This is an optimization exercise on Yosys and OpenROAD, whose aim is small area, not a production implementation. At most, simulation tests tie the RTL to the original design; equivalence was not proved. Some runs may be left out. An edit can pass the tests and still lose a function that they never use. For runs 2 and 3, only the layout was checked, not whether the RTL still works.

Run 1, where the registers sit:
Other sequential cells in the stronger gray, the rest of the logic in the fainter gray.
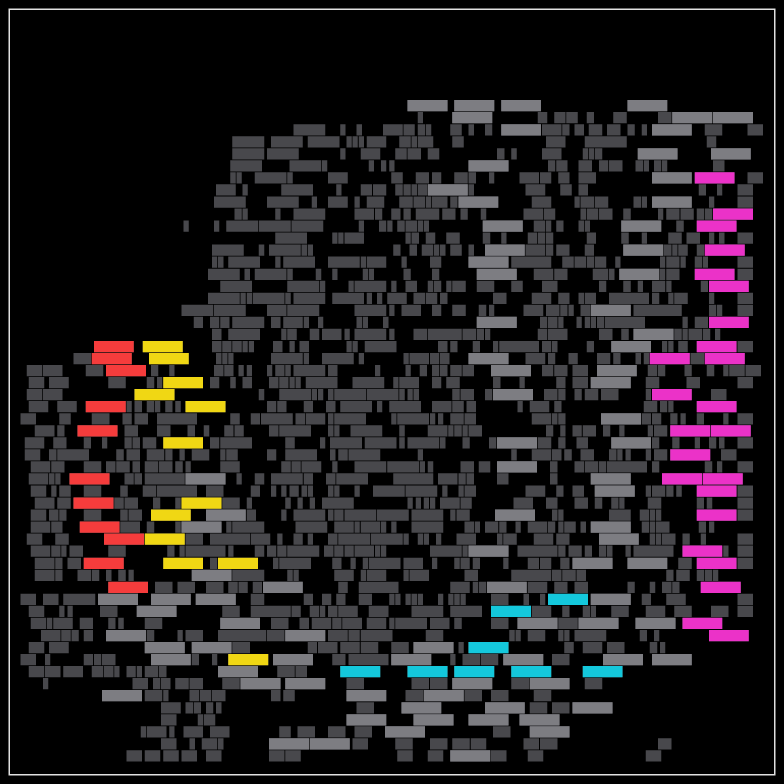
Run 1, clock tree branches:
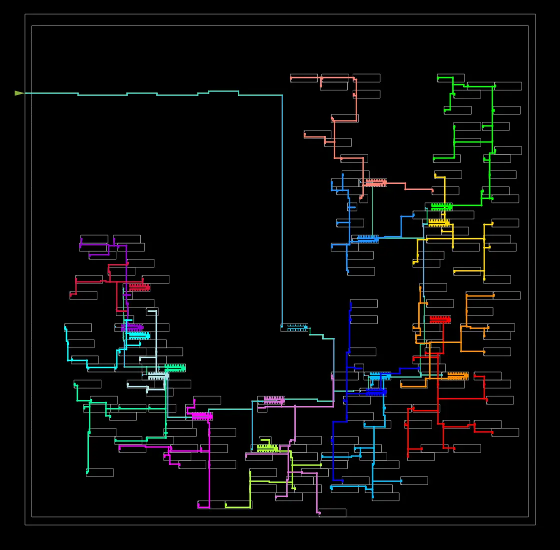
Run 1, gate families picked out:
Scale bar: 50 µm.
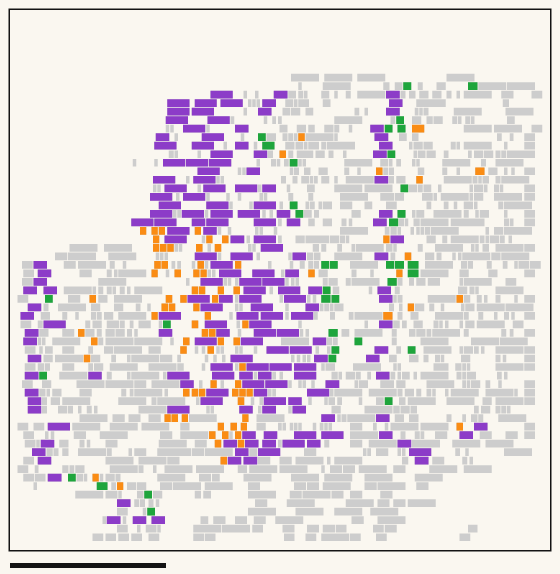
==> flow/config.mk <==
export PLATFORM = sky130hd
export DESIGN_NAME = formula
export DESIGN_NICKNAME = formula
export VERILOG_FILES = /design/flow/design.v
export SDC_FILE = /design/flow/constraint.sdc
export NUM_CORES = 4
export LEC_CHECK = 0
export CAP_MARGIN = 20
export CORE_MARGIN = 2
export CORE_UTILIZATION = 40
export SLEW_MARGIN = 20
==> flow/constraint.sdc <==
create_clock -name core_clock -period 6.0 [get_ports {clk}]
set_input_delay 1.2000 -clock core_clock [delete_from_list [all_inputs] [get_ports {clk}]]
set_output_delay 1.2000 -clock core_clock [all_outputs]
set_load 0.01 [all_outputs]
==> flow/design.v <==
module formula # (
	parameter LEN = 8
) (
	input                         clk,
	input                         rst,
	input  signed [    LEN - 1:0] a,
	input  signed [    LEN - 1:0] b,
	input  signed [    LEN - 1:0] c,
	input  signed [    LEN - 1:0] d,
	input                         input_vld,
	output signed [3 * LEN - 1:0] res,
	output                        res_overflow,
	output                        output_vld
);
	localparam logic [2 * LEN - 1:0] CONST1 = 1;
	localparam logic [3 * LEN - 1:0] CONST2 = 2;
	localparam logic [    LEN - 1:0] CONST3 = 3;
	localparam logic [    LEN - 1:0] CONST4 = 4;
	logic signed [    LEN    :0] sub_st1;             
	logic signed [2 * LEN - 1:0] mul1_st1, mul2_st1;  
	logic signed [2 * LEN    :0] sum_st2;             
	logic signed [3 * LEN - 1:0] mul2_st3;            
   logic signed [3 * LEN    :0] sub_st4;             
	logic signed [3 * LEN - 1:0] div_st5;             
	logic signed [    LEN - 1:0] sub_st1_reg;
	logic signed [2 * LEN - 1:0] mul1_st1_reg, mul2_st1_reg;
	logic signed [    LEN - 1:0] sub_st2_reg;
	logic signed [2 * LEN - 1:0] mul_st2_reg, sum_st2_reg;  
	logic signed [2 * LEN - 1:0] mul1_st3_reg;
	logic signed [3 * LEN - 1:0] mul2_st3_reg;               
	logic signed [3 * LEN - 1:0] sub_st4_reg;                              
	logic signed [3 * LEN - 1:0] div_st5_reg;   
	logic                    vld_st1, vld_st2, vld_st3, vld_st4, vld_st5;
	logic                    overflow_st1, overflow_st2, overflow_st3, overflow_st4, overflow_st5;	
	always_ff @ (posedge clk or posedge rst)
		if (rst) begin
			vld_st1 <= '0;
			vld_st2 <= '0;
			vld_st3 <= '0;
			vld_st4 <= '0;
			vld_st5 <= '0;
		end
		else begin
			vld_st1 <= input_vld;
			vld_st2 <= vld_st1;
			vld_st3 <= vld_st2;
			vld_st4 <= vld_st3;
			vld_st5 <= vld_st4;
		end
	assign sub_st1  = $signed(a) - $signed(b);
	assign mul1_st1 = $signed(CONST3) * $signed(c);
	assign mul2_st1 = $signed(CONST4) * $signed(d);
	always_ff @ (posedge clk or posedge rst)
		if (rst) begin
			sub_st1_reg  <= '0;
			mul1_st1_reg <= '0;
			mul2_st1_reg <= '0;
		end
		else if (input_vld) begin
			sub_st1_reg  <= sub_st1[LEN - 1:0];
			mul1_st1_reg <= mul1_st1;
			mul2_st1_reg <= mul2_st1;
		end
	always_ff @ (posedge clk or posedge rst)
		if (rst)
			overflow_st1 <= '0;
		else if (input_vld)
			overflow_st1 <= (sub_st1[LEN] ^ sub_st1[LEN - 1]    )  ||
								 (c[LEN - 1]   ^ mul1_st1[2 * LEN - 1]) ||
								 (d[LEN - 1]   ^ mul2_st1[2 * LEN - 1]);
	assign sum_st2 = $signed(CONST1) + $signed(mul1_st1_reg);
	always_ff @ (posedge clk or posedge rst)
		if (rst) begin
			sub_st2_reg <= '0;
			mul_st2_reg <= '0;
			sum_st2_reg <= '0;
		end
		else if (vld_st1 && ~overflow_st1) begin
			sub_st2_reg <= sub_st1_reg;
			mul_st2_reg <= mul2_st1_reg;
			sum_st2_reg <= sum_st2[2 * LEN - 1:0];
		end
	always_ff @ (posedge clk or posedge rst)
		if (rst)
			overflow_st2 <= '0;
		else if (vld_st1)
			overflow_st2 <= overflow_st1 || 
								 (sum_st2[2 * LEN] ^ sum_st2[2 * LEN - 1]);
	assign mul2_st3 = $signed(sub_st2_reg) * $signed(sum_st2_reg);
	always_ff @ (posedge clk or posedge rst)
		if (rst) begin
			mul1_st3_reg <= '0;
			mul2_st3_reg <= '0;
		end
		else if (vld_st2 && ~overflow_st2) begin
			mul1_st3_reg <= mul_st2_reg;
			mul2_st3_reg <= mul2_st3;
		end
	always_ff @ (posedge clk or posedge rst)
		if (rst)
			overflow_st3 <= '0;
		else if (vld_st2)
			overflow_st3 <= overflow_st2 || 
								 ((sub_st2_reg[LEN - 1] == sum_st2_reg[2 * LEN - 1]) && mul2_st3[3 * LEN - 1]);
	assign sub_st4 = $signed(mul2_st3_reg) - $signed(mul1_st3_reg);
	always_ff @ (posedge clk or posedge rst)
		if (rst) begin
			sub_st4_reg <= '0;
		end
		else if (vld_st3 && ~overflow_st3) begin
			sub_st4_reg <= sub_st4[3 * LEN - 1:0];
		end
	always_ff @ (posedge clk or posedge rst)
		if (rst)
			overflow_st4 <= '0;
		else if (vld_st3)
			overflow_st4 <= overflow_st3 ||
								 (sub_st4[3 * LEN] ^ sub_st4[3 * LEN - 1]);
	assign div_st5 = $signed(sub_st4_reg) / $signed(CONST2);
	always_ff @ (posedge clk or posedge rst)
		if (rst) begin
			div_st5_reg <= '0;
		end
		else if (vld_st4 && ~overflow_st4) begin
			div_st5_reg <= div_st5;
		end
	always_ff @ (posedge clk or posedge rst)
		if (rst)
			overflow_st5 <= '0;
		else if (vld_st4)
			overflow_st5 <= overflow_st4;
	assign output_vld   = vld_st5;
	assign res          = div_st5_reg;
	assign res_overflow = overflow_st5;
endmodule
==> flow/run.sh <==
#!/bin/bash
# synth_recipe.tcl (not shown) runs the flow's synth.tcl, then flattens the netlist and writes it again
# the make line also repeats each setting of config.mk as NAME=value (left out here)
make -C /OpenROAD-flow-scripts/flow DESIGN_CONFIG=/design/flow/config.mk WORK_HOME=/design/flow/orfs CLKGATE_MAP_FILE= SYNTH_SCRIPT=/design/flow/synth_recipe.tcl finish
==> flow_summary.toml, run 1 <==
[critical_path]
cp_slowest_cell = "dfrtp_1"
cpLargestDelayFamily = "adder cells"
start_kind = "register"
cp.buffers_inverters = 3
arrival_ns = 5.40
crit_chain = "nand2_1, fa_1, fa_1, inv_1, fa_1, inv_1, fa_1, inv_1, ha_1, a21o_1, a21oi_1, a21oi_1, nor4_1, o31ai_1, nand4_1, a21boi_0, o31ai_1"
cpPeakStageDelay_ns = 0.58
required_ns = 6.33
cp-end-kind = "register"
crit_path_end = "overflow_st3"
reg2reg_depth = 17
ff2ff_setup_slack_ns = 0.93
crit_type = "reg -> reg"
cp.depth = 17
crit_path_frequent_cell = "fa_1"
crit_start = "sub_st2_reg[4]"
worstReg2RegStart = "sub_st2_reg[4]"
r2r_end = "overflow_st3"

[synthesis]
ys_types = 57
synth-edff-count = 0
synth-seq-area-share_pct = 31.9
ys_seq_elements = 145
synth_area_leader_cell = "dfrtp_1"
syn_area_per_cell_um2 = 9.79
ys.flop_type = "dfrtp_1"
netlist_area_um2 = 11400
synth_async_sr_flop_share_pct = 100
synth.area.top_cells = "dfrtp_1 32%, fa_1 15%, ha_1 9.8%"
synth_warnings = 1
synth_top_cell_area_share_pct = 31.9
syn_inst = 1161

[placement]
place_ws_ns = 0.900
dp_cells = 1569
place.gp.congestion = 0.818
port_buffers = 60
dpl.hpwl_mm = 16.6

[clock_network]
insertion_delay_ns = 0.42
cts.path.max_buffers = 2
cts_setup_buffers = 0
tritoncts = "built"
ctsResizeCount = 0
postCtsHoldBufs = 0

[detailed_routing]
ant_nets = 0
drt-vias-per-instance = 4.81
first_pass_iters = 6
drtIter0Drc = 382
finalWirelength_mm = 21.2
drc = 0
vias = 7703
wl_per_cell_um = 13.2

[global_routing]
grt_usage_pct = 15.2
grt_pass1_wl_mm = 37.6
grt_overflow = 0
antenna_found_initial = 0
grt_max_degree = 105
grt_pass1_vias = 7937

[outcome]
status = "no timing/DRC/antenna violations"

[timing]
drv_slew = 0
finalHoldViolCount = 0
finalSetupViolations = 0
clock.fmax_ghz = 0.197
final.setup_skew_ns = 0.0147
relSlewSlack_pct = 39.8
rsz0062_at_grt = "false"
worst_slew_pin_slew_ns = 0.903
min_period_ns = 5.07
fin_ws_ns = 0.929
layout_worst_path_cycle_share_pct = 84.5
tns_ns = 0

[job]
maxCapViolations = 0

[floorplanning]
initial_core_util_pct = 40.8
die_area_um2 = 29800
die_y_um = 173
io_pins = 61
die_w_um = 173
core_area_um2 = 27900
std_cell_rows = 61

[cells_and_area]
final_cell_count_no_fill = 1601
finish.utilization_pct = 46.5
areaGrowthSynthToFinish_pct = 14.0
n_antenna_cell = 0
fin_nets = 1422
layout-drive-gt1-share_pct = 8.75

[min_path]
hp-start = "vld_st4"
min_path_type = "reg -> reg"
holdPathStages = 0
whs_endpoint = "vld_st5"
Notes on 'where the registers sit' above:
red -> mul1_st1_reg  # flops 11
magenta -> div_st5_reg  # flops 24
yellow -> sum_st2_reg  # flops 12
cyan -> mul1_st3_reg  # flops 8

Notes on 'clock tree branches' above:
clock tree sinks: 145
Seq cells: 145
Root Buffer: clkbuf_16
total CTS buffers: 17
H-tree depth: 4

Notes on 'gate families picked out' above:
purple -> fa/ha/maj cells  # cells 177, most used ha_1
green -> non-inverting ao/oa cells  # cells 37, most used a21o_1
orange -> and/or cells  # cells 84, most used and2_1

[run 1: cell usage after synthesis (15+ instances only)]
library cell	number
a21o_1	20
a21oi_1	45
and2_1	69
clkbuf_1	35
dfrtp_1	145
fa_1	88
ha_1	89
inv_1	148
mux2_2	59
nand2_1	120
nand2b_1	15
nand3_1	22
nor2_1	45
o21ai_0	82
xnor2_1	40
xor2_1	34
[run 1: stage by stage]
step           area, µm²  hold slack, ns
2_1_floorplan      11400           0.375
3_3_place_gp       12400           0.393
3_5_place_dp       12400           0.396
4_1_cts            13000           0.410
5_1_grt            13000           0.434
6_report           13000           0.412
[run 1: cells in the final DEF (no fill, tap or decap), types with 17 or more instances in the layout]
| master | Yosys | final |
|---|---|---|
| clkdlybuf4s50_1 | 0 | 60 |
| xor2_1 | 34 | 34 |
| ha_1 | 89 | 89 |
| nor2_1 | 45 | 45 |
| a21o_1 | 20 | 20 |
| o21ai_0 | 82 | 82 |
| dfrtp_1 | 145 | 145 |
| inv_1 | 148 | 147 |
| nand3_1 | 22 | 22 |
| nand2_1 | 120 | 120 |
| and2_1 | 69 | 69 |
| mux2_2 | 59 | 59 |
| a21oi_1 | 45 | 45 |
| fa_1 | 88 | 88 |
| xnor2_1 | 40 | 40 |
| clkbuf_16 | 0 | 17 |
[run 1: cells by family after synthesis]
kind of cell / Yosys count / share of synthesized area, %
adder cells (fa/ha/maj): 177 / 25.3
XOR/XNOR: 74 / 5.70
buffers and inverters: 184 / 6.14
AO/OA/AOI/OAI: 201 / 11.1
AND/OR/NAND/NOR: 318 / 13.8
multiplexers: 62 / 6.11
flip-flops: 145 / 31.9
[run 1: per-layer routing]
metal  global-route usage [%]  up-vias  routed length [µm]
met3                     2.44       27                 619
met1                     19.3     3641                9800
met4                     4.81        0                 327
met2                     26.6      109               10400
met5                        0        -                   0
li1                         -     3926                   -
[run 1: layout make-up]
cell class / instances / area (µm²)
multi-input cells: 832 / 7040
repair buffers: 66 / 646
well taps: 378 / 473
clock buffers: 18 / 439
flip-flops and latches: 145 / 3630
inverters: 148 / 561
clock inverters: 14 / 166
fillers: 2684 / 14900
==> run 1 -> run 2 <==
==> flow/design.v (replaced) <==
module formula # (
	parameter LEN = 8
) (
	input                         clk,
	input                         rst,
	input  signed [    LEN - 1:0] a,
	input  signed [    LEN - 1:0] b,
	input  signed [    LEN - 1:0] c,
	input  signed [    LEN - 1:0] d,
	input                         input_vld,
	output signed [3 * LEN - 1:0] res,
	output                        res_overflow,
	output                        output_vld
);
	logic [4:0] vld;
	always_ff @(posedge clk or posedge rst)
		if (rst) vld <= '0;
		else     vld <= {vld[3:0], input_vld};
	logic signed [8:0] sub;
	assign sub = a - b;
	logic signed [7:0] x1, c1, d1;
	logic              ov1;
	always_ff @(posedge clk) begin
		x1  <= sub[7:0];
		ov1 <= sub[8] ^ sub[7];
		c1  <= c;
		d1  <= d;
	end
	logic signed [16:0] p;
	logic signed [15:0] q;
	assign p = x1 * (10'sd1 + 10'sd3 * c1) - 17'sd4 * d1;
	assign q = (p + (p[16] & p[0])) >>> 1;
	logic signed [15:0] r2, r3, r4, r5;
	logic               o2, o3, o4, o5;
	always_ff @(posedge clk) begin
		r2 <= q;  o2 <= ov1;
		r3 <= r2; o3 <= o2;
		r4 <= r3; o4 <= o3;
		r5 <= r4; o5 <= o4;
	end
	assign output_vld   = vld[4];
	assign res          = {{8{r5[15]}}, r5};
	assign res_overflow = o5;
endmodule
Run 2, PDN straps and rails:
Scale bar: 50 µm. Pins as bars on the die edge. Tap cells in gray.
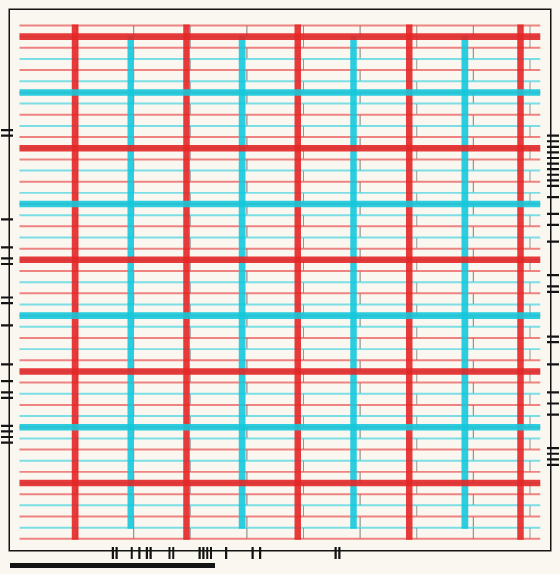
red -> VSS
cyan -> VDD
met1 rails = 47
rows = 46
tap cells = 216
met4 straps = 9

Run 2, gate families picked out:
Scale bar: 50 µm.
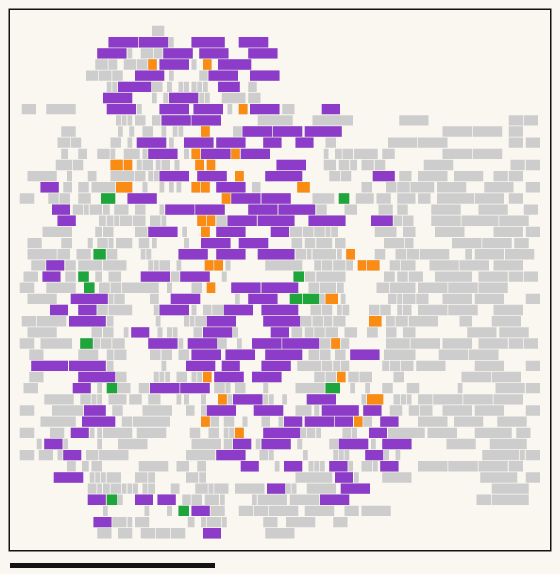
green -> non-inverting ao/oa cells  # cells 13, most used o21a_1
purple -> fa/ha/maj cells  # cells 140, most used fa_1
orange -> and/or cells  # cells 35, most used and2_1

==> run 2 against run 1 <==
The layout now fails its checks (setup timing). Fmax down 24%. Final cell count down 38%. Global-route usage up 0.88 points. Critical path depth up 12. Hold slack worse by 0.087 ns. Via count down 42%. Die area down 42%. Worst setup slack worse by 1.6 ns. Highest routed layer unchanged.
==> flow_summary.toml, run 2 <==
[synthesis]
syn_area_per_cell_um2 = 10.5
ys_seq_elements = 98
synth_mux_area_share_pct = 0.480
ys.flop_type = "dfxtp_1"
synth_area_leader_cell = "dfxtp_1"
synth_top_family_by_area = "adder cells"
synth_compound_area_share_pct = 6.07
synth-edff-count = 0
synth.area.top_cells = "dfxtp_1 29%, fa_1 25%, ha_1 11%"
synth-simple-area-share_pct = 13.2
synth_xor_xnor_area_share_pct = 6.57
netlist_area_um2 = 6510
synth_most_common_cell = "inv_1"
synth-seq-area-share_pct = 30.5
synthAdderAreaFrac_pct = 36.2
synth_top_cell_area_share_pct = 28.6
synth_async_sr_flop_share_pct = 5.10
synth_warnings = 1
ys_types = 55

[timing]
final.setup_skew_ns = 0.0101
hold_slack_ns = 0.325
worst_slew_pin_slew_ns = 0.547
finalSetupViolations = 16
tns_ns = -7.23
min_period_ns = 6.69
relSlewSlack_pct = 63.5
fin_ws_ns = -0.690
layout_worst_path_cycle_share_pct = 112
rsz0062_at_grt = "true"

[detailed_routing]
ant_nets = 0
first_pass_iters = 4
wl_per_cell_um = 13.1
vias = 4489
drc = 0
finalWirelength_mm = 12.9
drt-vias-per-instance = 4.56
drtIter0Drc = 143

[cells_and_area]
postLayoutCellArea_um2 = 8780
final_common_cell = "buf_4"
mostFrequentLayoutCells = "91 x buf_4, 90 x inv_1, 90 x dfxtp_1, 77 x fa_1, 60 x clkdlybuf4s50_1"
fin_nets = 939
layout-drive-gt1-share_pct = 25.0
n_antenna_cell = 0
areaGrowthSynthToFinish_pct = 34.7

[critical_path]
cp_slowest_cell = "fa_1"
crit_path_frequent_cell = "fa_1"
crit_type = "reg -> reg"
cpPeakStageDelay_ns = 0.57
start_kind = "register"
cp-end-kind = "register"
required_ns = 6.24
arrival_ns = 6.93

[global_routing]
grt_pass1_vias = 4932
grt_pass1_wl_mm = 22.5
antenna_found_initial = 0
grt_usage_pct = 16.1
grt_max_degree = 18
grt_overflow = 0

[clock_network]
insertion_delay_ns = 0.35
cts_root_buf = "clkbuf_16"
numCtsBuffers = 9
cts.path.max_buffers = 2
cts_max_level = 3
tritoncts = "built"

[outcome]
so_faults = "setup timing"
status = "complete, but fails checks"

[placement]
dpl.hpwl_mm = 10.8
port_buffers = 60
place_ws_ns = -0.895
dpl_cell_area_um2 = 8180

[floorplanning]
std_cell_rows = 46
initial_core_util_pct = 41.0
die_w_um = 132
die_y_um = 132
die_area_um2 = 17300
io_pins = 61

[job]
maxCapViolations = 0
-- run 2: cell count changes in the layout (fill, tap and decap cells not counted), moves of 18 or more --
cell     previous run  this run
dfxtp_1             0        90
and2_1             69        24
ha_4                0        18
nand2_1           120        48
xor2_1             34        11
dfrtp_1           145         5
nand3_1            22         3
inv_1             147        90
buf_4               6        91
mux2_2             59         1
a21oi_1            45         8
ha_1               89        37
nor2_1             45        14
o21ai_0            82         9
-- run 2: metrics by stage --
stage | util, % | instances
final | 55.2 | 985
after global routing | 55.2 | 985
after CTS | 54.5 | 982
after detailed placement | 51.5 | 956
after global placement | 51.5 | 956
after floorplan | - | 618
-- run 2: layout make-up --
class                      instances  area [µm²]
timing repair buffer             153        1310
sequential                        98        1990
tap                              216         270
fill                            1400        7110
clock buffer                      10         229
clock inverter                     6        50.0
multi-input combinational        407        4570
inverter                          95         357
-- run 2: routing by layer --
layer / vias up / track usage [%] / wire, µm
li1: 2237 / - / -
met1: 2163 / 18.2 / 5390
met5: - / 0 / 0
met2: 73 / 30.2 / 6930
met3: 16 / 3.47 / 402
met4: 0 / 4.47 / 171
-- run 2: path summary, 6_finish.rpt --
path	startpoint	to	slack [ns]	depth (start not counted)
min	r2[5]	r3[5]	0.33	0
max reg2reg	c1[2]	r2[3]	-0.69	29
max in group asynchronous	rst	vld[2]	4.80	2
min in group asynchronous	rst	vld[0]	1.04	2
min reg2reg	r2[5]	r3[5]	0.33	0
max	c1[2]	r2[3]	-0.69	29
-- run 2: what timing repair did --
| item | 4_1_cts | 5_1_grt |
|---|---|---|
| endpoints found under the setup margin | 16 | 16 |
| pin swaps | 30 | 16 |
| setup buffers | 17 | 3 |
| resized for setup | 23 | 20 |
| hold buffers | 0 | 0 |
-- run 2: critical path, delay by kind of cell, from the launching register on --
kind,cells,cell delay [ns]
fa+ha+maj,9,3.32
compound gates,8,1.44
simple gates,5,0.61
xor+xnor,3,0.47
flops,1,0.37
buf+inv,4,0.37
--- run 3 (changed files replaced; the others as in run 2) ---
removed: flow/run.sh
==> flow/design.v <==
module formula # (
	parameter LEN = 8
) (
	input                         clk,
	input                         rst,
	input  signed [    LEN - 1:0] a,
	input  signed [    LEN - 1:0] b,
	input  signed [    LEN - 1:0] c,
	input  signed [    LEN - 1:0] d,
	input                         input_vld,
	output signed [3 * LEN - 1:0] res,
	output                        res_overflow,
	output                        output_vld
);
	logic [4:0] vld;
	always_ff @(posedge clk or posedge rst)
		if (rst) vld <= '0;
		else     vld <= {vld[3:0], input_vld};
	wire na1;
	wire na2;
	wire na3;
	wire na4;
	wire na5;
	wire na6;
	wire na7;
	wire na8;
	wire nc9;
	wire nc10;
	wire nc11;
	wire nc12;
	wire nc13;
	wire nc14;
	wire nc15;
	wire nc16;
	wire s17, c17;
	wire s18, c18;
	wire s19, c19;
	wire s20, c20;
	wire s21, c21;
	wire s22, c22;
	wire s23, c23;
	wire s24, c24;
	wire ov25;
	wire s26, c26;
	wire s27, c27;
	wire s28, c28;
	wire s29, c29;
	wire s30, c30;
	wire s31, c31;
	wire s32, c32;
	wire nd33;
	wire nd34;
	wire nd35;
	wire nd36;
	wire nd37;
	wire nd38;
	wire nd39;
	assign na1 = ~a[0];
	assign na2 = ~a[1];
	assign na3 = ~a[2];
	assign na4 = ~a[3];
	assign na5 = ~a[4];
	assign na6 = ~a[5];
	assign na7 = ~a[6];
	assign na8 = ~a[7];
	assign nc9 = ~c[0];
	assign nc10 = ~c[1];
	assign nc11 = ~c[2];
	assign nc12 = ~c[3];
	assign nc13 = ~c[4];
	assign nc14 = ~c[5];
	assign nc15 = ~c[6];
	assign nc16 = ~c[7];
	ha_bit u17 (.a(na1), .b(b[0]), .s(s17), .co(c17));
	fa_bit u18 (.a(na2), .b(b[1]), .ci(c17), .s(s18), .co(c18));
	fa_bit u19 (.a(na3), .b(b[2]), .ci(c18), .s(s19), .co(c19));
	fa_bit u20 (.a(na4), .b(b[3]), .ci(c19), .s(s20), .co(c20));
	fa_bit u21 (.a(na5), .b(b[4]), .ci(c20), .s(s21), .co(c21));
	fa_bit u22 (.a(na6), .b(b[5]), .ci(c21), .s(s22), .co(c22));
	fa_bit u23 (.a(na7), .b(b[6]), .ci(c22), .s(s23), .co(c23));
	fa_bit u24 (.a(na8), .b(b[7]), .ci(c23), .s(s24), .co(c24));
	assign ov25 = c23 ^ c24;
	fa_bit u26 (.a(nc11), .b(nc10), .ci(nc9), .s(s26), .co(c26));
	fa_bit u27 (.a(nc12), .b(nc11), .ci(c26), .s(s27), .co(c27));
	fa_bit u28 (.a(nc13), .b(nc12), .ci(c27), .s(s28), .co(c28));
	fa_bit u29 (.a(nc14), .b(nc13), .ci(c28), .s(s29), .co(c29));
	fa_bit u30 (.a(nc15), .b(nc14), .ci(c29), .s(s30), .co(c30));
	fa_bit u31 (.a(nc16), .b(nc15), .ci(c30), .s(s31), .co(c31));
	fa_bit u32 (.a(nc16), .b(nc16), .ci(c31), .s(s32), .co(c32));
	assign nd33 = ~d[0];
	assign nd34 = ~d[1];
	assign nd35 = ~d[2];
	assign nd36 = ~d[3];
	assign nd37 = ~d[4];
	assign nd38 = ~d[5];
	assign nd39 = ~d[6];
	logic [7:0] nx1, nd1;
	logic [9:0] ny1;
	logic       ov1;
	always_ff @(posedge clk) begin
		nx1 <= {s24, s23, s22, s21, s20, s19, s18, s17};
		ov1 <= ov25;
		ny1 <= {c32, s32, s31, s30, s29, s28, s27, s26, nc10, c[0]};
		nd1 <= {d[7], nd39, nd38, nd37, nd36, nd35, nd34, nd33};
	end
	wire bn40;
	wire bt41;
	wire bs42;
	wire pp43;
	wire pp44;
	wire pp45;
	wire pp46;
	wire pp47;
	wire pp48;
	wire pp49;
	wire pp50;
	wire pp51;
	wire pp52;
	wire pp53;
	wire bn54;
	wire bt55;
	wire bs56;
	wire pp57;
	wire pp58;
	wire pp59;
	wire pp60;
	wire pp61;
	wire pp62;
	wire pp63;
	wire pp64;
	wire pp65;
	wire pp66;
	wire pp67;
	wire bn68;
	wire bt69;
	wire bs70;
	wire pp71;
	wire pp72;
	wire pp73;
	wire pp74;
	wire pp75;
	wire pp76;
	wire pp77;
	wire pp78;
	wire pp79;
	wire pp80;
	wire pp81;
	wire bn82;
	wire bt83;
	wire bs84;
	wire pp85;
	wire pp86;
	wire pp87;
	wire pp88;
	wire pp89;
	wire pp90;
	wire pp91;
	wire pp92;
	wire pp93;
	wire pp94;
	wire pp95;
	wire s96, c96;
	wire s97, c97;
	wire s98, c98;
	wire s99, c99;
	wire s100, c100;
	wire s101, c101;
	wire s102, c102;
	wire s103, c103;
	wire s104, c104;
	wire s105, c105;
	wire s106, c106;
	wire s107, c107;
	wire s108, c108;
	wire s109, c109;
	wire s110, c110;
	wire s111, c111;
	wire s112, c112;
	wire s113, c113;
	wire s114, c114;
	wire s115, c115;
	wire s116, c116;
	wire s117, c117;
	wire s118, c118;
	wire s119, c119;
	wire s120, c120;
	wire s121, c121;
	wire s122, c122;
	wire s123, c123;
	wire s124, c124;
	wire s125, c125;
	wire s126, c126;
	wire s127, c127;
	wire s128, c128;
	wire s129, c129;
	wire s130, c130;
	wire s131, c131;
	wire s132, c132;
	wire s133, c133;
	wire s134, c134;
	wire s135, c135;
	wire s136, c136;
	wire s137, c137;
	wire s138, c138;
	wire s139, c139;
	wire s140, c140;
	wire s141, c141;
	wire s142, c142;
	wire s143, c143;
	wire s144, c144;
	wire s145, c145;
	wire s146;
	assign bn40 = ~(nx1[0] ^ 1'b1);
	assign bt41 = ~((nx1[0] & 1'b1 & ~nx1[1]) | (~nx1[0] & ~1'b1 & nx1[1]));
	assign bs42 = ~nx1[1];
	assign pp43 = (~(bn40 | ny1[0])) ^ bs42;
	assign pp44 = (~((bn40 | ny1[1]) & (bt41 | ny1[0]))) ^ bs42;
	assign pp45 = (~((bn40 | ny1[2]) & (bt41 | ny1[1]))) ^ bs42;
	assign pp46 = (~((bn40 | ny1[3]) & (bt41 | ny1[2]))) ^ bs42;
	assign pp47 = (~((bn40 | ny1[4]) & (bt41 | ny1[3]))) ^ bs42;
	assign pp48 = (~((bn40 | ny1[5]) & (bt41 | ny1[4]))) ^ bs42;
	assign pp49 = (~((bn40 | ny1[6]) & (bt41 | ny1[5]))) ^ bs42;
	assign pp50 = (~((bn40 | ny1[7]) & (bt41 | ny1[6]))) ^ bs42;
	assign pp51 = (~((bn40 | ny1[8]) & (bt41 | ny1[7]))) ^ bs42;
	assign pp52 = (~((bn40 | ny1[9]) & (bt41 | ny1[8]))) ^ bs42;
	assign pp53 = ~((~((bn40 | ny1[9]) & (bt41 | ny1[9]))) ^ bs42);
	assign bn54 = ~(nx1[2] ^ nx1[1]);
	assign bt55 = ~((nx1[2] & nx1[1] & ~nx1[3]) | (~nx1[2] & ~nx1[1] & nx1[3]));
	assign bs56 = ~nx1[3];
	assign pp57 = (~(bn54 | ny1[0])) ^ bs56;
	assign pp58 = (~((bn54 | ny1[1]) & (bt55 | ny1[0]))) ^ bs56;
	assign pp59 = (~((bn54 | ny1[2]) & (bt55 | ny1[1]))) ^ bs56;
	assign pp60 = (~((bn54 | ny1[3]) & (bt55 | ny1[2]))) ^ bs56;
	assign pp61 = (~((bn54 | ny1[4]) & (bt55 | ny1[3]))) ^ bs56;
	assign pp62 = (~((bn54 | ny1[5]) & (bt55 | ny1[4]))) ^ bs56;
	assign pp63 = (~((bn54 | ny1[6]) & (bt55 | ny1[5]))) ^ bs56;
	assign pp64 = (~((bn54 | ny1[7]) & (bt55 | ny1[6]))) ^ bs56;
	assign pp65 = (~((bn54 | ny1[8]) & (bt55 | ny1[7]))) ^ bs56;
	assign pp66 = (~((bn54 | ny1[9]) & (bt55 | ny1[8]))) ^ bs56;
	assign pp67 = ~((~((bn54 | ny1[9]) & (bt55 | ny1[9]))) ^ bs56);
	assign bn68 = ~(nx1[4] ^ nx1[3]);
	assign bt69 = ~((nx1[4] & nx1[3] & ~nx1[5]) | (~nx1[4] & ~nx1[3] & nx1[5]));
	assign bs70 = ~nx1[5];
	assign pp71 = (~(bn68 | ny1[0])) ^ bs70;
	assign pp72 = (~((bn68 | ny1[1]) & (bt69 | ny1[0]))) ^ bs70;
	assign pp73 = (~((bn68 | ny1[2]) & (bt69 | ny1[1]))) ^ bs70;
	assign pp74 = (~((bn68 | ny1[3]) & (bt69 | ny1[2]))) ^ bs70;
	assign pp75 = (~((bn68 | ny1[4]) & (bt69 | ny1[3]))) ^ bs70;
	assign pp76 = (~((bn68 | ny1[5]) & (bt69 | ny1[4]))) ^ bs70;
	assign pp77 = (~((bn68 | ny1[6]) & (bt69 | ny1[5]))) ^ bs70;
	assign pp78 = (~((bn68 | ny1[7]) & (bt69 | ny1[6]))) ^ bs70;
	assign pp79 = (~((bn68 | ny1[8]) & (bt69 | ny1[7]))) ^ bs70;
	assign pp80 = (~((bn68 | ny1[9]) & (bt69 | ny1[8]))) ^ bs70;
	assign pp81 = ~((~((bn68 | ny1[9]) & (bt69 | ny1[9]))) ^ bs70);
	assign bn82 = ~(nx1[6] ^ nx1[5]);
	assign bt83 = ~((nx1[6] & nx1[5] & ~nx1[7]) | (~nx1[6] & ~nx1[5] & nx1[7]));
	assign bs84 = ~nx1[7];
	assign pp85 = (~(bn82 | ny1[0])) ^ bs84;
	assign pp86 = (~((bn82 | ny1[1]) & (bt83 | ny1[0]))) ^ bs84;
	assign pp87 = (~((bn82 | ny1[2]) & (bt83 | ny1[1]))) ^ bs84;
	assign pp88 = (~((bn82 | ny1[3]) & (bt83 | ny1[2]))) ^ bs84;
	assign pp89 = (~((bn82 | ny1[4]) & (bt83 | ny1[3]))) ^ bs84;
	assign pp90 = (~((bn82 | ny1[5]) & (bt83 | ny1[4]))) ^ bs84;
	assign pp91 = (~((bn82 | ny1[6]) & (bt83 | ny1[5]))) ^ bs84;
	assign pp92 = (~((bn82 | ny1[7]) & (bt83 | ny1[6]))) ^ bs84;
	assign pp93 = (~((bn82 | ny1[8]) & (bt83 | ny1[7]))) ^ bs84;
	assign pp94 = (~((bn82 | ny1[9]) & (bt83 | ny1[8]))) ^ bs84;
	assign pp95 = ~((~((bn82 | ny1[9]) & (bt83 | ny1[9]))) ^ bs84);
	fa_bit u96 (.a(nd1[0]), .b(bs56), .ci(1'b1), .s(s96), .co(c96));
	fa_bit u97 (.a(s96), .b(pp45), .ci(pp57), .s(s97), .co(c97));
	fa_bit u98 (.a(nd1[1]), .b(c96), .ci(pp46), .s(s98), .co(c98));
	fa_bit u99 (.a(pp58), .b(c97), .ci(s98), .s(s99), .co(c99));
	fa_bit u100 (.a(nd1[2]), .b(bs70), .ci(pp47), .s(s100), .co(c100));
	fa_bit u101 (.a(pp59), .b(pp71), .ci(c98), .s(s101), .co(c101));
	fa_bit u102 (.a(s100), .b(c99), .ci(s101), .s(s102), .co(c102));
	fa_bit u103 (.a(nd1[3]), .b(pp48), .ci(pp60), .s(s103), .co(c103));
	fa_bit u104 (.a(pp72), .b(c100), .ci(s103), .s(s104), .co(c104));
	fa_bit u105 (.a(c101), .b(s104), .ci(c102), .s(s105), .co(c105));
	fa_bit u106 (.a(nd1[4]), .b(bs84), .ci(pp49), .s(s106), .co(c106));
	fa_bit u107 (.a(pp61), .b(pp73), .ci(pp85), .s(s107), .co(c107));
	fa_bit u108 (.a(c103), .b(s106), .ci(s107), .s(s108), .co(c108));
	fa_bit u109 (.a(c104), .b(s108), .ci(c105), .s(s109), .co(c109));
	fa_bit u110 (.a(nd1[5]), .b(pp50), .ci(pp62), .s(s110), .co(c110));
	fa_bit u111 (.a(pp74), .b(pp86), .ci(c106), .s(s111), .co(c111));
	fa_bit u112 (.a(c107), .b(s110), .ci(c108), .s(s112), .co(c112));
	fa_bit u113 (.a(s111), .b(s112), .ci(c109), .s(s113), .co(c113));
	fa_bit u114 (.a(nd1[6]), .b(pp51), .ci(pp63), .s(s114), .co(c114));
	fa_bit u115 (.a(pp75), .b(pp87), .ci(c110), .s(s115), .co(c115));
	fa_bit u116 (.a(s114), .b(c111), .ci(s115), .s(s116), .co(c116));
	fa_bit u117 (.a(c112), .b(s116), .ci(c113), .s(s117), .co(c117));
	fa_bit u118 (.a(nd1[7]), .b(pp52), .ci(1'b1), .s(s118), .co(c118));
	fa_bit u119 (.a(pp64), .b(pp76), .ci(pp88), .s(s119), .co(c119));
	fa_bit u120 (.a(c114), .b(s118), .ci(s119), .s(s120), .co(c120));
	fa_bit u121 (.a(c115), .b(s120), .ci(c116), .s(s121), .co(c121));
	fa_bit u122 (.a(pp53), .b(pp65), .ci(pp77), .s(s122), .co(c122));
	fa_bit u123 (.a(pp89), .b(c118), .ci(c119), .s(s123), .co(c123));
	fa_bit u124 (.a(s122), .b(c120), .ci(s123), .s(s124), .co(c124));
	fa_bit u125 (.a(pp66), .b(pp78), .ci(1'b1), .s(s125), .co(c125));
	fa_bit u126 (.a(pp90), .b(c122), .ci(s125), .s(s126), .co(c126));
	fa_bit u127 (.a(c123), .b(s126), .ci(c124), .s(s127), .co(c127));
	fa_bit u128 (.a(pp67), .b(pp79), .ci(pp91), .s(s128), .co(c128));
	fa_bit u129 (.a(c125), .b(s128), .ci(c126), .s(s129), .co(c129));
	fa_bit u130 (.a(pp80), .b(pp92), .ci(1'b1), .s(s130), .co(c130));
	fa_bit u131 (.a(c128), .b(s130), .ci(c129), .s(s131), .co(c131));
	fa_bit u132 (.a(pp81), .b(pp93), .ci(c130), .s(s132), .co(c132));
	fa_bit u133 (.a(pp94), .b(c132), .ci(1'b1), .s(s133), .co(c133));
	ha_bit u134 (.a(bs42), .b(pp43), .s(s134), .co(c134));
	ha_bit u135 (.a(pp44), .b(c134), .s(s135), .co(c135));
	ha_bit u136 (.a(s97), .b(c135), .s(s136), .co(c136));
	ha_bit u137 (.a(s99), .b(c136), .s(s137), .co(c137));
	ha_bit u138 (.a(s102), .b(c137), .s(s138), .co(c138));
	ha_bit u139 (.a(s105), .b(c138), .s(s139), .co(c139));
	ha_bit u140 (.a(s121), .b(c117), .s(s140), .co(c140));
	fa_bit u141 (.a(s124), .b(c121), .ci(c140), .s(s141), .co(c141));
	ha_bit u142 (.a(s129), .b(c127), .s(s142), .co(c142));
	ha_bit u143 (.a(s131), .b(c142), .s(s143), .co(c143));
	fa_bit u144 (.a(s132), .b(c131), .ci(c143), .s(s144), .co(c144));
	ha_bit u145 (.a(s133), .b(c144), .s(s145), .co(c145));
	assign s146 = pp95 ^ c133 ^ c145;
	logic [16:0] s2;
	logic        ov2;
	always_ff @(posedge clk) begin
		s2  <= {s146, s145, s144, s143, s142, s127, s141, s140, s117, s113, s109, s139, s138, s137, s136, s135, s134};
		ov2 <= ov1;
	end
	logic [1:0] bc2;
	always_ff @(posedge clk)
		bc2 <= {c141, c139};
	wire sg147;
	wire k148;
	wire s149, c149;
	wire s150, c150;
	wire s151, c151;
	wire s152, c152;
	wire s153, c153;
	wire s154, c154;
	wire s155, c155;
	wire s156, c156;
	wire s157, c157;
	wire s158, c158;
	wire s159, c159;
	wire s160, c160;
	wire s161, c161;
	wire s162, c162;
	wire s163, c163;
	wire s164;
	assign sg147 = s2[16] ^ (s2[15] & (s2[14] & (s2[13] & (s2[12] & ((s2[11] & (s2[10] & (s2[9] & (s2[8] & (s2[7] & (s2[6] & bc2[0])))))) | (s2[11] & bc2[1]) | ((s2[10] & (s2[9] & (s2[8] & (s2[7] & (s2[6] & bc2[0]))))) & bc2[1]))))));
	assign k148 = s2[0] & sg147;
	ha_bit u149 (.a(s2[1]), .b(k148), .s(s149), .co(c149));
	ha_bit u150 (.a(s2[2]), .b(c149), .s(s150), .co(c150));
	ha_bit u151 (.a(s2[3]), .b(c150), .s(s151), .co(c151));
	ha_bit u152 (.a(s2[4]), .b(c151), .s(s152), .co(c152));
	ha_bit u153 (.a(s2[5]), .b(c152), .s(s153), .co(c153));
	fa_bit u154 (.a(s2[6]), .b(c153), .ci(bc2[0]), .s(s154), .co(c154));
	ha_bit u155 (.a(s2[7]), .b(c154), .s(s155), .co(c155));
	ha_bit u156 (.a(s2[8]), .b(c155), .s(s156), .co(c156));
	ha_bit u157 (.a(s2[9]), .b(c156), .s(s157), .co(c157));
	ha_bit u158 (.a(s2[10]), .b(c157), .s(s158), .co(c158));
	fa_bit u159 (.a(s2[11]), .b(c158), .ci(bc2[1]), .s(s159), .co(c159));
	ha_bit u160 (.a(s2[12]), .b(c159), .s(s160), .co(c160));
	ha_bit u161 (.a(s2[13]), .b(c160), .s(s161), .co(c161));
	ha_bit u162 (.a(s2[14]), .b(c161), .s(s162), .co(c162));
	ha_bit u163 (.a(s2[15]), .b(c162), .s(s163), .co(c163));
	assign s164 = s2[16] ^ c163;
	logic [15:0] r3, r4, r5;
	always_ff @(posedge clk) begin
		r3 <= ({s164, s163, s162, s161, s160, s159, s158, s157, s156, s155, s154, s153, s152, s151, s150, s149} | {1'b0, {3{ov2}}, 12'd0}) & {~ov2, 15'h7fff};
		r4 <= r3;
		r5 <= r4;
	end
	assign output_vld   = vld[4];
	assign res_overflow = ~r5[15] & r5[14] & r5[13] & r5[12];
	assign res          = {{8{r5[15]}}, r5};
endmodule
module fa_bit (input a, input b, input ci, output s, output co);
	assign s  = a ^ b ^ ci;
	assign co = (a & b) | (a & ci) | (b & ci);
endmodule
module ha_bit (input a, input b, output s, output co);
	assign s  = a ^ b;
	assign co = a & b;
endmodule
==> flow/flow/run.sh <==
#!/bin/bash
# The standard layout (standard.sh) with these ORFS settings:
# synthesis buffers removed at floorplan, the smallest buffer on each port,
# and a clock tree of small clock buffers without dummy loads.
set -e
bash standard.sh REMOVE_ABC_BUFFERS=1 BUFFER_PORTS_ARGS="-buffer_cell sky130_fd_sc_hd__buf_1" RECOVER_POWER=100 CTS_ARGS="-sink_clustering_enable -repair_clock_nets -dont_use_dummy_load -buf_list {sky130_fd_sc_hd__clkbuf_8}" finish > standard.log 2>&1
==> flow/standard.sh <==
#!/bin/bash
# synth_recipe.tcl (not shown) runs the flow's synth.tcl, then flattens the netlist and writes it again
# the make line also repeats each setting of config.mk as NAME=value (left out here)
make -C /OpenROAD-flow-scripts/flow DESIGN_CONFIG=/design/flow/config.mk WORK_HOME=/design/flow/orfs CLKGATE_MAP_FILE= SYNTH_SCRIPT=/design/flow/synth_recipe.tcl "${@:-finish}"
==> flow/config.mk <==
export PLATFORM = sky130hd
export DESIGN_NAME = formula
export DESIGN_NICKNAME = formula
export VERILOG_FILES = /design/flow/design.v
export SDC_FILE = /design/flow/constraint.sdc
export NUM_CORES = 4
export LEC_CHECK = 0
export CAP_MARGIN = 0
export CORE_MARGIN = 2
export CORE_UTILIZATION = 40
export GPL_TIMING_DRIVEN = 0
export SLEW_MARGIN = 0
export SYNTH_HIERARCHICAL = 1
Run 3, wire density map:
The die is cut into 22 by 22 equal tiles; dark blue is low, red is high, scaled to the fullest tile. Values are wire area over tile area, all layers added.
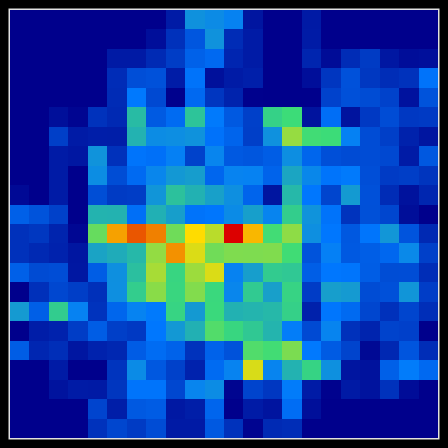
mean over tiles = 0.089
emptiest ninth of the die = top left
nearly empty tiles = 22%
tiles over half the peak = 6.6%
fullest tile = 0.49

Run 3, gate families picked out:
Scale bar: 20 µm.
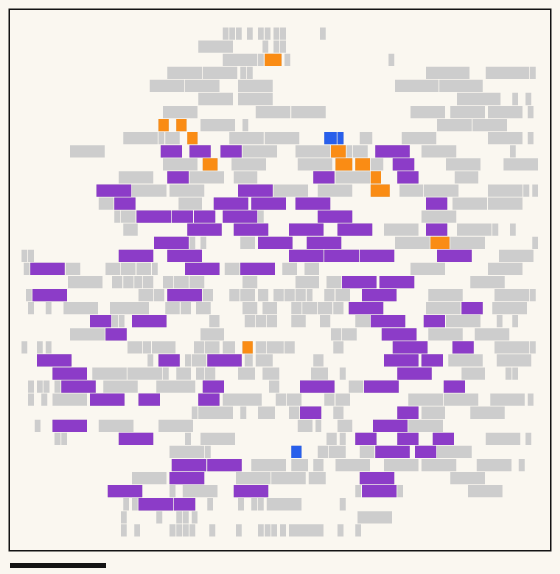
blue -> nand cells  # cells 3
purple -> fa/ha/maj cells  # cells 86, most used fa_1
orange -> and/or cells  # cells 12, most used or2_2

==> run 3 against run 2 <==
Now clean on timing, DRC and antenna. Wire length fell by 45%. Count of clock-buffer cells in the layout decreased by 1. Sequential share of layout area up 17 points. Critical endpoint is now s2[10]. Largest cell class unchanged.
==> flow_summary.toml, run 3 <==
[cells_and_area]
finish.utilization_pct = 44.7
areaGrowthSynthToFinish_pct = 8.55
final_common_cell = "dfxtp_1"

[synthesis]
synth_most_common_cell = "dfxtp_1"
netlist_area_um2 = 4700
synth_async_sr_flop_share_pct = 5.00
ys.flop_type = "dfxtp_1"
synth_top_cell_area_share_pct = 40.5
syn_area_per_cell_um2 = 13.0
syn_inst = 362
synth_area_leader_cell = "dfxtp_1"
synth-seq-area-share_pct = 43.2
synth-edff-count = 0

[critical_path]
reg2reg_depth = 11
ff2ff_setup_slack_ns = 0.74
crit_path_frequent_cell = "fa_1"
cp_slowest_cell = "dfxtp_1"
r2r_end = "s2[10]"
crit_type = "reg -> reg"
arrival_ns = 5.49
start_kind = "register"

[detailed_routing]
wl_met1_mm = 3.07
ant_nets = 0
wl_met2_mm = 3.55
vias = 2581
finalWirelength_mm = 7.10
drc = 0

[timing]
fin_ws_ns = 0.735
layout_worst_path_cycle_share_pct = 87.7
min_period_ns = 5.26
drv_slew = 0
finalSetupViolations = 0
relSlewSlack_pct = 46.6
rsz0062_at_grt = "false"

[placement]
place_ws_ns = 0.654
place.gp.congestion = 0.842
dpl.hpwl_mm = 5.55

[floorplanning]
die_y_um = 112
io_pins = 61
die_area_um2 = 12600
die_w_um = 112

[clock_network]
cts_max_level = 3
postCtsHoldBufs = 0
cts.sinks = 100
cts_setup_buffers = 0
tritoncts = "built"

[min_path]
hp-start = "r3[10]"
whs_endpoint = "r4[10]"
holdPathStages = 0

[global_routing]
grt_overflow = 0
grt_max_degree = 18
gr-usage-met2_pct = 21.4
grt_usage_pct = 12.7
use_met3_pct = 3.19
use_met1_pct = 15.7
antenna_found_initial = 0

[outcome]
status = "no timing/DRC/antenna violations"
## run 3: changes by cell type after synthesis, sizes merged, moves of 11 or more
| cell | change |
|---|---|
| inv | -61 |
| nand2 | -52 |
| o22ai | +33 |
| ha | -29 |
| and2 | -25 |
| fa | -25 |
| nor2b | -17 |
| o21ai | -14 |
| nand2b | -12 |
| nor2 | -11 |
| nor3 | -11 |
| xor2 | -11 |
## run 3: cell type report
class / count / area [µm²] / area share (%)
Tap cell: 143 / 179 / 3.51
Sequential cell: 100 / 2030 / 39.8
Clock buffer: 9 / 124 / 2.43
Timing Repair Buffer: 60 / 225 / 4.42
Multi-Input combinational cell: 205 / 2420 / 47.4
Inverter: 34 / 128 / 2.50
## run 3: critical path, delay by kind of cell (launching register included)
| kind | cells | cell delay (ns) |
|---|---|---|
| buffers and inverters | 1 | 0.29 |
| adder cells (fa/ha/maj) | 10 | 4.04 |
| flip-flops | 1 | 0.83 |
## run 3: per-stage QoR
| stage | instance area [µm²] | hold WS (ns) | std cells |
|---|---|---|---|
| after global placement | 4980 | 0.310 | 542 |
| after global routing | 5100 | 0.316 | 551 |
| after CTS | 5100 | 0.315 | 551 |
| after detailed placement | 4980 | 0.312 | 542 |
| final | 5100 | 0.314 | 551 |
| after floorplan | 4580 | 0.310 | 339 |
## run 3: cells by family (layout without fill, tap and decap cells)
| logic type | count (synthesis) | after routing | synth area share [%] |
|---|---|---|---|
| AOI/OAI and AO/OA | 43 | 43 | 5.86 |
| muxes | 12 | 12 | 3.36 |
| DFF | 100 | 100 | 43.2 |
| buffers and inverters | 61 | 103 | 5.62 |
| adders and majority gates | 86 | 86 | 31.9 |
| xor gates and xnor gates | 38 | 38 | 7.09 |
| and+or+nand+nor | 21 | 21 | 2.98 |
| other | 1 | 5 | 0.0798 |
## run 3: worst max path at each step
stage / from / end / depth (start not counted)
after floorplan: nx1[3] / s2[10] / 11
after global placement: nx1[3] / s2[10] / 11
after detailed placement: nx1[3] / s2[10] / 11
after CTS: nx1[3] / s2[10] / 11
after global routing: nx1[3] / s2[16] / 16
final: nx1[3] / s2[10] / 11
## Run 4: files that changed since run 3, shown whole
==> flow/design.v <==
module formula # (
	parameter LEN = 8
) (
	input                         clk,
	input                         rst,
	input  signed [    LEN - 1:0] a,
	input  signed [    LEN - 1:0] b,
	input  signed [    LEN - 1:0] c,
	input  signed [    LEN - 1:0] d,
	input                         input_vld,
	output signed [3 * LEN - 1:0] res,
	output                        res_overflow,
	output                        output_vld
);
	logic [4:0] vld;
	always_ff @(posedge clk or posedge rst)
		if (rst) vld <= '0;
		else     vld <= {vld[3:0], input_vld};
	wire na1;
	wire na2;
	wire na3;
	wire na4;
	wire na5;
	wire na6;
	wire na7;
	wire na8;
	wire nc9;
	wire nc10;
	wire nc11;
	wire nc12;
	wire nc13;
	wire nc14;
	wire nc15;
	wire nc16;
	wire s17, c17;
	wire s18, c18;
	wire s19, c19;
	wire s20, c20;
	wire s21, c21;
	wire s22, c22;
	wire s23, c23;
	wire s24, c24;
	wire ov25;
	wire s26, c26;
	wire s27, c27;
	wire s28, c28;
	wire s29, c29;
	wire s30, c30;
	wire s31, c31;
	wire s32, c32;
	wire nd33;
	wire nd34;
	wire nd35;
	wire nd36;
	wire nd37;
	wire nd38;
	wire nd39;
	assign na1 = ~a[0];
	assign na2 = ~a[1];
	assign na3 = ~a[2];
	assign na4 = ~a[3];
	assign na5 = ~a[4];
	assign na6 = ~a[5];
	assign na7 = ~a[6];
	assign na8 = ~a[7];
	assign nc9 = ~c[0];
	assign nc10 = ~c[1];
	assign nc11 = ~c[2];
	assign nc12 = ~c[3];
	assign nc13 = ~c[4];
	assign nc14 = ~c[5];
	assign nc15 = ~c[6];
	assign nc16 = ~c[7];
	ha_bit u17 (.a(na1), .b(b[0]), .s(s17), .co(c17));
	fa_bit u18 (.a(na2), .b(b[1]), .ci(c17), .s(s18), .co(c18));
	fa_bit u19 (.a(na3), .b(b[2]), .ci(c18), .s(s19), .co(c19));
	fa_bit u20 (.a(na4), .b(b[3]), .ci(c19), .s(s20), .co(c20));
	fa_bit u21 (.a(na5), .b(b[4]), .ci(c20), .s(s21), .co(c21));
	fa_bit u22 (.a(na6), .b(b[5]), .ci(c21), .s(s22), .co(c22));
	fa_bit u23 (.a(na7), .b(b[6]), .ci(c22), .s(s23), .co(c23));
	fa_bit u24 (.a(na8), .b(b[7]), .ci(c23), .s(s24), .co(c24));
	assign ov25 = c23 ^ c24;
	fa_bit u26 (.a(nc11), .b(nc10), .ci(nc9), .s(s26), .co(c26));
	fa_bit u27 (.a(nc12), .b(nc11), .ci(c26), .s(s27), .co(c27));
	fa_bit u28 (.a(nc13), .b(nc12), .ci(c27), .s(s28), .co(c28));
	fa_bit u29 (.a(nc14), .b(nc13), .ci(c28), .s(s29), .co(c29));
	fa_bit u30 (.a(nc15), .b(nc14), .ci(c29), .s(s30), .co(c30));
	fa_bit u31 (.a(nc16), .b(nc15), .ci(c30), .s(s31), .co(c31));
	fa_bit u32 (.a(nc16), .b(nc16), .ci(c31), .s(s32), .co(c32));
	assign nd33 = ~d[0];
	assign nd34 = ~d[1];
	assign nd35 = ~d[2];
	assign nd36 = ~d[3];
	assign nd37 = ~d[4];
	assign nd38 = ~d[5];
	assign nd39 = ~d[6];
	logic [7:0] nx1, nd1;
	logic [9:0] ny1;
	logic       ov1;
	always_ff @(posedge clk) begin
		nx1 <= {s24, s23, s22, s21, s20, s19, s18, s17};
		ov1 <= ov25;
		ny1 <= {c32, s32, s31, s30, s29, s28, s27, s26, nc10, c[0]};
		nd1 <= {d[7], nd39, nd38, nd37, nd36, nd35, nd34, nd33};
	end
	wire pp40;
	wire pp41;
	wire pp42;
	wire pp43;
	wire pp44;
	wire pp45;
	wire pp46;
	wire pp47;
	wire pp48;
	wire pp49;
	wire pp50;
	wire pp51;
	wire pp52;
	wire pp53;
	wire pp54;
	wire pp55;
	wire pp56;
	wire pp57;
	wire pp58;
	wire pp59;
	wire pp60;
	wire pp61;
	wire pp62;
	wire pp63;
	wire pp64;
	wire pp65;
	wire pp66;
	wire pp67;
	wire pp68;
	wire pp69;
	wire pp70;
	wire pp71;
	wire pp72;
	wire pp73;
	wire pp74;
	wire pp75;
	wire pp76;
	wire pp77;
	wire pp78;
	wire pp79;
	wire pp80;
	wire pp81;
	wire pp82;
	wire pp83;
	wire pp84;
	wire pp85;
	wire pp86;
	wire pp87;
	wire pp88;
	wire pp89;
	wire pp90;
	wire pp91;
	wire pp92;
	wire pp93;
	wire pp94;
	wire pp95;
	wire pp96;
	wire pp97;
	wire pp98;
	wire pp99;
	wire pp100;
	wire pp101;
	wire pp102;
	wire pp103;
	wire pp104;
	wire pp105;
	wire pp106;
	wire pp107;
	wire pp108;
	wire pp109;
	wire pp110;
	wire pp111;
	wire pp112;
	wire pp113;
	wire pp114;
	wire pp115;
	wire pp116;
	wire pp117;
	wire pp118;
	wire pp119;
	wire s120;
	wire s121, c121;
	wire s122, c122;
	wire s123, c123;
	wire s124, c124;
	wire s125, c125;
	wire s126, c126;
	wire s127, c127;
	wire s128, c128;
	wire s129, c129;
	wire s130, c130;
	wire s131, c131;
	wire s132, c132;
	wire s133, c133;
	wire s134, c134;
	wire s135, c135;
	wire s136, c136;
	wire s137, c137;
	wire s138, c138;
	wire s139, c139;
	wire s140, c140;
	wire s141;
	wire s142, c142;
	wire s143, c143;
	wire s144, c144;
	wire s145, c145;
	wire s146, c146;
	wire s147, c147;
	wire s148, c148;
	wire s149, c149;
	wire s150, c150;
	wire s151, c151;
	wire s152, c152;
	wire s153, c153;
	wire s154, c154;
	wire s155, c155;
	wire s156, c156;
	wire s157, c157;
	wire s158, c158;
	wire s159, c159;
	wire s160, c160;
	wire s161, c161;
	wire s162, c162;
	wire s163, c163;
	wire s164, c164;
	wire s165, c165;
	wire s166, c166;
	wire s167, c167;
	wire s168, c168;
	wire s169, c169;
	wire s170, c170;
	wire s171, c171;
	wire s172, c172;
	wire s173, c173;
	wire s174, c174;
	wire s175, c175;
	wire s176, c176;
	wire s177, c177;
	wire s178, c178;
	wire s179, c179;
	wire s180, c180;
	wire s181, c181;
	wire s182, c182;
	wire s183, c183;
	wire s184, c184;
	wire s185, c185;
	wire s186, c186;
	wire s187, c187;
	wire s188, c188;
	wire s189, c189;
	wire s190, c190;
	wire s191, c191;
	wire s192, c192;
	wire s193, c193;
	wire s194, c194;
	wire s195, c195;
	wire s196, c196;
	wire s197, c197;
	wire s198, c198;
	wire s199, c199;
	wire s200, c200;
	wire s201, c201;
	wire s202, c202;
	wire s203, c203;
	wire s204, c204;
	wire s205, c205;
	wire s206, c206;
	wire s207, c207;
	wire s208;
	assign pp40 = ~(nx1[0] | ny1[0]);
	assign pp41 = ~(nx1[0] | ny1[1]);
	assign pp42 = ~(nx1[0] | ny1[2]);
	assign pp43 = ~(nx1[0] | ny1[3]);
	assign pp44 = ~(nx1[0] | ny1[4]);
	assign pp45 = ~(nx1[0] | ny1[5]);
	assign pp46 = ~(nx1[0] | ny1[6]);
	assign pp47 = ~(nx1[0] | ny1[7]);
	assign pp48 = ~(nx1[0] | ny1[8]);
	assign pp49 = ~(nx1[1] | ny1[0]);
	assign pp50 = ~(nx1[1] | ny1[1]);
	assign pp51 = ~(nx1[1] | ny1[2]);
	assign pp52 = ~(nx1[1] | ny1[3]);
	assign pp53 = ~(nx1[1] | ny1[4]);
	assign pp54 = ~(nx1[1] | ny1[5]);
	assign pp55 = ~(nx1[1] | ny1[6]);
	assign pp56 = ~(nx1[1] | ny1[7]);
	assign pp57 = ~(nx1[1] | ny1[8]);
	assign pp58 = ~(nx1[2] | ny1[0]);
	assign pp59 = ~(nx1[2] | ny1[1]);
	assign pp60 = ~(nx1[2] | ny1[2]);
	assign pp61 = ~(nx1[2] | ny1[3]);
	assign pp62 = ~(nx1[2] | ny1[4]);
	assign pp63 = ~(nx1[2] | ny1[5]);
	assign pp64 = ~(nx1[2] | ny1[6]);
	assign pp65 = ~(nx1[2] | ny1[7]);
	assign pp66 = ~(nx1[2] | ny1[8]);
	assign pp67 = ~(nx1[3] | ny1[0]);
	assign pp68 = ~(nx1[3] | ny1[1]);
	assign pp69 = ~(nx1[3] | ny1[2]);
	assign pp70 = ~(nx1[3] | ny1[3]);
	assign pp71 = ~(nx1[3] | ny1[4]);
	assign pp72 = ~(nx1[3] | ny1[5]);
	assign pp73 = ~(nx1[3] | ny1[6]);
	assign pp74 = ~(nx1[3] | ny1[7]);
	assign pp75 = ~(nx1[3] | ny1[8]);
	assign pp76 = ~(nx1[4] | ny1[0]);
	assign pp77 = ~(nx1[4] | ny1[1]);
	assign pp78 = ~(nx1[4] | ny1[2]);
	assign pp79 = ~(nx1[4] | ny1[3]);
	assign pp80 = ~(nx1[4] | ny1[4]);
	assign pp81 = ~(nx1[4] | ny1[5]);
	assign pp82 = ~(nx1[4] | ny1[6]);
	assign pp83 = ~(nx1[4] | ny1[7]);
	assign pp84 = ~(nx1[4] | ny1[8]);
	assign pp85 = ~(nx1[5] | ny1[0]);
	assign pp86 = ~(nx1[5] | ny1[1]);
	assign pp87 = ~(nx1[5] | ny1[2]);
	assign pp88 = ~(nx1[5] | ny1[3]);
	assign pp89 = ~(nx1[5] | ny1[4]);
	assign pp90 = ~(nx1[5] | ny1[5]);
	assign pp91 = ~(nx1[5] | ny1[6]);
	assign pp92 = ~(nx1[5] | ny1[7]);
	assign pp93 = ~(nx1[5] | ny1[8]);
	assign pp94 = ~(nx1[6] | ny1[0]);
	assign pp95 = ~(nx1[6] | ny1[1]);
	assign pp96 = ~(nx1[6] | ny1[2]);
	assign pp97 = ~(nx1[6] | ny1[3]);
	assign pp98 = ~(nx1[6] | ny1[4]);
	assign pp99 = ~(nx1[6] | ny1[5]);
	assign pp100 = ~(nx1[6] | ny1[6]);
	assign pp101 = ~(nx1[6] | ny1[7]);
	assign pp102 = ~(nx1[6] | ny1[8]);
	assign pp103 = (nx1[7] | ny1[0]);
	assign pp104 = (nx1[7] | ny1[1]);
	assign pp105 = (nx1[7] | ny1[2]);
	assign pp106 = (nx1[7] | ny1[3]);
	assign pp107 = (nx1[7] | ny1[4]);
	assign pp108 = (nx1[7] | ny1[5]);
	assign pp109 = (nx1[7] | ny1[6]);
	assign pp110 = (nx1[7] | ny1[7]);
	assign pp111 = (nx1[7] | ny1[8]);
	assign pp112 = (nx1[0] | ny1[9]);
	assign pp113 = (nx1[1] | ny1[9]);
	assign pp114 = (nx1[2] | ny1[9]);
	assign pp115 = (nx1[3] | ny1[9]);
	assign pp116 = (nx1[4] | ny1[9]);
	assign pp117 = (nx1[5] | ny1[9]);
	assign pp118 = (nx1[6] | ny1[9]);
	assign pp119 = ~(nx1[7] | ny1[9]);
	assign s120 = ~pp47;
	ha_bit u121 (.a(pp48), .b(pp56), .s(s121), .co(c121));
	ha_bit u122 (.a(pp57), .b(pp65), .s(s122), .co(c122));
	ha_bit u123 (.a(pp45), .b(pp53), .s(s123), .co(c123));
	fa_bit u124 (.a(pp46), .b(pp54), .ci(pp62), .s(s124), .co(c124));
	ha_bit u125 (.a(pp70), .b(pp78), .s(s125), .co(c125));
	fa_bit u126 (.a(pp55), .b(pp63), .ci(pp71), .s(s126), .co(c126));
	fa_bit u127 (.a(pp79), .b(pp87), .ci(pp95), .s(s127), .co(c127));
	ha_bit u128 (.a(pp103), .b(nd1[5]), .s(s128), .co(c128));
	fa_bit u129 (.a(pp64), .b(pp72), .ci(pp80), .s(s129), .co(c129));
	fa_bit u130 (.a(pp88), .b(pp96), .ci(pp104), .s(s130), .co(c130));
	fa_bit u131 (.a(nd1[6]), .b(s121), .ci(pp47), .s(s131), .co(c131));
	fa_bit u132 (.a(pp73), .b(pp81), .ci(pp89), .s(s132), .co(c132));
	fa_bit u133 (.a(pp97), .b(pp105), .ci(pp112), .s(s133), .co(c133));
	fa_bit u134 (.a(nd1[7]), .b(s122), .ci(c121), .s(s134), .co(c134));
	fa_bit u135 (.a(pp66), .b(pp74), .ci(pp82), .s(s135), .co(c135));
	fa_bit u136 (.a(pp90), .b(pp98), .ci(pp106), .s(s136), .co(c136));
	ha_bit u137 (.a(pp113), .b(c122), .s(s137), .co(c137));
	fa_bit u138 (.a(pp75), .b(pp83), .ci(pp91), .s(s138), .co(c138));
	ha_bit u139 (.a(pp99), .b(pp107), .s(s139), .co(c139));
	ha_bit u140 (.a(pp84), .b(pp92), .s(s140), .co(c140));
	assign s141 = ~pp42;
	fa_bit u142 (.a(pp43), .b(pp51), .ci(pp59), .s(s142), .co(c142));
	fa_bit u143 (.a(pp44), .b(pp52), .ci(pp60), .s(s143), .co(c143));
	ha_bit u144 (.a(pp68), .b(pp76), .s(s144), .co(c144));
	fa_bit u145 (.a(pp61), .b(pp69), .ci(pp77), .s(s145), .co(c145));
	fa_bit u146 (.a(pp85), .b(nd1[3]), .ci(s123), .s(s146), .co(c146));
	fa_bit u147 (.a(pp86), .b(pp94), .ci(nd1[4]), .s(s147), .co(c147));
	fa_bit u148 (.a(s124), .b(s125), .ci(c123), .s(s148), .co(c148));
	fa_bit u149 (.a(s120), .b(s126), .ci(s127), .s(s149), .co(c149));
	fa_bit u150 (.a(s128), .b(c124), .ci(c125), .s(s150), .co(c150));
	fa_bit u151 (.a(s129), .b(s130), .ci(s131), .s(s151), .co(c151));
	fa_bit u152 (.a(c126), .b(c127), .ci(c128), .s(s152), .co(c152));
	fa_bit u153 (.a(s132), .b(s133), .ci(s134), .s(s153), .co(c153));
	fa_bit u154 (.a(c129), .b(c130), .ci(c131), .s(s154), .co(c154));
	fa_bit u155 (.a(s135), .b(s136), .ci(s137), .s(s155), .co(c155));
	fa_bit u156 (.a(c132), .b(c133), .ci(c134), .s(s156), .co(c156));
	fa_bit u157 (.a(pp114), .b(s138), .ci(s139), .s(s157), .co(c157));
	fa_bit u158 (.a(c135), .b(c136), .ci(c137), .s(s158), .co(c158));
	fa_bit u159 (.a(pp100), .b(pp108), .ci(pp115), .s(s159), .co(c159));
	fa_bit u160 (.a(s140), .b(c138), .ci(c139), .s(s160), .co(c160));
	fa_bit u161 (.a(pp93), .b(pp101), .ci(pp109), .s(s161), .co(c161));
	ha_bit u162 (.a(pp116), .b(c140), .s(s162), .co(c162));
	ha_bit u163 (.a(pp102), .b(pp110), .s(s163), .co(c163));
	ha_bit u164 (.a(pp50), .b(pp58), .s(s164), .co(c164));
	fa_bit u165 (.a(pp67), .b(nd1[1]), .ci(s142), .s(s165), .co(c165));
	fa_bit u166 (.a(nd1[2]), .b(s143), .ci(s144), .s(s166), .co(c166));
	fa_bit u167 (.a(s145), .b(s146), .ci(c143), .s(s167), .co(c167));
	fa_bit u168 (.a(s147), .b(s148), .ci(c145), .s(s168), .co(c168));
	fa_bit u169 (.a(s149), .b(s150), .ci(c147), .s(s169), .co(c169));
	fa_bit u170 (.a(s151), .b(s152), .ci(c149), .s(s170), .co(c170));
	fa_bit u171 (.a(s153), .b(s154), .ci(c151), .s(s171), .co(c171));
	fa_bit u172 (.a(s155), .b(s156), .ci(c153), .s(s172), .co(c172));
	fa_bit u173 (.a(s157), .b(s158), .ci(c155), .s(s173), .co(c173));
	fa_bit u174 (.a(s159), .b(s160), .ci(c157), .s(s174), .co(c174));
	fa_bit u175 (.a(s161), .b(s162), .ci(c159), .s(s175), .co(c175));
	fa_bit u176 (.a(pp117), .b(s163), .ci(c161), .s(s176), .co(c176));
	ha_bit u177 (.a(pp111), .b(pp118), .s(s177), .co(c177));
	ha_bit u178 (.a(nd1[0]), .b(s141), .s(s178), .co(c178));
	fa_bit u179 (.a(pp42), .b(s165), .ci(c164), .s(s179), .co(c179));
	fa_bit u180 (.a(c142), .b(s166), .ci(c165), .s(s180), .co(c180));
	fa_bit u181 (.a(c144), .b(s167), .ci(c166), .s(s181), .co(c181));
	fa_bit u182 (.a(c146), .b(s168), .ci(c167), .s(s182), .co(c182));
	fa_bit u183 (.a(c148), .b(s169), .ci(c168), .s(s183), .co(c183));
	fa_bit u184 (.a(c150), .b(s170), .ci(c169), .s(s184), .co(c184));
	fa_bit u185 (.a(c152), .b(s171), .ci(c170), .s(s185), .co(c185));
	fa_bit u186 (.a(c154), .b(s172), .ci(c171), .s(s186), .co(c186));
	fa_bit u187 (.a(c156), .b(s173), .ci(c172), .s(s187), .co(c187));
	fa_bit u188 (.a(c158), .b(s174), .ci(c173), .s(s188), .co(c188));
	fa_bit u189 (.a(c160), .b(s175), .ci(c174), .s(s189), .co(c189));
	fa_bit u190 (.a(c162), .b(s176), .ci(c175), .s(s190), .co(c190));
	fa_bit u191 (.a(c163), .b(s177), .ci(c176), .s(s191), .co(c191));
	ha_bit u192 (.a(pp119), .b(c177), .s(s192), .co(c192));
	ha_bit u193 (.a(pp41), .b(pp49), .s(s193), .co(c193));
	fa_bit u194 (.a(s164), .b(s178), .ci(c193), .s(s194), .co(c194));
	fa_bit u195 (.a(s179), .b(c178), .ci(c194), .s(s195), .co(c195));
	fa_bit u196 (.a(s180), .b(c179), .ci(c195), .s(s196), .co(c196));
	fa_bit u197 (.a(s181), .b(c180), .ci(c196), .s(s197), .co(c197));
	fa_bit u198 (.a(s182), .b(c181), .ci(c197), .s(s198), .co(c198));
	fa_bit u199 (.a(s183), .b(c182), .ci(c198), .s(s199), .co(c199));
	fa_bit u200 (.a(s184), .b(c183), .ci(c199), .s(s200), .co(c200));
	ha_bit u201 (.a(s185), .b(c184), .s(s201), .co(c201));
	fa_bit u202 (.a(s186), .b(c185), .ci(c201), .s(s202), .co(c202));
	fa_bit u203 (.a(s187), .b(c186), .ci(c202), .s(s203), .co(c203));
	fa_bit u204 (.a(s188), .b(c187), .ci(c203), .s(s204), .co(c204));
	fa_bit u205 (.a(s189), .b(c188), .ci(c204), .s(s205), .co(c205));
	fa_bit u206 (.a(s190), .b(c189), .ci(c205), .s(s206), .co(c206));
	fa_bit u207 (.a(s191), .b(c190), .ci(c206), .s(s207), .co(c207));
	assign s208 = s192 ^ c191 ^ c207;
	logic [16:0] s2;
	logic        ov2;
	always_ff @(posedge clk) begin
		s2  <= {s208, s207, s206, s205, s204, s203, s202, s201, s200, s199, s198, s197, s196, s195, s194, s193, pp40};
		ov2 <= ov1;
	end
	logic [0:0] bc2;
	always_ff @(posedge clk)
		bc2 <= {c200};
	wire s209, c209;
	wire s210, c210;
	wire s211, c211;
	wire s212, c212;
	wire s213, c213;
	wire s214, c214;
	wire s215, c215;
	wire s216;
	wire k217;
	wire s218, c218;
	wire s219, c219;
	wire s220, c220;
	wire s221, c221;
	wire s222, c222;
	wire s223, c223;
	wire s224, c224;
	wire s225, c225;
	wire s226, c226;
	wire s227, c227;
	wire s228, c228;
	wire s229, c229;
	wire s230, c230;
	wire s231, c231;
	wire s232, c232;
	wire s233;
	ha_bit u209 (.a(s2[9]), .b(bc2[0]), .s(s209), .co(c209));
	ha_bit u210 (.a(s2[10]), .b(c209), .s(s210), .co(c210));
	ha_bit u211 (.a(s2[11]), .b(c210), .s(s211), .co(c211));
	ha_bit u212 (.a(s2[12]), .b(c211), .s(s212), .co(c212));
	ha_bit u213 (.a(s2[13]), .b(c212), .s(s213), .co(c213));
	ha_bit u214 (.a(s2[14]), .b(c213), .s(s214), .co(c214));
	ha_bit u215 (.a(s2[15]), .b(c214), .s(s215), .co(c215));
	assign s216 = s2[16] ^ c215;
	assign k217 = s2[0] & s216;
	ha_bit u218 (.a(s2[1]), .b(k217), .s(s218), .co(c218));
	ha_bit u219 (.a(s2[2]), .b(c218), .s(s219), .co(c219));
	ha_bit u220 (.a(s2[3]), .b(c219), .s(s220), .co(c220));
	ha_bit u221 (.a(s2[4]), .b(c220), .s(s221), .co(c221));
	ha_bit u222 (.a(s2[5]), .b(c221), .s(s222), .co(c222));
	ha_bit u223 (.a(s2[6]), .b(c222), .s(s223), .co(c223));
	ha_bit u224 (.a(s2[7]), .b(c223), .s(s224), .co(c224));
	ha_bit u225 (.a(s2[8]), .b(c224), .s(s225), .co(c225));
	ha_bit u226 (.a(s209), .b(c225), .s(s226), .co(c226));
	ha_bit u227 (.a(s210), .b(c226), .s(s227), .co(c227));
	ha_bit u228 (.a(s211), .b(c227), .s(s228), .co(c228));
	ha_bit u229 (.a(s212), .b(c228), .s(s229), .co(c229));
	ha_bit u230 (.a(s213), .b(c229), .s(s230), .co(c230));
	ha_bit u231 (.a(s214), .b(c230), .s(s231), .co(c231));
	ha_bit u232 (.a(s215), .b(c231), .s(s232), .co(c232));
	assign s233 = s216 ^ c232;
	logic [15:0] r3, r4, r5;
	always_ff @(posedge clk) begin
		r3 <= ({s233, s232, s231, s230, s229, s228, s227, s226, s225, s224, s223, s222, s221, s220, s219, s218} | {1'b0, {3{ov2}}, 12'd0}) & {~ov2, 15'h7fff};
		r4 <= r3;
		r5 <= r4;
	end
	assign output_vld   = vld[4];
	assign res_overflow = ~r5[15] & r5[14] & r5[13] & r5[12];
	assign res          = {{8{r5[15]}}, r5};
endmodule
module fa_bit (input a, input b, input ci, output s, output co);
	assign s  = a ^ b ^ ci;
	assign co = (a & b) | (a & ci) | (b & ci);
endmodule
module ha_bit (input a, input b, output s, output co);
	assign s  = a ^ b;
	assign co = a & b;
endmodule
==> flow/flow/run.sh <==
#!/bin/bash
set -e
bash standard.sh > standard.log 2>&1
==> flow/config.mk <==
export PLATFORM = sky130hd
export DESIGN_NAME = formula
export DESIGN_NICKNAME = formula
export VERILOG_FILES = /design/flow/design.v
export SDC_FILE = /design/flow/constraint.sdc
export NUM_CORES = 4
export LEC_CHECK = 0
export CAP_MARGIN = 20
export CORE_MARGIN = 2
export CORE_UTILIZATION = 40
export SLEW_MARGIN = 20
export SYNTH_HIERARCHICAL = 1
Run 4, where the registers sit:
Other sequential cells in the stronger gray, the rest of the logic in the fainter gray.
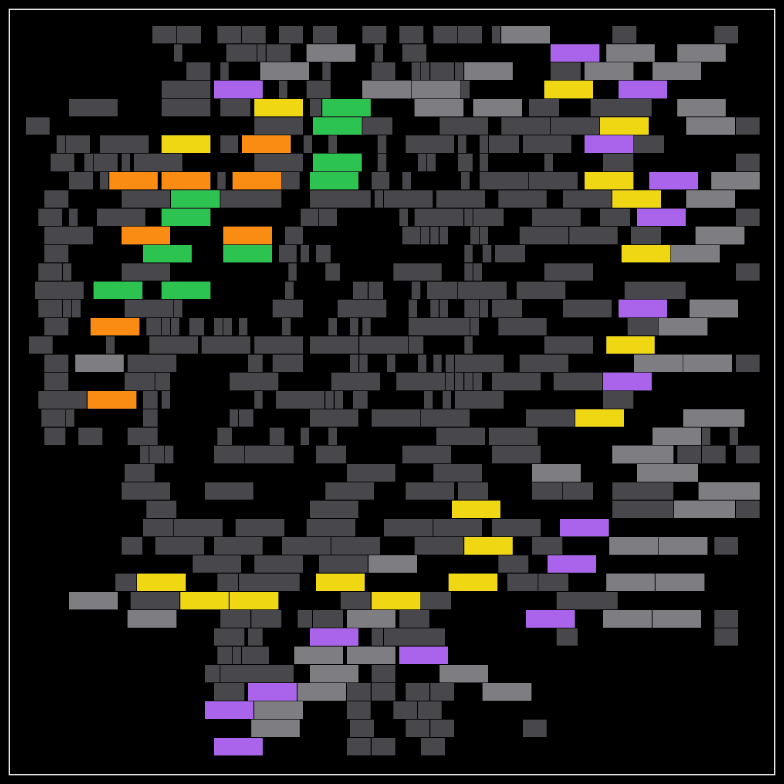
green -> ny1  # flops 10, where top left
orange -> nx1  # flops 8, where top left
purple -> r3  # flops 16
yellow -> s2  # flops 17
not colored = 48

Run 4, wire density map:
The die is cut into 23 by 23 equal tiles; dark blue is low, red is high, scaled to the fullest tile. Values are wire area over tile area, all layers added.
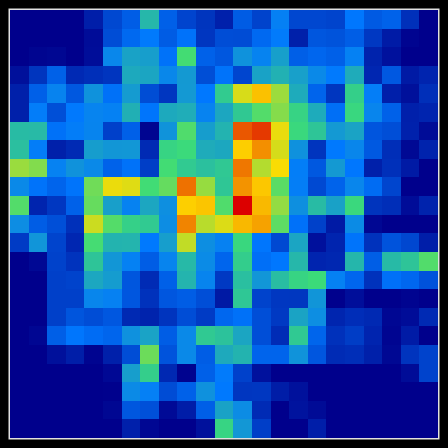
tiles over half the peak = 9.3%
fullest tile = 0.43
densest ninth of the die = middle
nearly empty tiles = 20%
mean over tiles = 0.094
emptiest ninth of the die = bottom right

==> run 4 against run 3 <==
Core utilization grew 4.4 points. Synthesized area up 2.7%. Fmax decreased by 8.0%. Critical path type unchanged.
==> flow_summary.toml, run 4 <==
[cells_and_area]
fill_cells = 1071
areaGrowthSynthToFinish_pct = 21.1
final_cell_count_no_fill = 569
fin_nets = 576
ff_latch_area_um2 = 2010
final_common_cell = "dfxtp_1"
mostFrequentLayoutCells = "94 x dfxtp_1, 83 x fa_1, 63 x nor2_1, 60 x clkdlybuf4s50_1, 40 x ha_1"
multi_input_area_um2 = 2600
layout-drive-gt1-share_pct = 9.72

[clock_network]
cts_setup_buffers = 0
insertion_delay_ns = 0.34
cts.path.max_buffers = 2
ctsResizeCount = 0
cts.sinks = 99
numCtsBuffers = 9
cts_root_buf = "clkbuf_16"
tritoncts = "built"
postCtsHoldBufs = 0
cts_max_level = 3

[floorplanning]
io_pins = 61
initial_core_util_pct = 40.5
core_area_um2 = 11900
die_w_um = 114
die_area_um2 = 13000
die_y_um = 114

[synthesis]
synthTopCellsByCount = "94 x dfxtp_1, 83 x fa_1, 63 x nor2_1"
synth_area_leader_cell = "dfxtp_1"
synth_top_cell_area_share_pct = 39.0
syn_inst = 362
synth_async_sr_flop_share_pct = 5.05
synth-edff-count = 0
netlist_area_um2 = 4830
synth-seq-area-share_pct = 41.6
ys_seq_elements = 99
syn_area_per_cell_um2 = 13.3
ys_types = 17

[timing]
layout_worst_path_cycle_share_pct = 95.4
tns_ns = 0
final.setup_skew_ns = 0.00462
min_period_ns = 5.72
drv_slew = 0
worst_slew_pin_slew_ns = 0.411
clock.fmax_ghz = 0.175
finalHoldViolCount = 0
hold_slack_ns = 0.323

[global_routing]
antenna_found_initial = 0
grt_pass1_wl_mm = 13.6
grt_pass1_vias = 2816
grt_overflow = 0
grt_max_degree = 16
grt_usage_pct = 14.1

[critical_path]
crit_type = "reg -> reg"
crit_path_frequent_cell = "fa_1"
start_kind = "register"
crit_start = "ny1[7]"
r2r_end = "s2[16]"
cpPeakStageDelay_ns = 0.57
crit_chain = "nor2_1, ha_1, fa_1, fa_1, fa_1, fa_1, ha_1, fa_1, fa_1, fa_1, fa_1, fa_1, fa_1, xnor2_1, xnor2_1"
cp_slowest_cell = "fa_1"
ff2ff_setup_slack_ns = 0.28
worstReg2RegStart = "ny1[7]"
cp-end-kind = "register"

[detailed_routing]
drt-vias-per-instance = 4.43
ant_nets = 0
wl_per_cell_um = 13.9
vias = 2523
drc = 0
drtIter0Drc = 126
finalWirelength_mm = 7.92
first_pass_iters = 4

[min_path]
min_path_type = "reg -> reg"

[outcome]
status = "no timing/DRC/antenna violations"

[job]
maxCapViolations = 0

[placement]
dpl.hpwl_mm = 6.37
dp_cells = 554
-- run 4: area by class of cell --
type                            count  share of cell area [%]
Sequential cell                    99                    34.3
Timing Repair Buffer               67                    11.2
Inverter                           26                    1.67
Multi-Input combinational cell    215                    44.5
Clock buffer                       11                    4.35
Clock inverter                      4                   0.835
Tap cell                          147                    3.15
-- run 4: cells by family (layout without fill, tap and decap cells) --
kind of cell               Yosys count  after routing  share of synthesized area, %
xor gates and xnor gates             4              4                         0.726
adders and majority gates          123            123                          44.8
buffers and inverters               48            108                          4.54
DFF                                 99             99                          41.6
muxes                                1              1                         0.233
and+or+nand+nor                     87             87                          8.12
-- run 4: critical path, delay by kind of cell, from the launching register on --
family	cells	cell delay, ns
XOR/XNOR	2	0.31
AND/OR/NAND/NOR	1	0.08
flip-flops	1	0.45
adder cells (fa/ha/maj)	12	4.79
-- run 4: worst min path at each step --
stage | cells past startpoint | startpoint | slack [ns] | end
final | 0 | r3[8] | 0.32 | r4[8]
after global routing | 0 | r4[15] | 0.33 | r5[15]
after CTS | 0 | r3[8] | 0.33 | r4[8]
after detailed placement | 0 | r4[10] | 0.31 | r5[10]
after global placement | 0 | r3[12] | 0.31 | r4[12]
after floorplan | 0 | ov1 | 0.31 | ov2
-- run 4: per-module statistics from Yosys, one instance, submodules excluded --
| module | cell area [µm²] | copies in the design | cells inside | flip-flops and latches |
|---|---|---|---|---|
| fa_bit | 20.0 | 83 | 1 | 0 |
| formula | 2660 | 1 | 239 | 99 |
| ha_bit | 12.5 | 40 | 1 | 0 |
-- run 4: metrics by stage --
step                      setup slack [ns]  cell area [µm²]  util (%)
after floorplan                      0.335             4830         -
after global placement               0.279             5540      46.5
after detailed placement             0.224             5540      46.5
after CTS                            0.212             5840      49.1
after global routing                0.0531             5840      49.1
final                                0.278             5840      49.1
-- run 4: layer usage --
layer | wire [µm] | track usage [%]
met5 | 0 | 0
met2 | 4120 | 23.8
met3 | 264 | 3.93
met4 | 159 | 5.85
met1 | 3370 | 17.0
==> run 4 -> run 5 <==
==> flow/run.sh (new file) <==
#!/bin/bash
# synth_recipe.tcl (not shown) runs the flow's synth.tcl, then flattens the netlist and writes it again
# the make line also repeats each setting of config.mk as NAME=value (left out here)
make -C /OpenROAD-flow-scripts/flow DESIGN_CONFIG=/design/flow/config.mk WORK_HOME=/design/flow/orfs CLKGATE_MAP_FILE= SYNTH_SCRIPT=/design/flow/synth_recipe.tcl finish
removed: flow/flow/run.sh
removed: flow/standard.sh
Run 5, gate families picked out:
Scale bar: 20 µm.
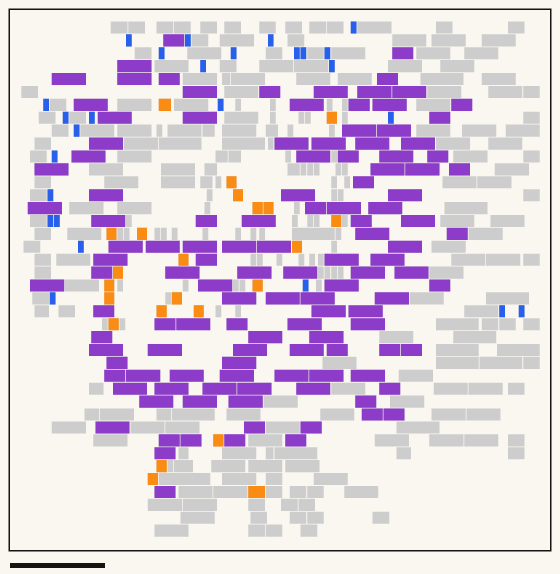
purple -> fa/ha/maj cells  # cells 123, most used fa_1
orange -> and/or cells  # cells 23, most used or2_2
blue -> inv cells  # cells 26, most used inv_1

Run 5, PDN straps and rails:
Scale bar: 20 µm. Pins as bars on the die edge. Tap cells in gray.
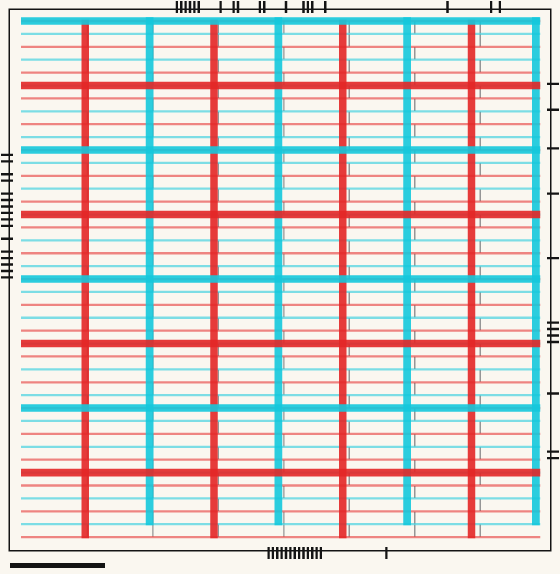
cyan -> VDD
red -> VSS
tap cells = 147
rows = 40
met1 rails = 41
met4 straps = 8
signal pins = 61

==> run 5 against run 4 <==
Still clean. Fmax stayed put. Synthesized area did not move. Count of clock-buffer cells in the layout unchanged. Largest cell class unchanged.
==> flow_summary.toml, run 5 <==
[outcome]
status = "no timing/DRC/antenna violations"

[floorplanning]
io_pins = 61
die_area_um2 = 13000
std_cell_rows = 40
initial_core_util_pct = 40.5
die_y_um = 114
core_area_um2 = 11900
die_w_um = 114

[cells_and_area]
final_cell_count_no_fill = 569
postLayoutCellArea_um2 = 5840
layout-drive-gt1-share_pct = 9.72
fin_nets = 576
final_common_cell = "dfxtp_1"
mostFrequentLayoutCells = "94 x dfxtp_1, 83 x fa_1, 63 x nor2_1, 60 x clkdlybuf4s50_1, 40 x ha_1"
areaGrowthSynthToFinish_pct = 21.1
n_antenna_cell = 0

[job]
maxCapViolations = 0

[clock_network]
cts_setup_buffers = 0
cts.sinks = 99
clk_pin_slew_ns = 0.06
numCtsBuffers = 9
tritoncts = "built"
postCtsHoldBufs = 0
cts.path.max_buffers = 2
cts_root_buf = "clkbuf_16"
ctsResizeCount = 0
cts_max_level = 3
insertion_delay_ns = 0.34

[synthesis]
synth_top_cell_area_share_pct = 39.0
synth_area_leader_cell = "dfxtp_1"
ys_types = 17
synth_async_sr_flop_share_pct = 5.05
synth.area.top_cells = "dfxtp_1 39%, fa_1 34%, ha_1 10%"
synth_compound_area_share_pct = 0
synth_mux_area_share_pct = 0.233
synth-edff-count = 0
synthTopCellsByCount = "94 x dfxtp_1, 83 x fa_1, 63 x nor2_1"
synthAdderAreaFrac_pct = 44.8
syn_area_per_cell_um2 = 13.3
synth_top_family_by_area = "adder cells"
synth-simple-area-share_pct = 8.12
synth-seq-area-share_pct = 41.6
synth_warnings = 7
syn_inst = 362
ys.flop_type = "dfxtp_1"
synth_xor_xnor_area_share_pct = 0.726
synth_most_common_cell = "dfxtp_1"
netlist_area_um2 = 4830
ys_seq_elements = 99

[global_routing]
grt_usage_pct = 14.1
grt_pass1_wl_mm = 13.6
grt_max_degree = 16
grt-busiest-layer = "met2"
gr-usage-met2_pct = 23.8
antenna_found_initial = 0
grt_overflow = 0
grt_pass1_vias = 2816
use_met3_pct = 3.93
use_met1_pct = 17.0

[critical_path]
ff2ff_setup_slack_ns = 0.28
cp.buffers_inverters = 0
cpLargestDelayFamily = "adder cells"
arrival_ns = 6.00
cp_slowest_cell = "fa_1"
crit_chain = "nor2_1, ha_1, fa_1, fa_1, fa_1, fa_1, ha_1, fa_1, fa_1, fa_1, fa_1, fa_1, fa_1, xnor2_1, xnor2_1"
cpPeakStageDelay_ns = 0.57
crit_path_frequent_cell = "fa_1"
start_kind = "register"
crit_type = "reg -> reg"
required_ns = 6.28
cp-end-kind = "register"

[timing]
drv_slew = 0
clock.fmax_ghz = 0.175
finalSetupViolations = 0
relSlewSlack_pct = 72.5
rsz0062_at_grt = "false"
layout_worst_path_cycle_share_pct = 95.4
finalHoldViolCount = 0
worst_slew_pin_slew_ns = 0.411
tns_ns = 0
final.setup_skew_ns = 0.00462
min_period_ns = 5.72

[placement]
dpl.hpwl_mm = 6.37
place.gp.congestion = 0.856
dpl_cell_area_um2 = 5540
dp_cells = 554
port_buffers = 60

[detailed_routing]
wl_per_cell_um = 13.9
first_pass_iters = 4
drt-vias-per-instance = 4.43
drc = 0
vias = 2523
ant_nets = 0
finalWirelength_mm = 7.92
drtIter0Drc = 126

[min_path]
min_path_type = "reg -> reg"
run 5: cell counts in the layout (fill, tap and decap cells not counted):
No cell type changed its count.
run 5: stage by stage:
step | setup WS, ns | util (%) | hold slack (ns)
detailed placement | 0.224 | 46.5 | 0.312
global placement | 0.279 | 46.5 | 0.310
floorplan | 0.335 | - | 0.310
global route | 0.0531 | 49.1 | 0.330
CTS | 0.212 | 49.1 | 0.326
finish | 0.278 | 49.1 | 0.323
run 5: worst register-to-register path: stages, from the launching register on:
cell	delay (ns)
dfxtp_1	0.45
nor2_1	0.08
ha_1	0.29
fa_1	0.54
fa_1	0.46
fa_1	0.57
fa_1	0.42
ha_1	0.22
fa_1	0.37
fa_1	0.39
fa_1	0.39
fa_1	0.38
fa_1	0.39
fa_1	0.38
xnor2_1	0.18
xnor2_1	0.13
run 5: logic make-up (layout without fill, tap and decap cells):
| logic type | Yosys count | in the layout |
|---|---|---|
| buf+inv | 48 | 108 |
| xor+xnor | 4 | 4 |
| fa+ha+maj | 123 | 123 |
| simple gates | 87 | 87 |
| flops | 99 | 99 |
| mux | 1 | 1 |
run 5: final cells by class:
type	instances	area, µm²
sequential	99	2010
inverter	26	97.6
clock buffer	11	254
timing repair buffer	67	653
fill	1071	6070
clock inverter	4	48.8
tap	147	184
multi-input combinational	215	2600
run 5: modules after synthesis, one instance, submodules excluded:
module	cell area (µm²)	cells inside
fa_bit	20.0	1
formula	2660	239
ha_bit	12.5	1
run 5: worst paths after layout:
kind,start,to,cells past startpoint
min in group asynchronous,rst,vld[2],2
hold / removal,r3[8],r4[8],0
setup / recovery,ny1[7],s2[16],15
max in group asynchronous,rst,vld[3],2
hold reg to reg,r3[8],r4[8],0
setup reg to reg,ny1[7],s2[16],15
run 5: layer usage:
layer	up-vias	wire, µm
li1	1198	-
met3	10	264
met2	42	4120
met1	1273	3370
met4	0	159
met5	-	0
==> run 5 -> run 6 <==
==> flow/flow/run.sh (new file) <==
#!/bin/bash
# Standard layout with smaller port buffers and smaller clock buffers.
set -e
bash standard.sh BUFFER_PORTS_ARGS="-buffer_cell sky130_fd_sc_hd__buf_1" \
  CTS_ARGS="-sink_clustering_enable -repair_clock_nets -dont_use_dummy_load -buf_list {sky130_fd_sc_hd__clkbuf_4 sky130_fd_sc_hd__clkbuf_8}" finish > standard.log 2>&1
==> flow/standard.sh (new file) <==
#!/bin/bash
# synth_recipe.tcl (not shown) runs the flow's synth.tcl, then flattens the netlist and writes it again
# the make line also repeats each setting of config.mk as NAME=value (left out here)
make -C /OpenROAD-flow-scripts/flow DESIGN_CONFIG=/design/flow/config.mk WORK_HOME=/design/flow/orfs CLKGATE_MAP_FILE= SYNTH_SCRIPT=/design/flow/synth_recipe.tcl "${@:-finish}"
removed: flow/run.sh
Run 6, wire density map:
The die is cut into 23 by 23 equal tiles; dark blue is low, red is high, scaled to the fullest tile. Values are wire area over tile area, all layers added.
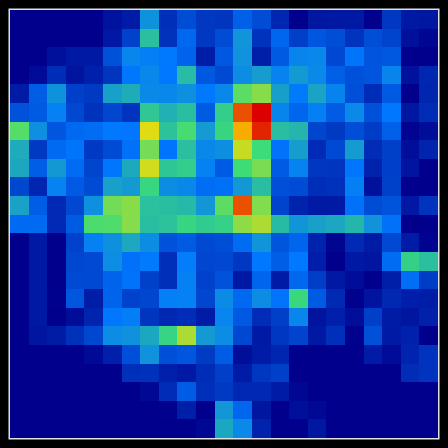
emptiest ninth of the die = bottom right
mean over tiles = 0.094
tiles over half the peak = 4.7%
nearly empty tiles = 22%
fullest tile = 0.55

Run 6, where the registers sit:
Other sequential cells in the stronger gray, the rest of the logic in the fainter gray.
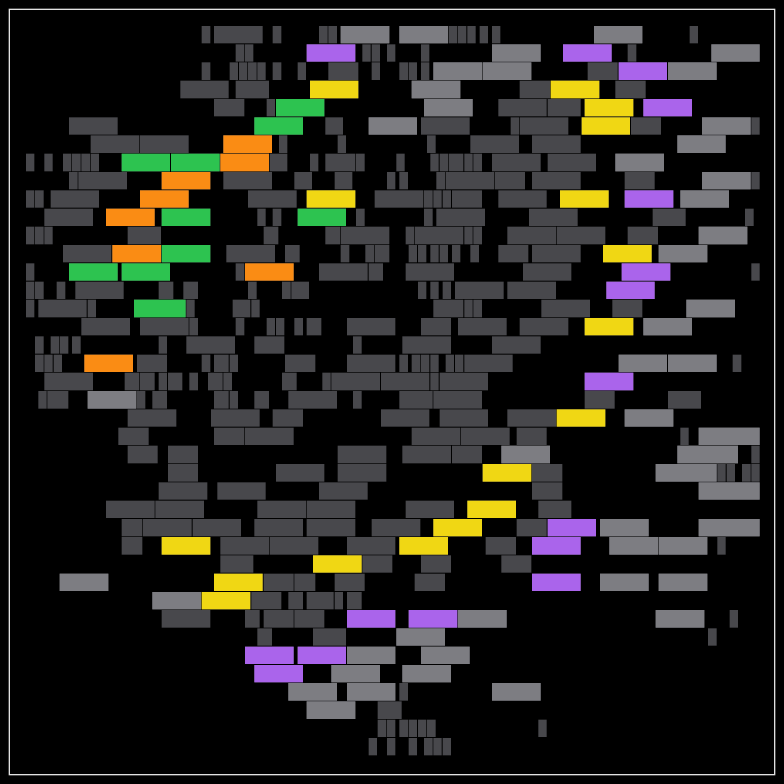
purple -> r3  # flops 16
yellow -> s2  # flops 17
orange -> nx1  # flops 8, where top left
green -> ny1  # flops 10, where top left
not colored = 48

==> run 6 against run 5 <==
Worst setup slack better by 0.023 ns. Global-route usage down 0.96 points. Non-clock buffer count fell by 2. Fmax is 0.40% higher.
==> flow_summary.toml, run 6 <==
[outcome]
status = "no timing/DRC/antenna violations"

[floorplanning]
std_cell_rows = 40
die_area_um2 = 13000
die_y_um = 114
die_w_um = 114

[critical_path]
start_kind = "register"
crit_path_frequent_cell = "fa_1"
crit_type = "reg -> reg"
cp_slowest_cell = "dfxtp_1"
cp-end-kind = "register"
arrival_ns = 5.98

[detailed_routing]
ant_nets = 0
wl_per_cell_um = 13.7
vias = 2524
drt-vias-per-instance = 4.50

[synthesis]
synth_async_sr_flop_share_pct = 5.05
synth-edff-count = 0
synth_top_cell_area_share_pct = 39.0
syn_inst = 362
synth_area_leader_cell = "dfxtp_1"
synth.area.top_cells = "dfxtp_1 39%, fa_1 34%, ha_1 10%"
synth_warnings = 7
synthTopCellsByCount = "94 x dfxtp_1, 83 x fa_1, 63 x nor2_1"
ys_seq_elements = 99
synth-seq-area-share_pct = 41.6

[timing]
finalHoldViolCount = 0
worst_slew_pin_slew_ns = 0.424
clock.fmax_ghz = 0.175
final.setup_skew_ns = 0.0260
min_period_ns = 5.70
tns_ns = 0
relSlewSlack_pct = 71.7
finalSetupViolations = 0

[clock_network]
cts.path.max_buffers = 2
insertion_delay_ns = 0.38
clk_pin_slew_ns = 0.09
cts_max_level = 3
cts_root_buf = "clkbuf_8"
cts.sinks = 99
postCtsHoldBufs = 0
numCtsBuffers = 9

[placement]
dp_cells = 552
dpl.hpwl_mm = 6.14

[global_routing]
grt_usage_pct = 13.1
grt_max_degree = 18
grt_overflow = 0

[cells_and_area]
areaGrowthSynthToFinish_pct = 9.33
n_antenna_cell = 0
final_cell_count_no_fill = 561
[run 6: logic make-up (layout without fill, tap and decap cells)]
group,after synthesis,in the layout,share of synthesized area [%]
xor gates and xnor gates,4,4,0.726
adders and majority gates,123,123,44.8
buffers and inverters,48,100,4.54
DFF,99,99,41.6
muxes,1,1,0.233
and+or+nand+nor,87,87,8.12
[run 6: modules after synthesis, one instance, submodules excluded]
module,cells,copies in the design
formula,239,1
ha_bit,1,40
fa_bit,1,83
[run 6: routing by layer]
metal  share of wire [%]  global-route usage, %
met5                   0                      0
met2                  52                   22.3
met1                  41                   14.9
met3                 5.4                   4.84
met4                 1.9                   5.37
[run 6: what timing repair did]
action / CTS / global route
gates resized for setup: 0 / 1
setup buffers: 0 / 0
setup endpoints to repair: 0 / 1
[run 6: critical path, delay by kind of cell (launching register included)]
kind / cells / cell delay (ns)
xor gates and xnor gates: 2 / 0.31
adders and majority gates: 11 / 4.59
DFF: 1 / 0.58
and+or+nand+nor: 1 / 0.12
[run 6: final cells by class]
cell class,count,area [µm²]
clock buffers,9,124
flip-flops and latches,99,2010
multi-input cells,215,2600
fillers,1104,6640
well taps,147,184
repair buffers,65,263
inverters,26,97.6
[run 6: worst paths after layout]
| path | from | endpoint | slack, ns | cells after the start |
|---|---|---|---|---|
| max in group asynchronous | rst | vld[4] | 5.15 | 2 |
| min in group asynchronous | rst | vld[1] | 0.69 | 2 |
| worst min-delay path | r3[11] | r4[11] | 0.31 | 0 |
| worst max-delay path | nx1[3] | s2[16] | 0.30 | 14 |
| worst min register to register | r3[11] | r4[11] | 0.31 | 0 |
| worst max register to register | nx1[3] | s2[16] | 0.30 | 14 |
[run 6: through the flow]
step / hold slack [ns] / area [µm²] / utilization (%) / setup slack, ns
after floorplan: 0.310 / 4830 / - / 0.335
after global placement: 0.310 / 5150 / 43.2 / 0.308
after detailed placement: 0.312 / 5150 / 43.2 / 0.230
after CTS: 0.308 / 5280 / 44.3 / 0.199
after global routing: 0.315 / 5280 / 44.3 / 0.0640
final: 0.308 / 5280 / 44.3 / 0.301
==> run 6 -> run 7 <==
==> flow/flow/run.sh (replaced) <==
#!/bin/bash
# Standard layout with smaller port buffers and a clock tree without dummy loads.
set -e
bash standard.sh BUFFER_PORTS_ARGS="-buffer_cell sky130_fd_sc_hd__buf_1" \
  CTS_ARGS="-sink_clustering_enable -repair_clock_nets -dont_use_dummy_load" finish > standard.log 2>&1
Run 7, clock tree branches:
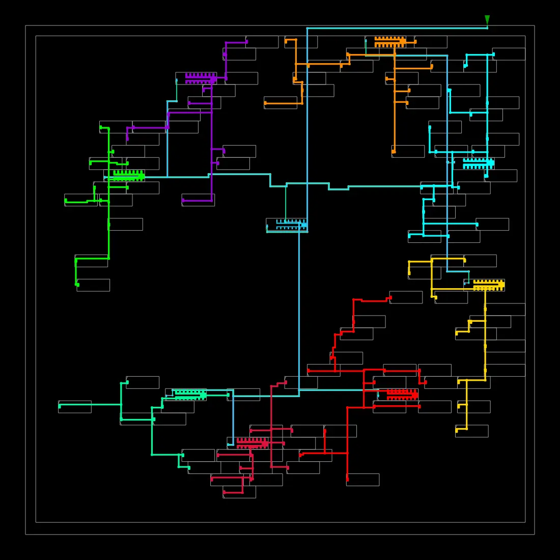
Seq cells: 99
total CTS buffers: 9
clock tree sinks: 99

Run 7, where the registers sit:
Other sequential cells in the stronger gray, the rest of the logic in the fainter gray.
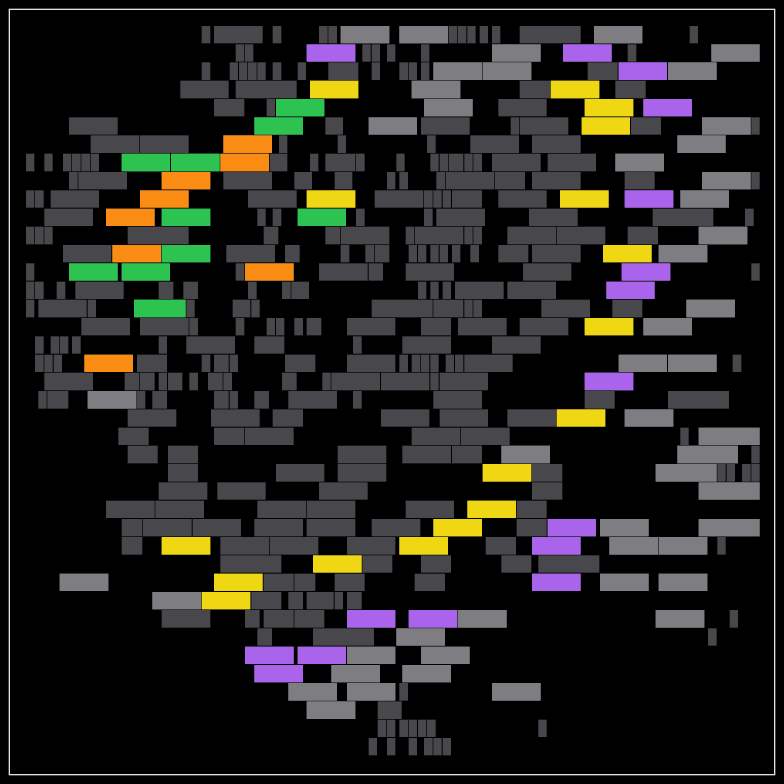
green -> ny1  # flops 10, where top left
yellow -> s2  # flops 17
purple -> r3  # flops 16
orange -> nx1  # flops 8, where top left
not colored = 48

==> run 7 against run 6 <==
Highest routed layer unchanged. Still clean. Sequential share of layout area fell by 0.72 points. Core utilization rose by 0.85 points. Synthesized cell count did not move. Synthesized area did not move.
==> flow_summary.toml, run 7 <==
[timing]
layout_worst_path_cycle_share_pct = 94.8
worst_slew_pin_slew_ns = 0.420
tns_ns = 0
finalSetupViolations = 0
fin_ws_ns = 0.315
relSlewSlack_pct = 71.9
rsz0062_at_grt = "false"
final.setup_skew_ns = 0.0206
drv_slew = 0
finalHoldViolCount = 0
min_period_ns = 5.69
clock.fmax_ghz = 0.176

[synthesis]
synth-seq-area-share_pct = 41.6
netlist_area_um2 = 4830
synthAdderAreaFrac_pct = 44.8
ys_seq_elements = 99
syn_inst = 362
synth_async_sr_flop_share_pct = 5.05
syn_area_per_cell_um2 = 13.3
synthTopCellsByCount = "94 x dfxtp_1, 83 x fa_1, 63 x nor2_1"
synth_compound_area_share_pct = 0
synth-simple-area-share_pct = 8.12
synth_mux_area_share_pct = 0.233
synth_top_family_by_area = "adder cells"
synth_top_cell_area_share_pct = 39.0
ys_types = 17
synth_area_leader_cell = "dfxtp_1"
synth_xor_xnor_area_share_pct = 0.726
synth.area.top_cells = "dfxtp_1 39%, fa_1 34%, ha_1 10%"
ys.flop_type = "dfxtp_1"
synth_most_common_cell = "dfxtp_1"
synth_warnings = 7

[cells_and_area]
mostFrequentLayoutCells = "93 x dfxtp_1, 83 x fa_1, 63 x nor2_1, 60 x buf_1, 40 x ha_1"
multi_input_area_um2 = 2600
fill_cells = 1096
fin_nets = 574
layout-drive-gt1-share_pct = 8.45
final_common_cell = "dfxtp_1"
n_antenna_cell = 0
ff_latch_area_um2 = 2010
postLayoutCellArea_um2 = 5380

[floorplanning]
core_area_um2 = 11900
initial_core_util_pct = 40.5
io_pins = 61
die_w_um = 114
std_cell_rows = 40
die_y_um = 114
die_area_um2 = 13000

[critical_path]
crit_type = "reg -> reg"
cp-end-kind = "register"
ff2ff_setup_slack_ns = 0.31
required_ns = 6.27
worstReg2RegStart = "ny1[7]"
crit_start = "ny1[7]"
arrival_ns = 5.95

[job]
maxCapViolations = 0

[global_routing]
grt_overflow = 0
grt_pass1_wl_mm = 12.4
antenna_found_initial = 0
grt_max_degree = 18

[placement]
place.gp.congestion = 0.862
port_buffers = 60
dpl_cell_area_um2 = 5150
place_ws_ns = 0.230

[detailed_routing]
first_pass_iters = 4
drtIter0Drc = 88
drt-vias-per-instance = 4.49
ant_nets = 0
drc = 0
vias = 2518
wl_per_cell_um = 13.6
finalWirelength_mm = 7.62

[clock_network]
insertion_delay_ns = 0.35
cts_root_buf = "clkbuf_16"
cts_setup_buffers = 0
tritoncts = "built"
cts.path.max_buffers = 2
ctsResizeCount = 0
clk_pin_slew_ns = 0.06

[min_path]
hp-start = "r3[11]"
min_path_type = "reg -> reg"

[outcome]
status = "no timing/DRC/antenna violations"
[run 7: cell counts after synthesis]
Identical to the previous run, type by type.
[run 7: final timing paths]
kind	endpoint	cells after the start
max reg2reg	s2[16]	15
max in group asynchronous	vld[4]	2
min reg2reg	r4[11]	0
min	r4[11]	0
max	s2[16]	15
min in group asynchronous	vld[1]	2
[run 7: area by class of cell]
type / instances / area share (%)
clock buffer: 9 / 4.19
sequential: 99 / 37.3
inverter: 26 / 1.81
multi-input combinational: 215 / 48.3
timing repair buffer: 65 / 4.89
tap: 147 / 3.42
[run 7: layer usage]
layer	vias up	global-route usage [%]	part of all wire (%)
li1	1189	-	-
met1	1250	14.9	41
met2	63	21.9	51
met3	16	4.57	5.4
met4	0	6.50	2.5
met5	-	0	0
[run 7: per-module statistics from Yosys, one instance, submodules excluded]
module | flops+latches | cells inside | cell area, µm² | times used
formula | 99 | 239 | 2660 | 1
fa_bit | 0 | 1 | 20.0 | 83
ha_bit | 0 | 1 | 12.5 | 40
[run 7: cells by family after synthesis]
family / Yosys count
adder cells (fa/ha/maj): 123
flip-flops: 99
AND/OR/NAND/NOR: 87
buffers and inverters: 48
XOR/XNOR: 4
multiplexers: 1
[run 7: worst max-delay path, cell delays in order (launching register included)]
cell	delay, ns
dfxtp_2	0.38
nor2_1	0.06
ha_1	0.30
fa_1	0.54
fa_1	0.45
fa_1	0.57
fa_1	0.42
ha_1	0.23
fa_1	0.38
fa_1	0.38
fa_1	0.38
fa_1	0.40
fa_1	0.40
fa_1	0.38
xnor2_1	0.18
xnor2_1	0.13
[run 7: through the flow]
stage | util (%) | instances | hold WS (ns)
2_1_floorplan | - | 362 | 0.310
4_1_cts | 45.1 | 561 | 0.311
3_3_place_gp | 43.2 | 552 | 0.310
6_report | 45.1 | 561 | 0.311
3_5_place_dp | 43.2 | 552 | 0.312
5_1_grt | 45.1 | 561 | 0.319
==> run 8: too many edits to list; what changed since run 7 <==
flow/design.v: 520 -> 488 lines; modules unchanged: 2
  formula: edited, 512 -> 480 lines
==> flow/flow/run.sh (replaced) <==
#!/bin/bash
# Standard layout with the smallest port buffers and a plain clock tree of clkbuf_8.
set -e
bash standard.sh BUFFER_PORTS_ARGS="-buffer_cell sky130_fd_sc_hd__buf_1" \
  CTS_ARGS="-sink_clustering_enable -repair_clock_nets -dont_use_dummy_load -buf_list {sky130_fd_sc_hd__clkbuf_8}" finish > standard.log 2>&1
--- a/flow/config.mk
+++ b/flow/config.mk
@@ -6,7 +6,8 @@
 export NUM_CORES = 4
 export LEC_CHECK = 0
-export CAP_MARGIN = 20
+export CAP_MARGIN = 0
 export CORE_MARGIN = 2
 export CORE_UTILIZATION = 40
-export SLEW_MARGIN = 20
+export GPL_TIMING_DRIVEN = 0
+export SLEW_MARGIN = 0
 export SYNTH_HIERARCHICAL = 1
Run 8, where the registers sit:
Other sequential cells in the stronger gray, the rest of the logic in the fainter gray.
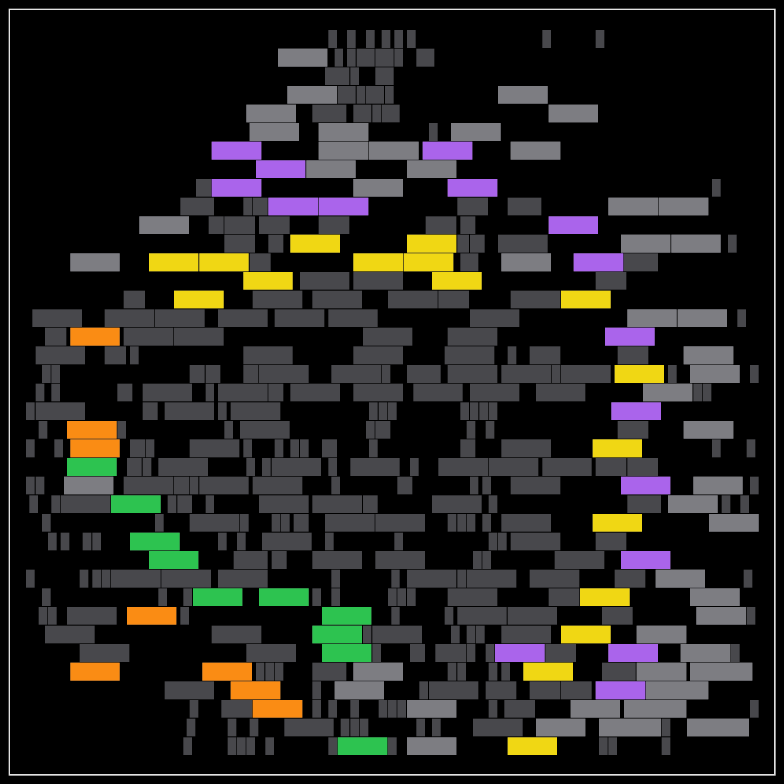
purple -> r3  # flops 16
orange -> nx1  # flops 8, where bottom left
green -> ny1  # flops 10
yellow -> s2  # flops 17

Run 8, clock tree branches:
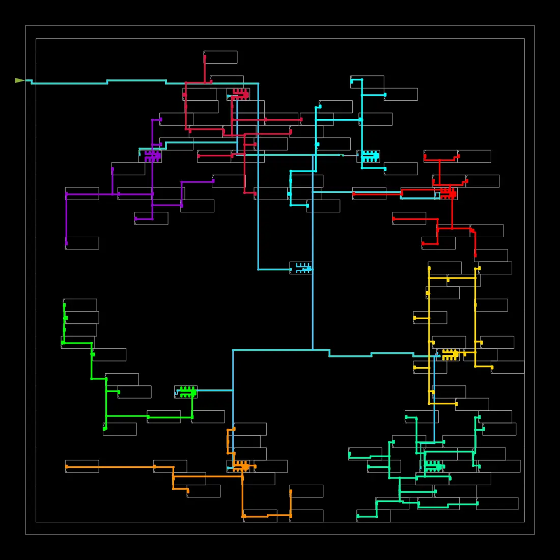
H-tree depth: 3
Root Buffer: clkbuf_8

==> run 8 against run 7 <==
Synthesized cell count shrank 2.8%. Largest cell class unchanged. Highest routed layer unchanged. Critical path depth is the same. Global-route usage grew 1.0 points. Final cell count grew 0.18%. Still clean on timing, DRC and antenna.
==> flow_summary.toml, run 8 <==
[outcome]
status = "no timing/DRC/antenna violations"

[global_routing]
grt_pass1_wl_mm = 13.2
grt_overflow = 0
antenna_found_initial = 0

[synthesis]
synth-edff-count = 0
synth-seq-area-share_pct = 43.3
syn_area_per_cell_um2 = 13.2
synthTopCellsByCount = "94 x dfxtp_1, 83 x fa_1, 63 x nor2_1"
synth.area.top_cells = "dfxtp_1 41%, fa_1 36%, ha_1 6.5%"
synth_warnings = 7
synth_top_cell_area_share_pct = 40.6
netlist_area_um2 = 4640
ys_seq_elements = 99
ys.flop_type = "dfxtp_1"

[clock_network]
postCtsHoldBufs = 0
tritoncts = "built"
clk_pin_slew_ns = 0.10
cts_setup_buffers = 0
cts.sinks = 99

[critical_path]
arrival_ns = 5.94
r2r_end = "s2[16]"
ff2ff_setup_slack_ns = 0.31
worstReg2RegStart = "nx1[0]"
reg2reg_depth = 15

[floorplanning]
core_area_um2 = 11400
io_pins = 61
die_area_um2 = 12500
die_w_um = 112
die_y_um = 112

[cells_and_area]
final_cell_count_no_fill = 562
areaGrowthSynthToFinish_pct = 11.2
fill_cells = 1060
final_common_cell = "dfxtp_1"
postLayoutCellArea_um2 = 5160
n_antenna_cell = 0

[placement]
port_buffers = 60
dpl_cell_area_um2 = 5040
place_ws_ns = 0.253
place.gp.congestion = 0.827

[detailed_routing]
first_pass_iters = 4
drc = 0
ant_nets = 0
finalWirelength_mm = 7.65
wl_per_cell_um = 13.6

[timing]
hold_slack_ns = 0.304
relSlewSlack_pct = 60.2
drv_slew = 0
worst_slew_pin_slew_ns = 0.597
min_period_ns = 5.69
finalSetupViolations = 0
clock.fmax_ghz = 0.176
fin_ws_ns = 0.307
layout_worst_path_cycle_share_pct = 94.9
finalHoldViolCount = 0

[job]
maxCapViolations = 0

[min_path]
hp-start = "r4[3]"
whs_endpoint = "r5[3]"
==> run 8: changes by cell type after synthesis, sizes merged, moves of 2 or more <==
cell    delta
buf        -7
clkbuf     +7
ha        -16
inv        +4
nand4      +2
==> run 8: modules after synthesis (local to each module, per instance) <==
module / copies in the design / cells inside / area (µm²) / flops+latches
ha_bit: 22 / 1 / 12.5 / 0
formula: 1 / 247 / 2700 / 99
fa_bit: 83 / 1 / 20.0 / 0
==> run 8: kinds of logic after synthesis <==
group | after synthesis | synth area share [%]
adder cells (fa/ha/maj) | 107 | 42.3
flip-flops | 99 | 43.3
AND/OR/NAND/NOR | 88 | 8.55
buffers and inverters | 52 | 4.86
XOR/XNOR | 4 | 0.755
AO/OA/AOI/OAI | 2 | 0.270
==> run 8: worst max-delay path by stage <==
stage                  end  slack, ns
floorplan           s2[16]       0.66
CTS                 s2[16]       0.24
global placement    s2[16]       0.32
global route        s2[16]       0.03
detailed placement  s2[16]       0.25
finish              s2[16]       0.31
==> run 8: layout make-up <==
| cell class | count | area (µm²) | area share, % |
|---|---|---|---|
| Buffer | 20 | 105 | 2.04 |
| Clock buffer | 9 | 124 | 2.40 |
| Inverter | 30 | 113 | 2.18 |
| Multi-Input combinational cell | 201 | 2410 | 46.6 |
| Sequential cell | 99 | 2010 | 38.9 |
| Tap cell | 143 | 179 | 3.47 |
| Timing Repair Buffer | 60 | 225 | 4.37 |
==> run 8: critical path: stages, from the launching register on <==
cell and delay (ns):
dfxtp_1 0.31, clkbuf_1 0.42, nor2_1 0.14, fa_1 0.52
fa_1 0.46, fa_1 0.53, fa_1 0.41, ha_1 0.21
fa_1 0.37, fa_1 0.38, fa_1 0.38, fa_1 0.38
fa_1 0.38, fa_1 0.38, xnor2_1 0.19, xnor2_1 0.09
==> run 8: layer usage <==
metal  up-vias  track usage [%]  share of wire (%)
met5         -                0                  0
met4         0             6.01                2.7
met3        22             5.01                5.4
met2        60             25.2                 52
met1      1262             15.1                 40
li1       1171                -                  -
==> run 8: through the flow <==
| stage | util, % |
|---|---|
| after floorplan | - |
| after global placement | 44.3 |
| after detailed placement | 44.3 |
| after CTS | 45.4 |
| after global routing | 45.4 |
| final | 45.4 |
==> run 8 -> run 9 <==
==> flow/flow/run.sh (replaced) <==
#!/bin/bash
# Standard layout, except: synthesis buffers removed at floorplan, smallest port
# buffers, and a clock tree of clkbuf_8 without dummy loads.
set -e
bash standard.sh REMOVE_ABC_BUFFERS=1 BUFFER_PORTS_ARGS="-buffer_cell sky130_fd_sc_hd__buf_1" \
  CTS_ARGS="-sink_clustering_enable -repair_clock_nets -dont_use_dummy_load -buf_list {sky130_fd_sc_hd__clkbuf_8}" finish > standard.log 2>&1
Run 9, gate families picked out:
Scale bar: 20 µm.
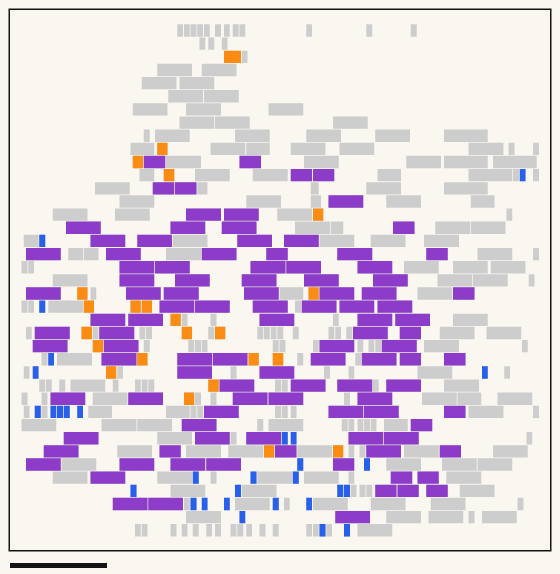
purple -> fa/ha/maj cells  # cells 107, most used fa_1
orange -> and/or cells  # cells 23, most used or2_2
blue -> inv cells  # cells 30, most used inv_1

Run 9, where the registers sit:
Other sequential cells in the stronger gray, the rest of the logic in the fainter gray.
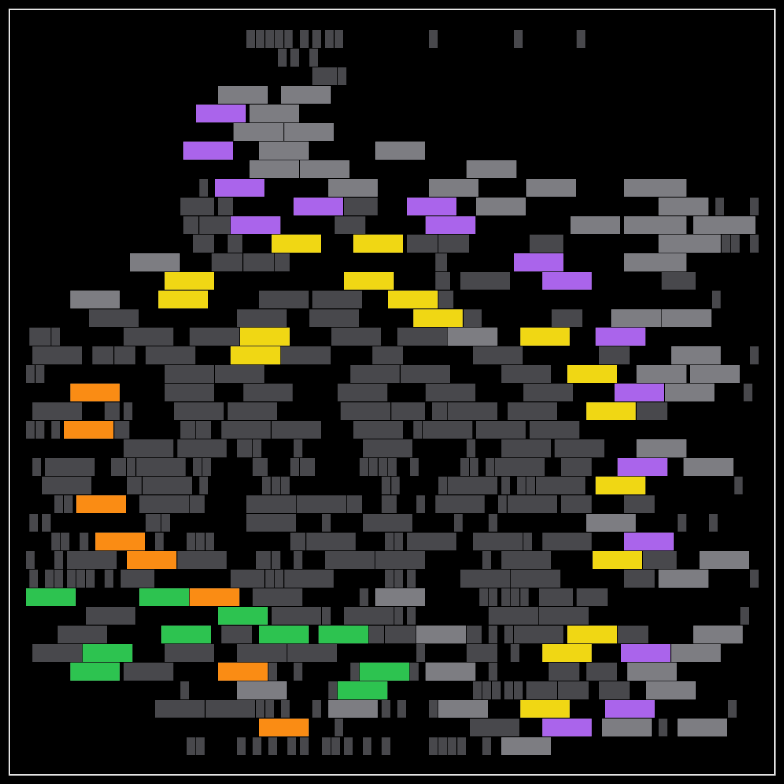
yellow -> s2  # flops 17
orange -> nx1  # flops 8
purple -> r3  # flops 16
green -> ny1  # flops 10

==> run 9 against run 8 <==
Final cell count decreased by 3.6%. Sequential share of layout area increased by 0.81 points. Core utilization decreased by 0.92 points. Hold slack improved by 0.015 ns. Global-route usage decreased by 0.93 points. First-iteration DRC count decreased by 15%. Wire length decreased by 5.7%.
==> flow_summary.toml, run 9 <==
[timing]
finalHoldViolCount = 0
rsz0062_at_grt = "false"
layout_worst_path_cycle_share_pct = 91.8
min_period_ns = 5.51
worst_slew_pin_slew_ns = 0.443
clock.fmax_ghz = 0.182
finalSetupViolations = 0
relSlewSlack_pct = 70.4
tns_ns = 0
final.setup_skew_ns = 0.0215
drv_slew = 0
hold_slack_ns = 0.319

[critical_path]
reg2reg_depth = 14
cp_slowest_cell = "dfxtp_1"
crit_path_frequent_cell = "fa_1"
r2r_end = "s2[16]"
cpPeakStageDelay_ns = 0.60
crit_type = "reg -> reg"
required_ns = 6.26
arrival_ns = 5.77
crit_chain = "nor2_1, fa_1, fa_1, fa_1, fa_1, ha_1, fa_1, fa_1, fa_1, fa_1, fa_1, fa_1, xnor2_1, xnor2_1"
cp-end-kind = "register"
ff2ff_setup_slack_ns = 0.49
worstReg2RegStart = "nx1[2]"
start_kind = "register"

[detailed_routing]
wl_per_cell_um = 13.3
first_pass_iters = 4
finalWirelength_mm = 7.22
drt-vias-per-instance = 4.54
drc = 0
ant_nets = 0
vias = 2458
drtIter0Drc = 82

[clock_network]
cts_max_level = 3
cts_setup_buffers = 0
clk_pin_slew_ns = 0.09
tritoncts = "built"
insertion_delay_ns = 0.37
ctsResizeCount = 0
numCtsBuffers = 9
postCtsHoldBufs = 0
cts_root_buf = "clkbuf_8"
cts.path.max_buffers = 2
cts.sinks = 99

[floorplanning]
die_w_um = 112
die_area_um2 = 12500
std_cell_rows = 39
die_y_um = 112
core_area_um2 = 11400
initial_core_util_pct = 40.8
io_pins = 61

[outcome]
status = "no timing/DRC/antenna violations"

[synthesis]
synth-simple-area-share_pct = 8.55
synth_xor_xnor_area_share_pct = 0.755
synth_top_family_by_area = "adder cells"
synth_most_common_cell = "dfxtp_1"
synthAdderAreaFrac_pct = 42.3
netlist_area_um2 = 4640
synth_warnings = 7
synth_area_leader_cell = "dfxtp_1"
synth_async_sr_flop_share_pct = 5.05
synth_top_cell_area_share_pct = 40.6
ys_types = 16
synthTopCellsByCount = "94 x dfxtp_1, 83 x fa_1, 63 x nor2_1"
synth-seq-area-share_pct = 43.3
synth_mux_area_share_pct = 0
ys.flop_type = "dfxtp_1"
ys_seq_elements = 99
syn_inst = 352
synth-edff-count = 0
synth_compound_area_share_pct = 0.270
syn_area_per_cell_um2 = 13.2
synth.area.top_cells = "dfxtp_1 41%, fa_1 36%, ha_1 6.5%"

[global_routing]
grt_pass1_vias = 2708
grt_usage_pct = 13.2
grt_overflow = 0
gr-usage-met2_pct = 22.5
grt-busiest-layer = "met2"
use_met1_pct = 15.1
grt_pass1_wl_mm = 12.6
antenna_found_initial = 0
use_met3_pct = 5.17
grt_max_degree = 17

[min_path]
hp-start = "r3[4]"
holdPathStages = 0
whs_endpoint = "r4[4]"
min_path_type = "reg -> reg"

[cells_and_area]
mostFrequentLayoutCells = "94 x dfxtp_1, 83 x fa_1, 63 x nor2_1, 60 x buf_1, 30 x inv_1"
largest_register_ffs = 17
fin_nets = 543
n_antenna_cell = 0
areaGrowthSynthToFinish_pct = 8.96
layout-drive-gt1-share_pct = 7.52
final_common_cell = "dfxtp_1"
fill_cells = 1065
final_cell_count_no_fill = 542
largest_register = "s2"

[placement]
port_buffers = 60
place.gp.congestion = 0.844
dp_cells = 533
dpl.hpwl_mm = 5.62

[job]
maxCapViolations = 0
-- run 9: changes by cell type in the layout (fill, tap and decap cells not counted), sizes merged --
cell / change
clkbuf: -12
buf: -8
-- run 9: logic make-up (layout without fill, tap and decap cells) --
family / after synthesis / after routing
DFF: 99 / 99
xor gates and xnor gates: 4 / 4
adders and majority gates: 107 / 107
buffers and inverters: 52 / 99
and+or+nand+nor: 88 / 88
AOI/OAI and AO/OA: 2 / 2
-- run 9: worst max path at each step --
stage	end	startpoint	cells past startpoint
2_1_floorplan	s2[16]	ny1[1]	14
3_3_place_gp	s2[16]	nx1[0]	14
3_5_place_dp	s2[16]	nx1[0]	14
4_1_cts	s2[16]	nx1[0]	14
5_1_grt	s2[16]	nx1[2]	14
6_report	s2[16]	nx1[2]	14
-- run 9: layout make-up --
type                    instances  area, µm²  area share, %
repair buffers                 60        225           4.46
multi-input cells             201       2410           47.6
inverters                      30        113           2.23
well taps                     143        179           3.54
flip-flops and latches         99       2010           39.7
clock buffers                   9        124           2.45
-- run 9: routing by layer --
layer  share of wire, %  wire length [µm]  vias up
li1                   -                 -     1133
met1                 39              2840     1252
met2                 53              3820       64
met3                6.0               435        9
met4                1.6               118        0
met5                  0                 0        -
-- run 9: per-module statistics from Yosys (local to each module, per instance) --
module   cells inside  flip-flops and latches
fa_bit              1                       0
formula           247                      99
ha_bit              1                       0
-- run 9: metrics by stage --
stage	setup WS (ns)	util, %	instance area (µm²)
final	0.491	44.4	5050
after global placement	0.473	43.4	4930
after CTS	0.457	44.4	5050
after floorplan	0.749	-	4530
after global routing	0.210	44.4	5050
after detailed placement	0.459	43.4	4930
-- run 9: critical path: cells and delay by family, from the launching register on --
kind                     cells  cell delay (ns)
AND/OR/NAND/NOR              1             0.12
adder cells (fa/ha/maj)     11             4.41
XOR/XNOR                     2             0.27
flip-flops                   1             0.60

## Gallery

Wire density map.
image #1
The die is cut into 26 by 26 equal tiles; dark blue is low, red is high, scaled to the fullest tile. Values are wire area over tile area, all layers added.
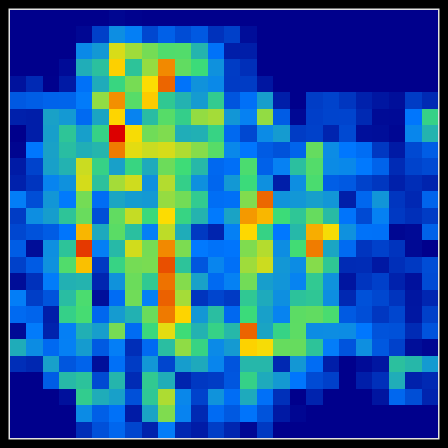
image #2
The die is cut into 35 by 35 equal tiles; dark blue is low, red is high, scaled to the fullest tile. Values are wire area over tile area, all layers added.
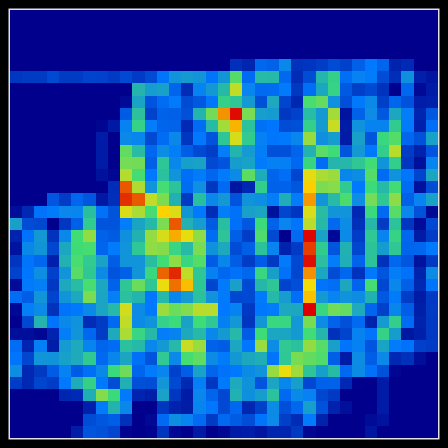
image #3
The die is cut into 22 by 22 equal tiles; dark blue is low, red is high, scaled to the fullest tile. Values are wire area over tile area, all layers added.
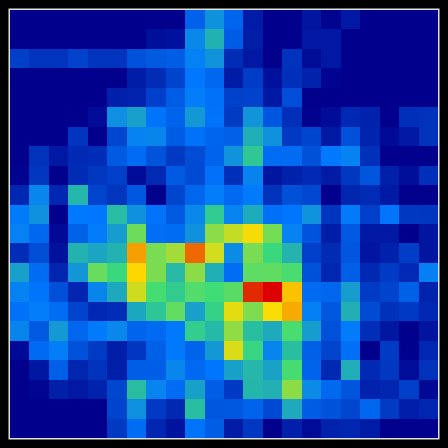
image #4
The die is cut into 23 by 23 equal tiles; dark blue is low, red is high, scaled to the fullest tile. Values are wire area over tile area, all layers added.
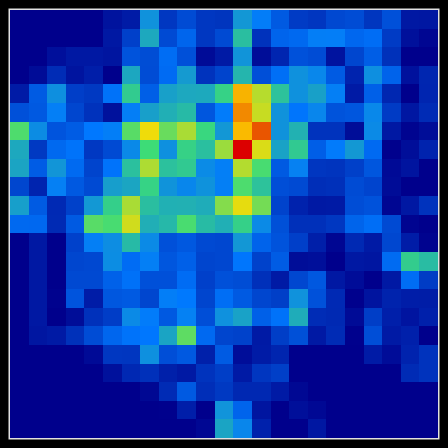
Image #3 comes from run 8.
Image #4 comes from run 7.
Image #2 comes from run 1.
Image #1 comes from run 2.


==> screenshots <==
PDN straps and rails.
Plate I
Scale bar: 20 µm. Pins as bars on the die edge. Tap cells in gray.
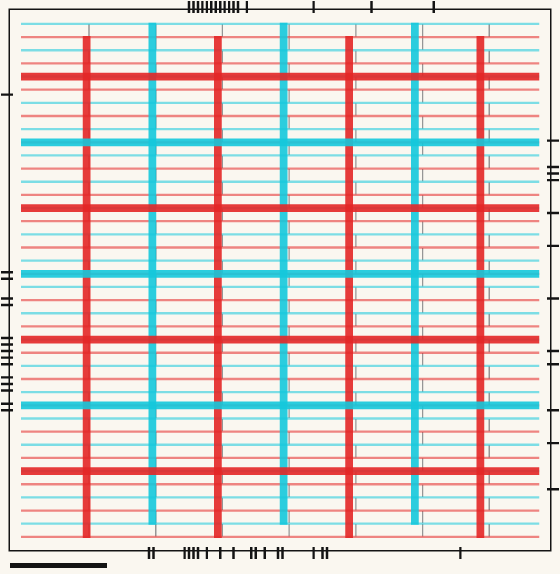
Plate II
Scale bar: 50 µm. Pins as bars on the die edge. Tap cells in gray.
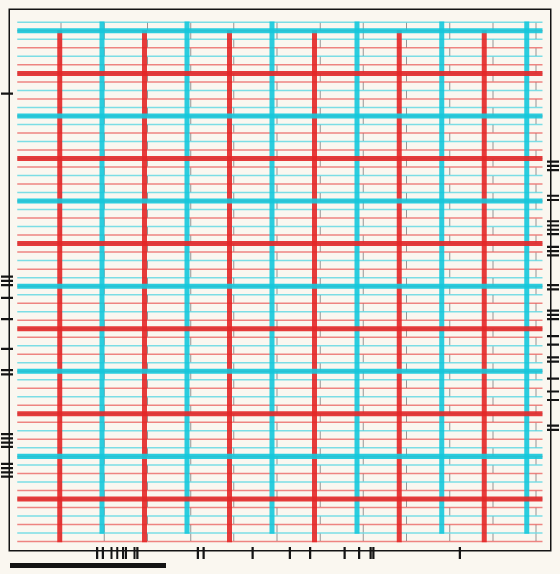
- run 9 = Plate I
- run 1 = Plate II

Key to Plate I:
cyan -> VDD
red -> VSS
met5 straps = 7
tap cells = 143
rows = 39
met1 rails = 40

## what the ideal ports hide
Ports are ideal in the flow. The routed layouts listed here were re-timed in OpenROAD. Step 1 assumes that a clkbuf_16 drives the clock port and a buf_2 every other input. Step 2 also shifts input and output timing later by t, the mid clock arrival at the registers, as if the neighbouring blocks saw the same clock. Three values: ideal, step 1, step 2; two values: the first two.
run	shift t [ns]	slack for setup (ns)	worst data-port slew with drivers (ns)
run 1	0.466	0.929 / 0.929 / 0.929	0.03
run 2	0.385	-0.690 / -0.690 / -0.690	0.04
run 3	0.377	0.735 / 0.735 / 0.735	0.03
run 4	0.378	0.278 / 0.278 / 0.278	0.04
run 5	0.378	0.278 / 0.278 / 0.278	0.04
run 6	0.397	0.301 / 0.301 / 0.301	0.03
run 7	0.381	0.315 / 0.315 / 0.315	0.03
run 8	0.401	0.307 / 0.307 / 0.307	0.03
run 9	0.387	0.491 / 0.491 / 0.491	0.03
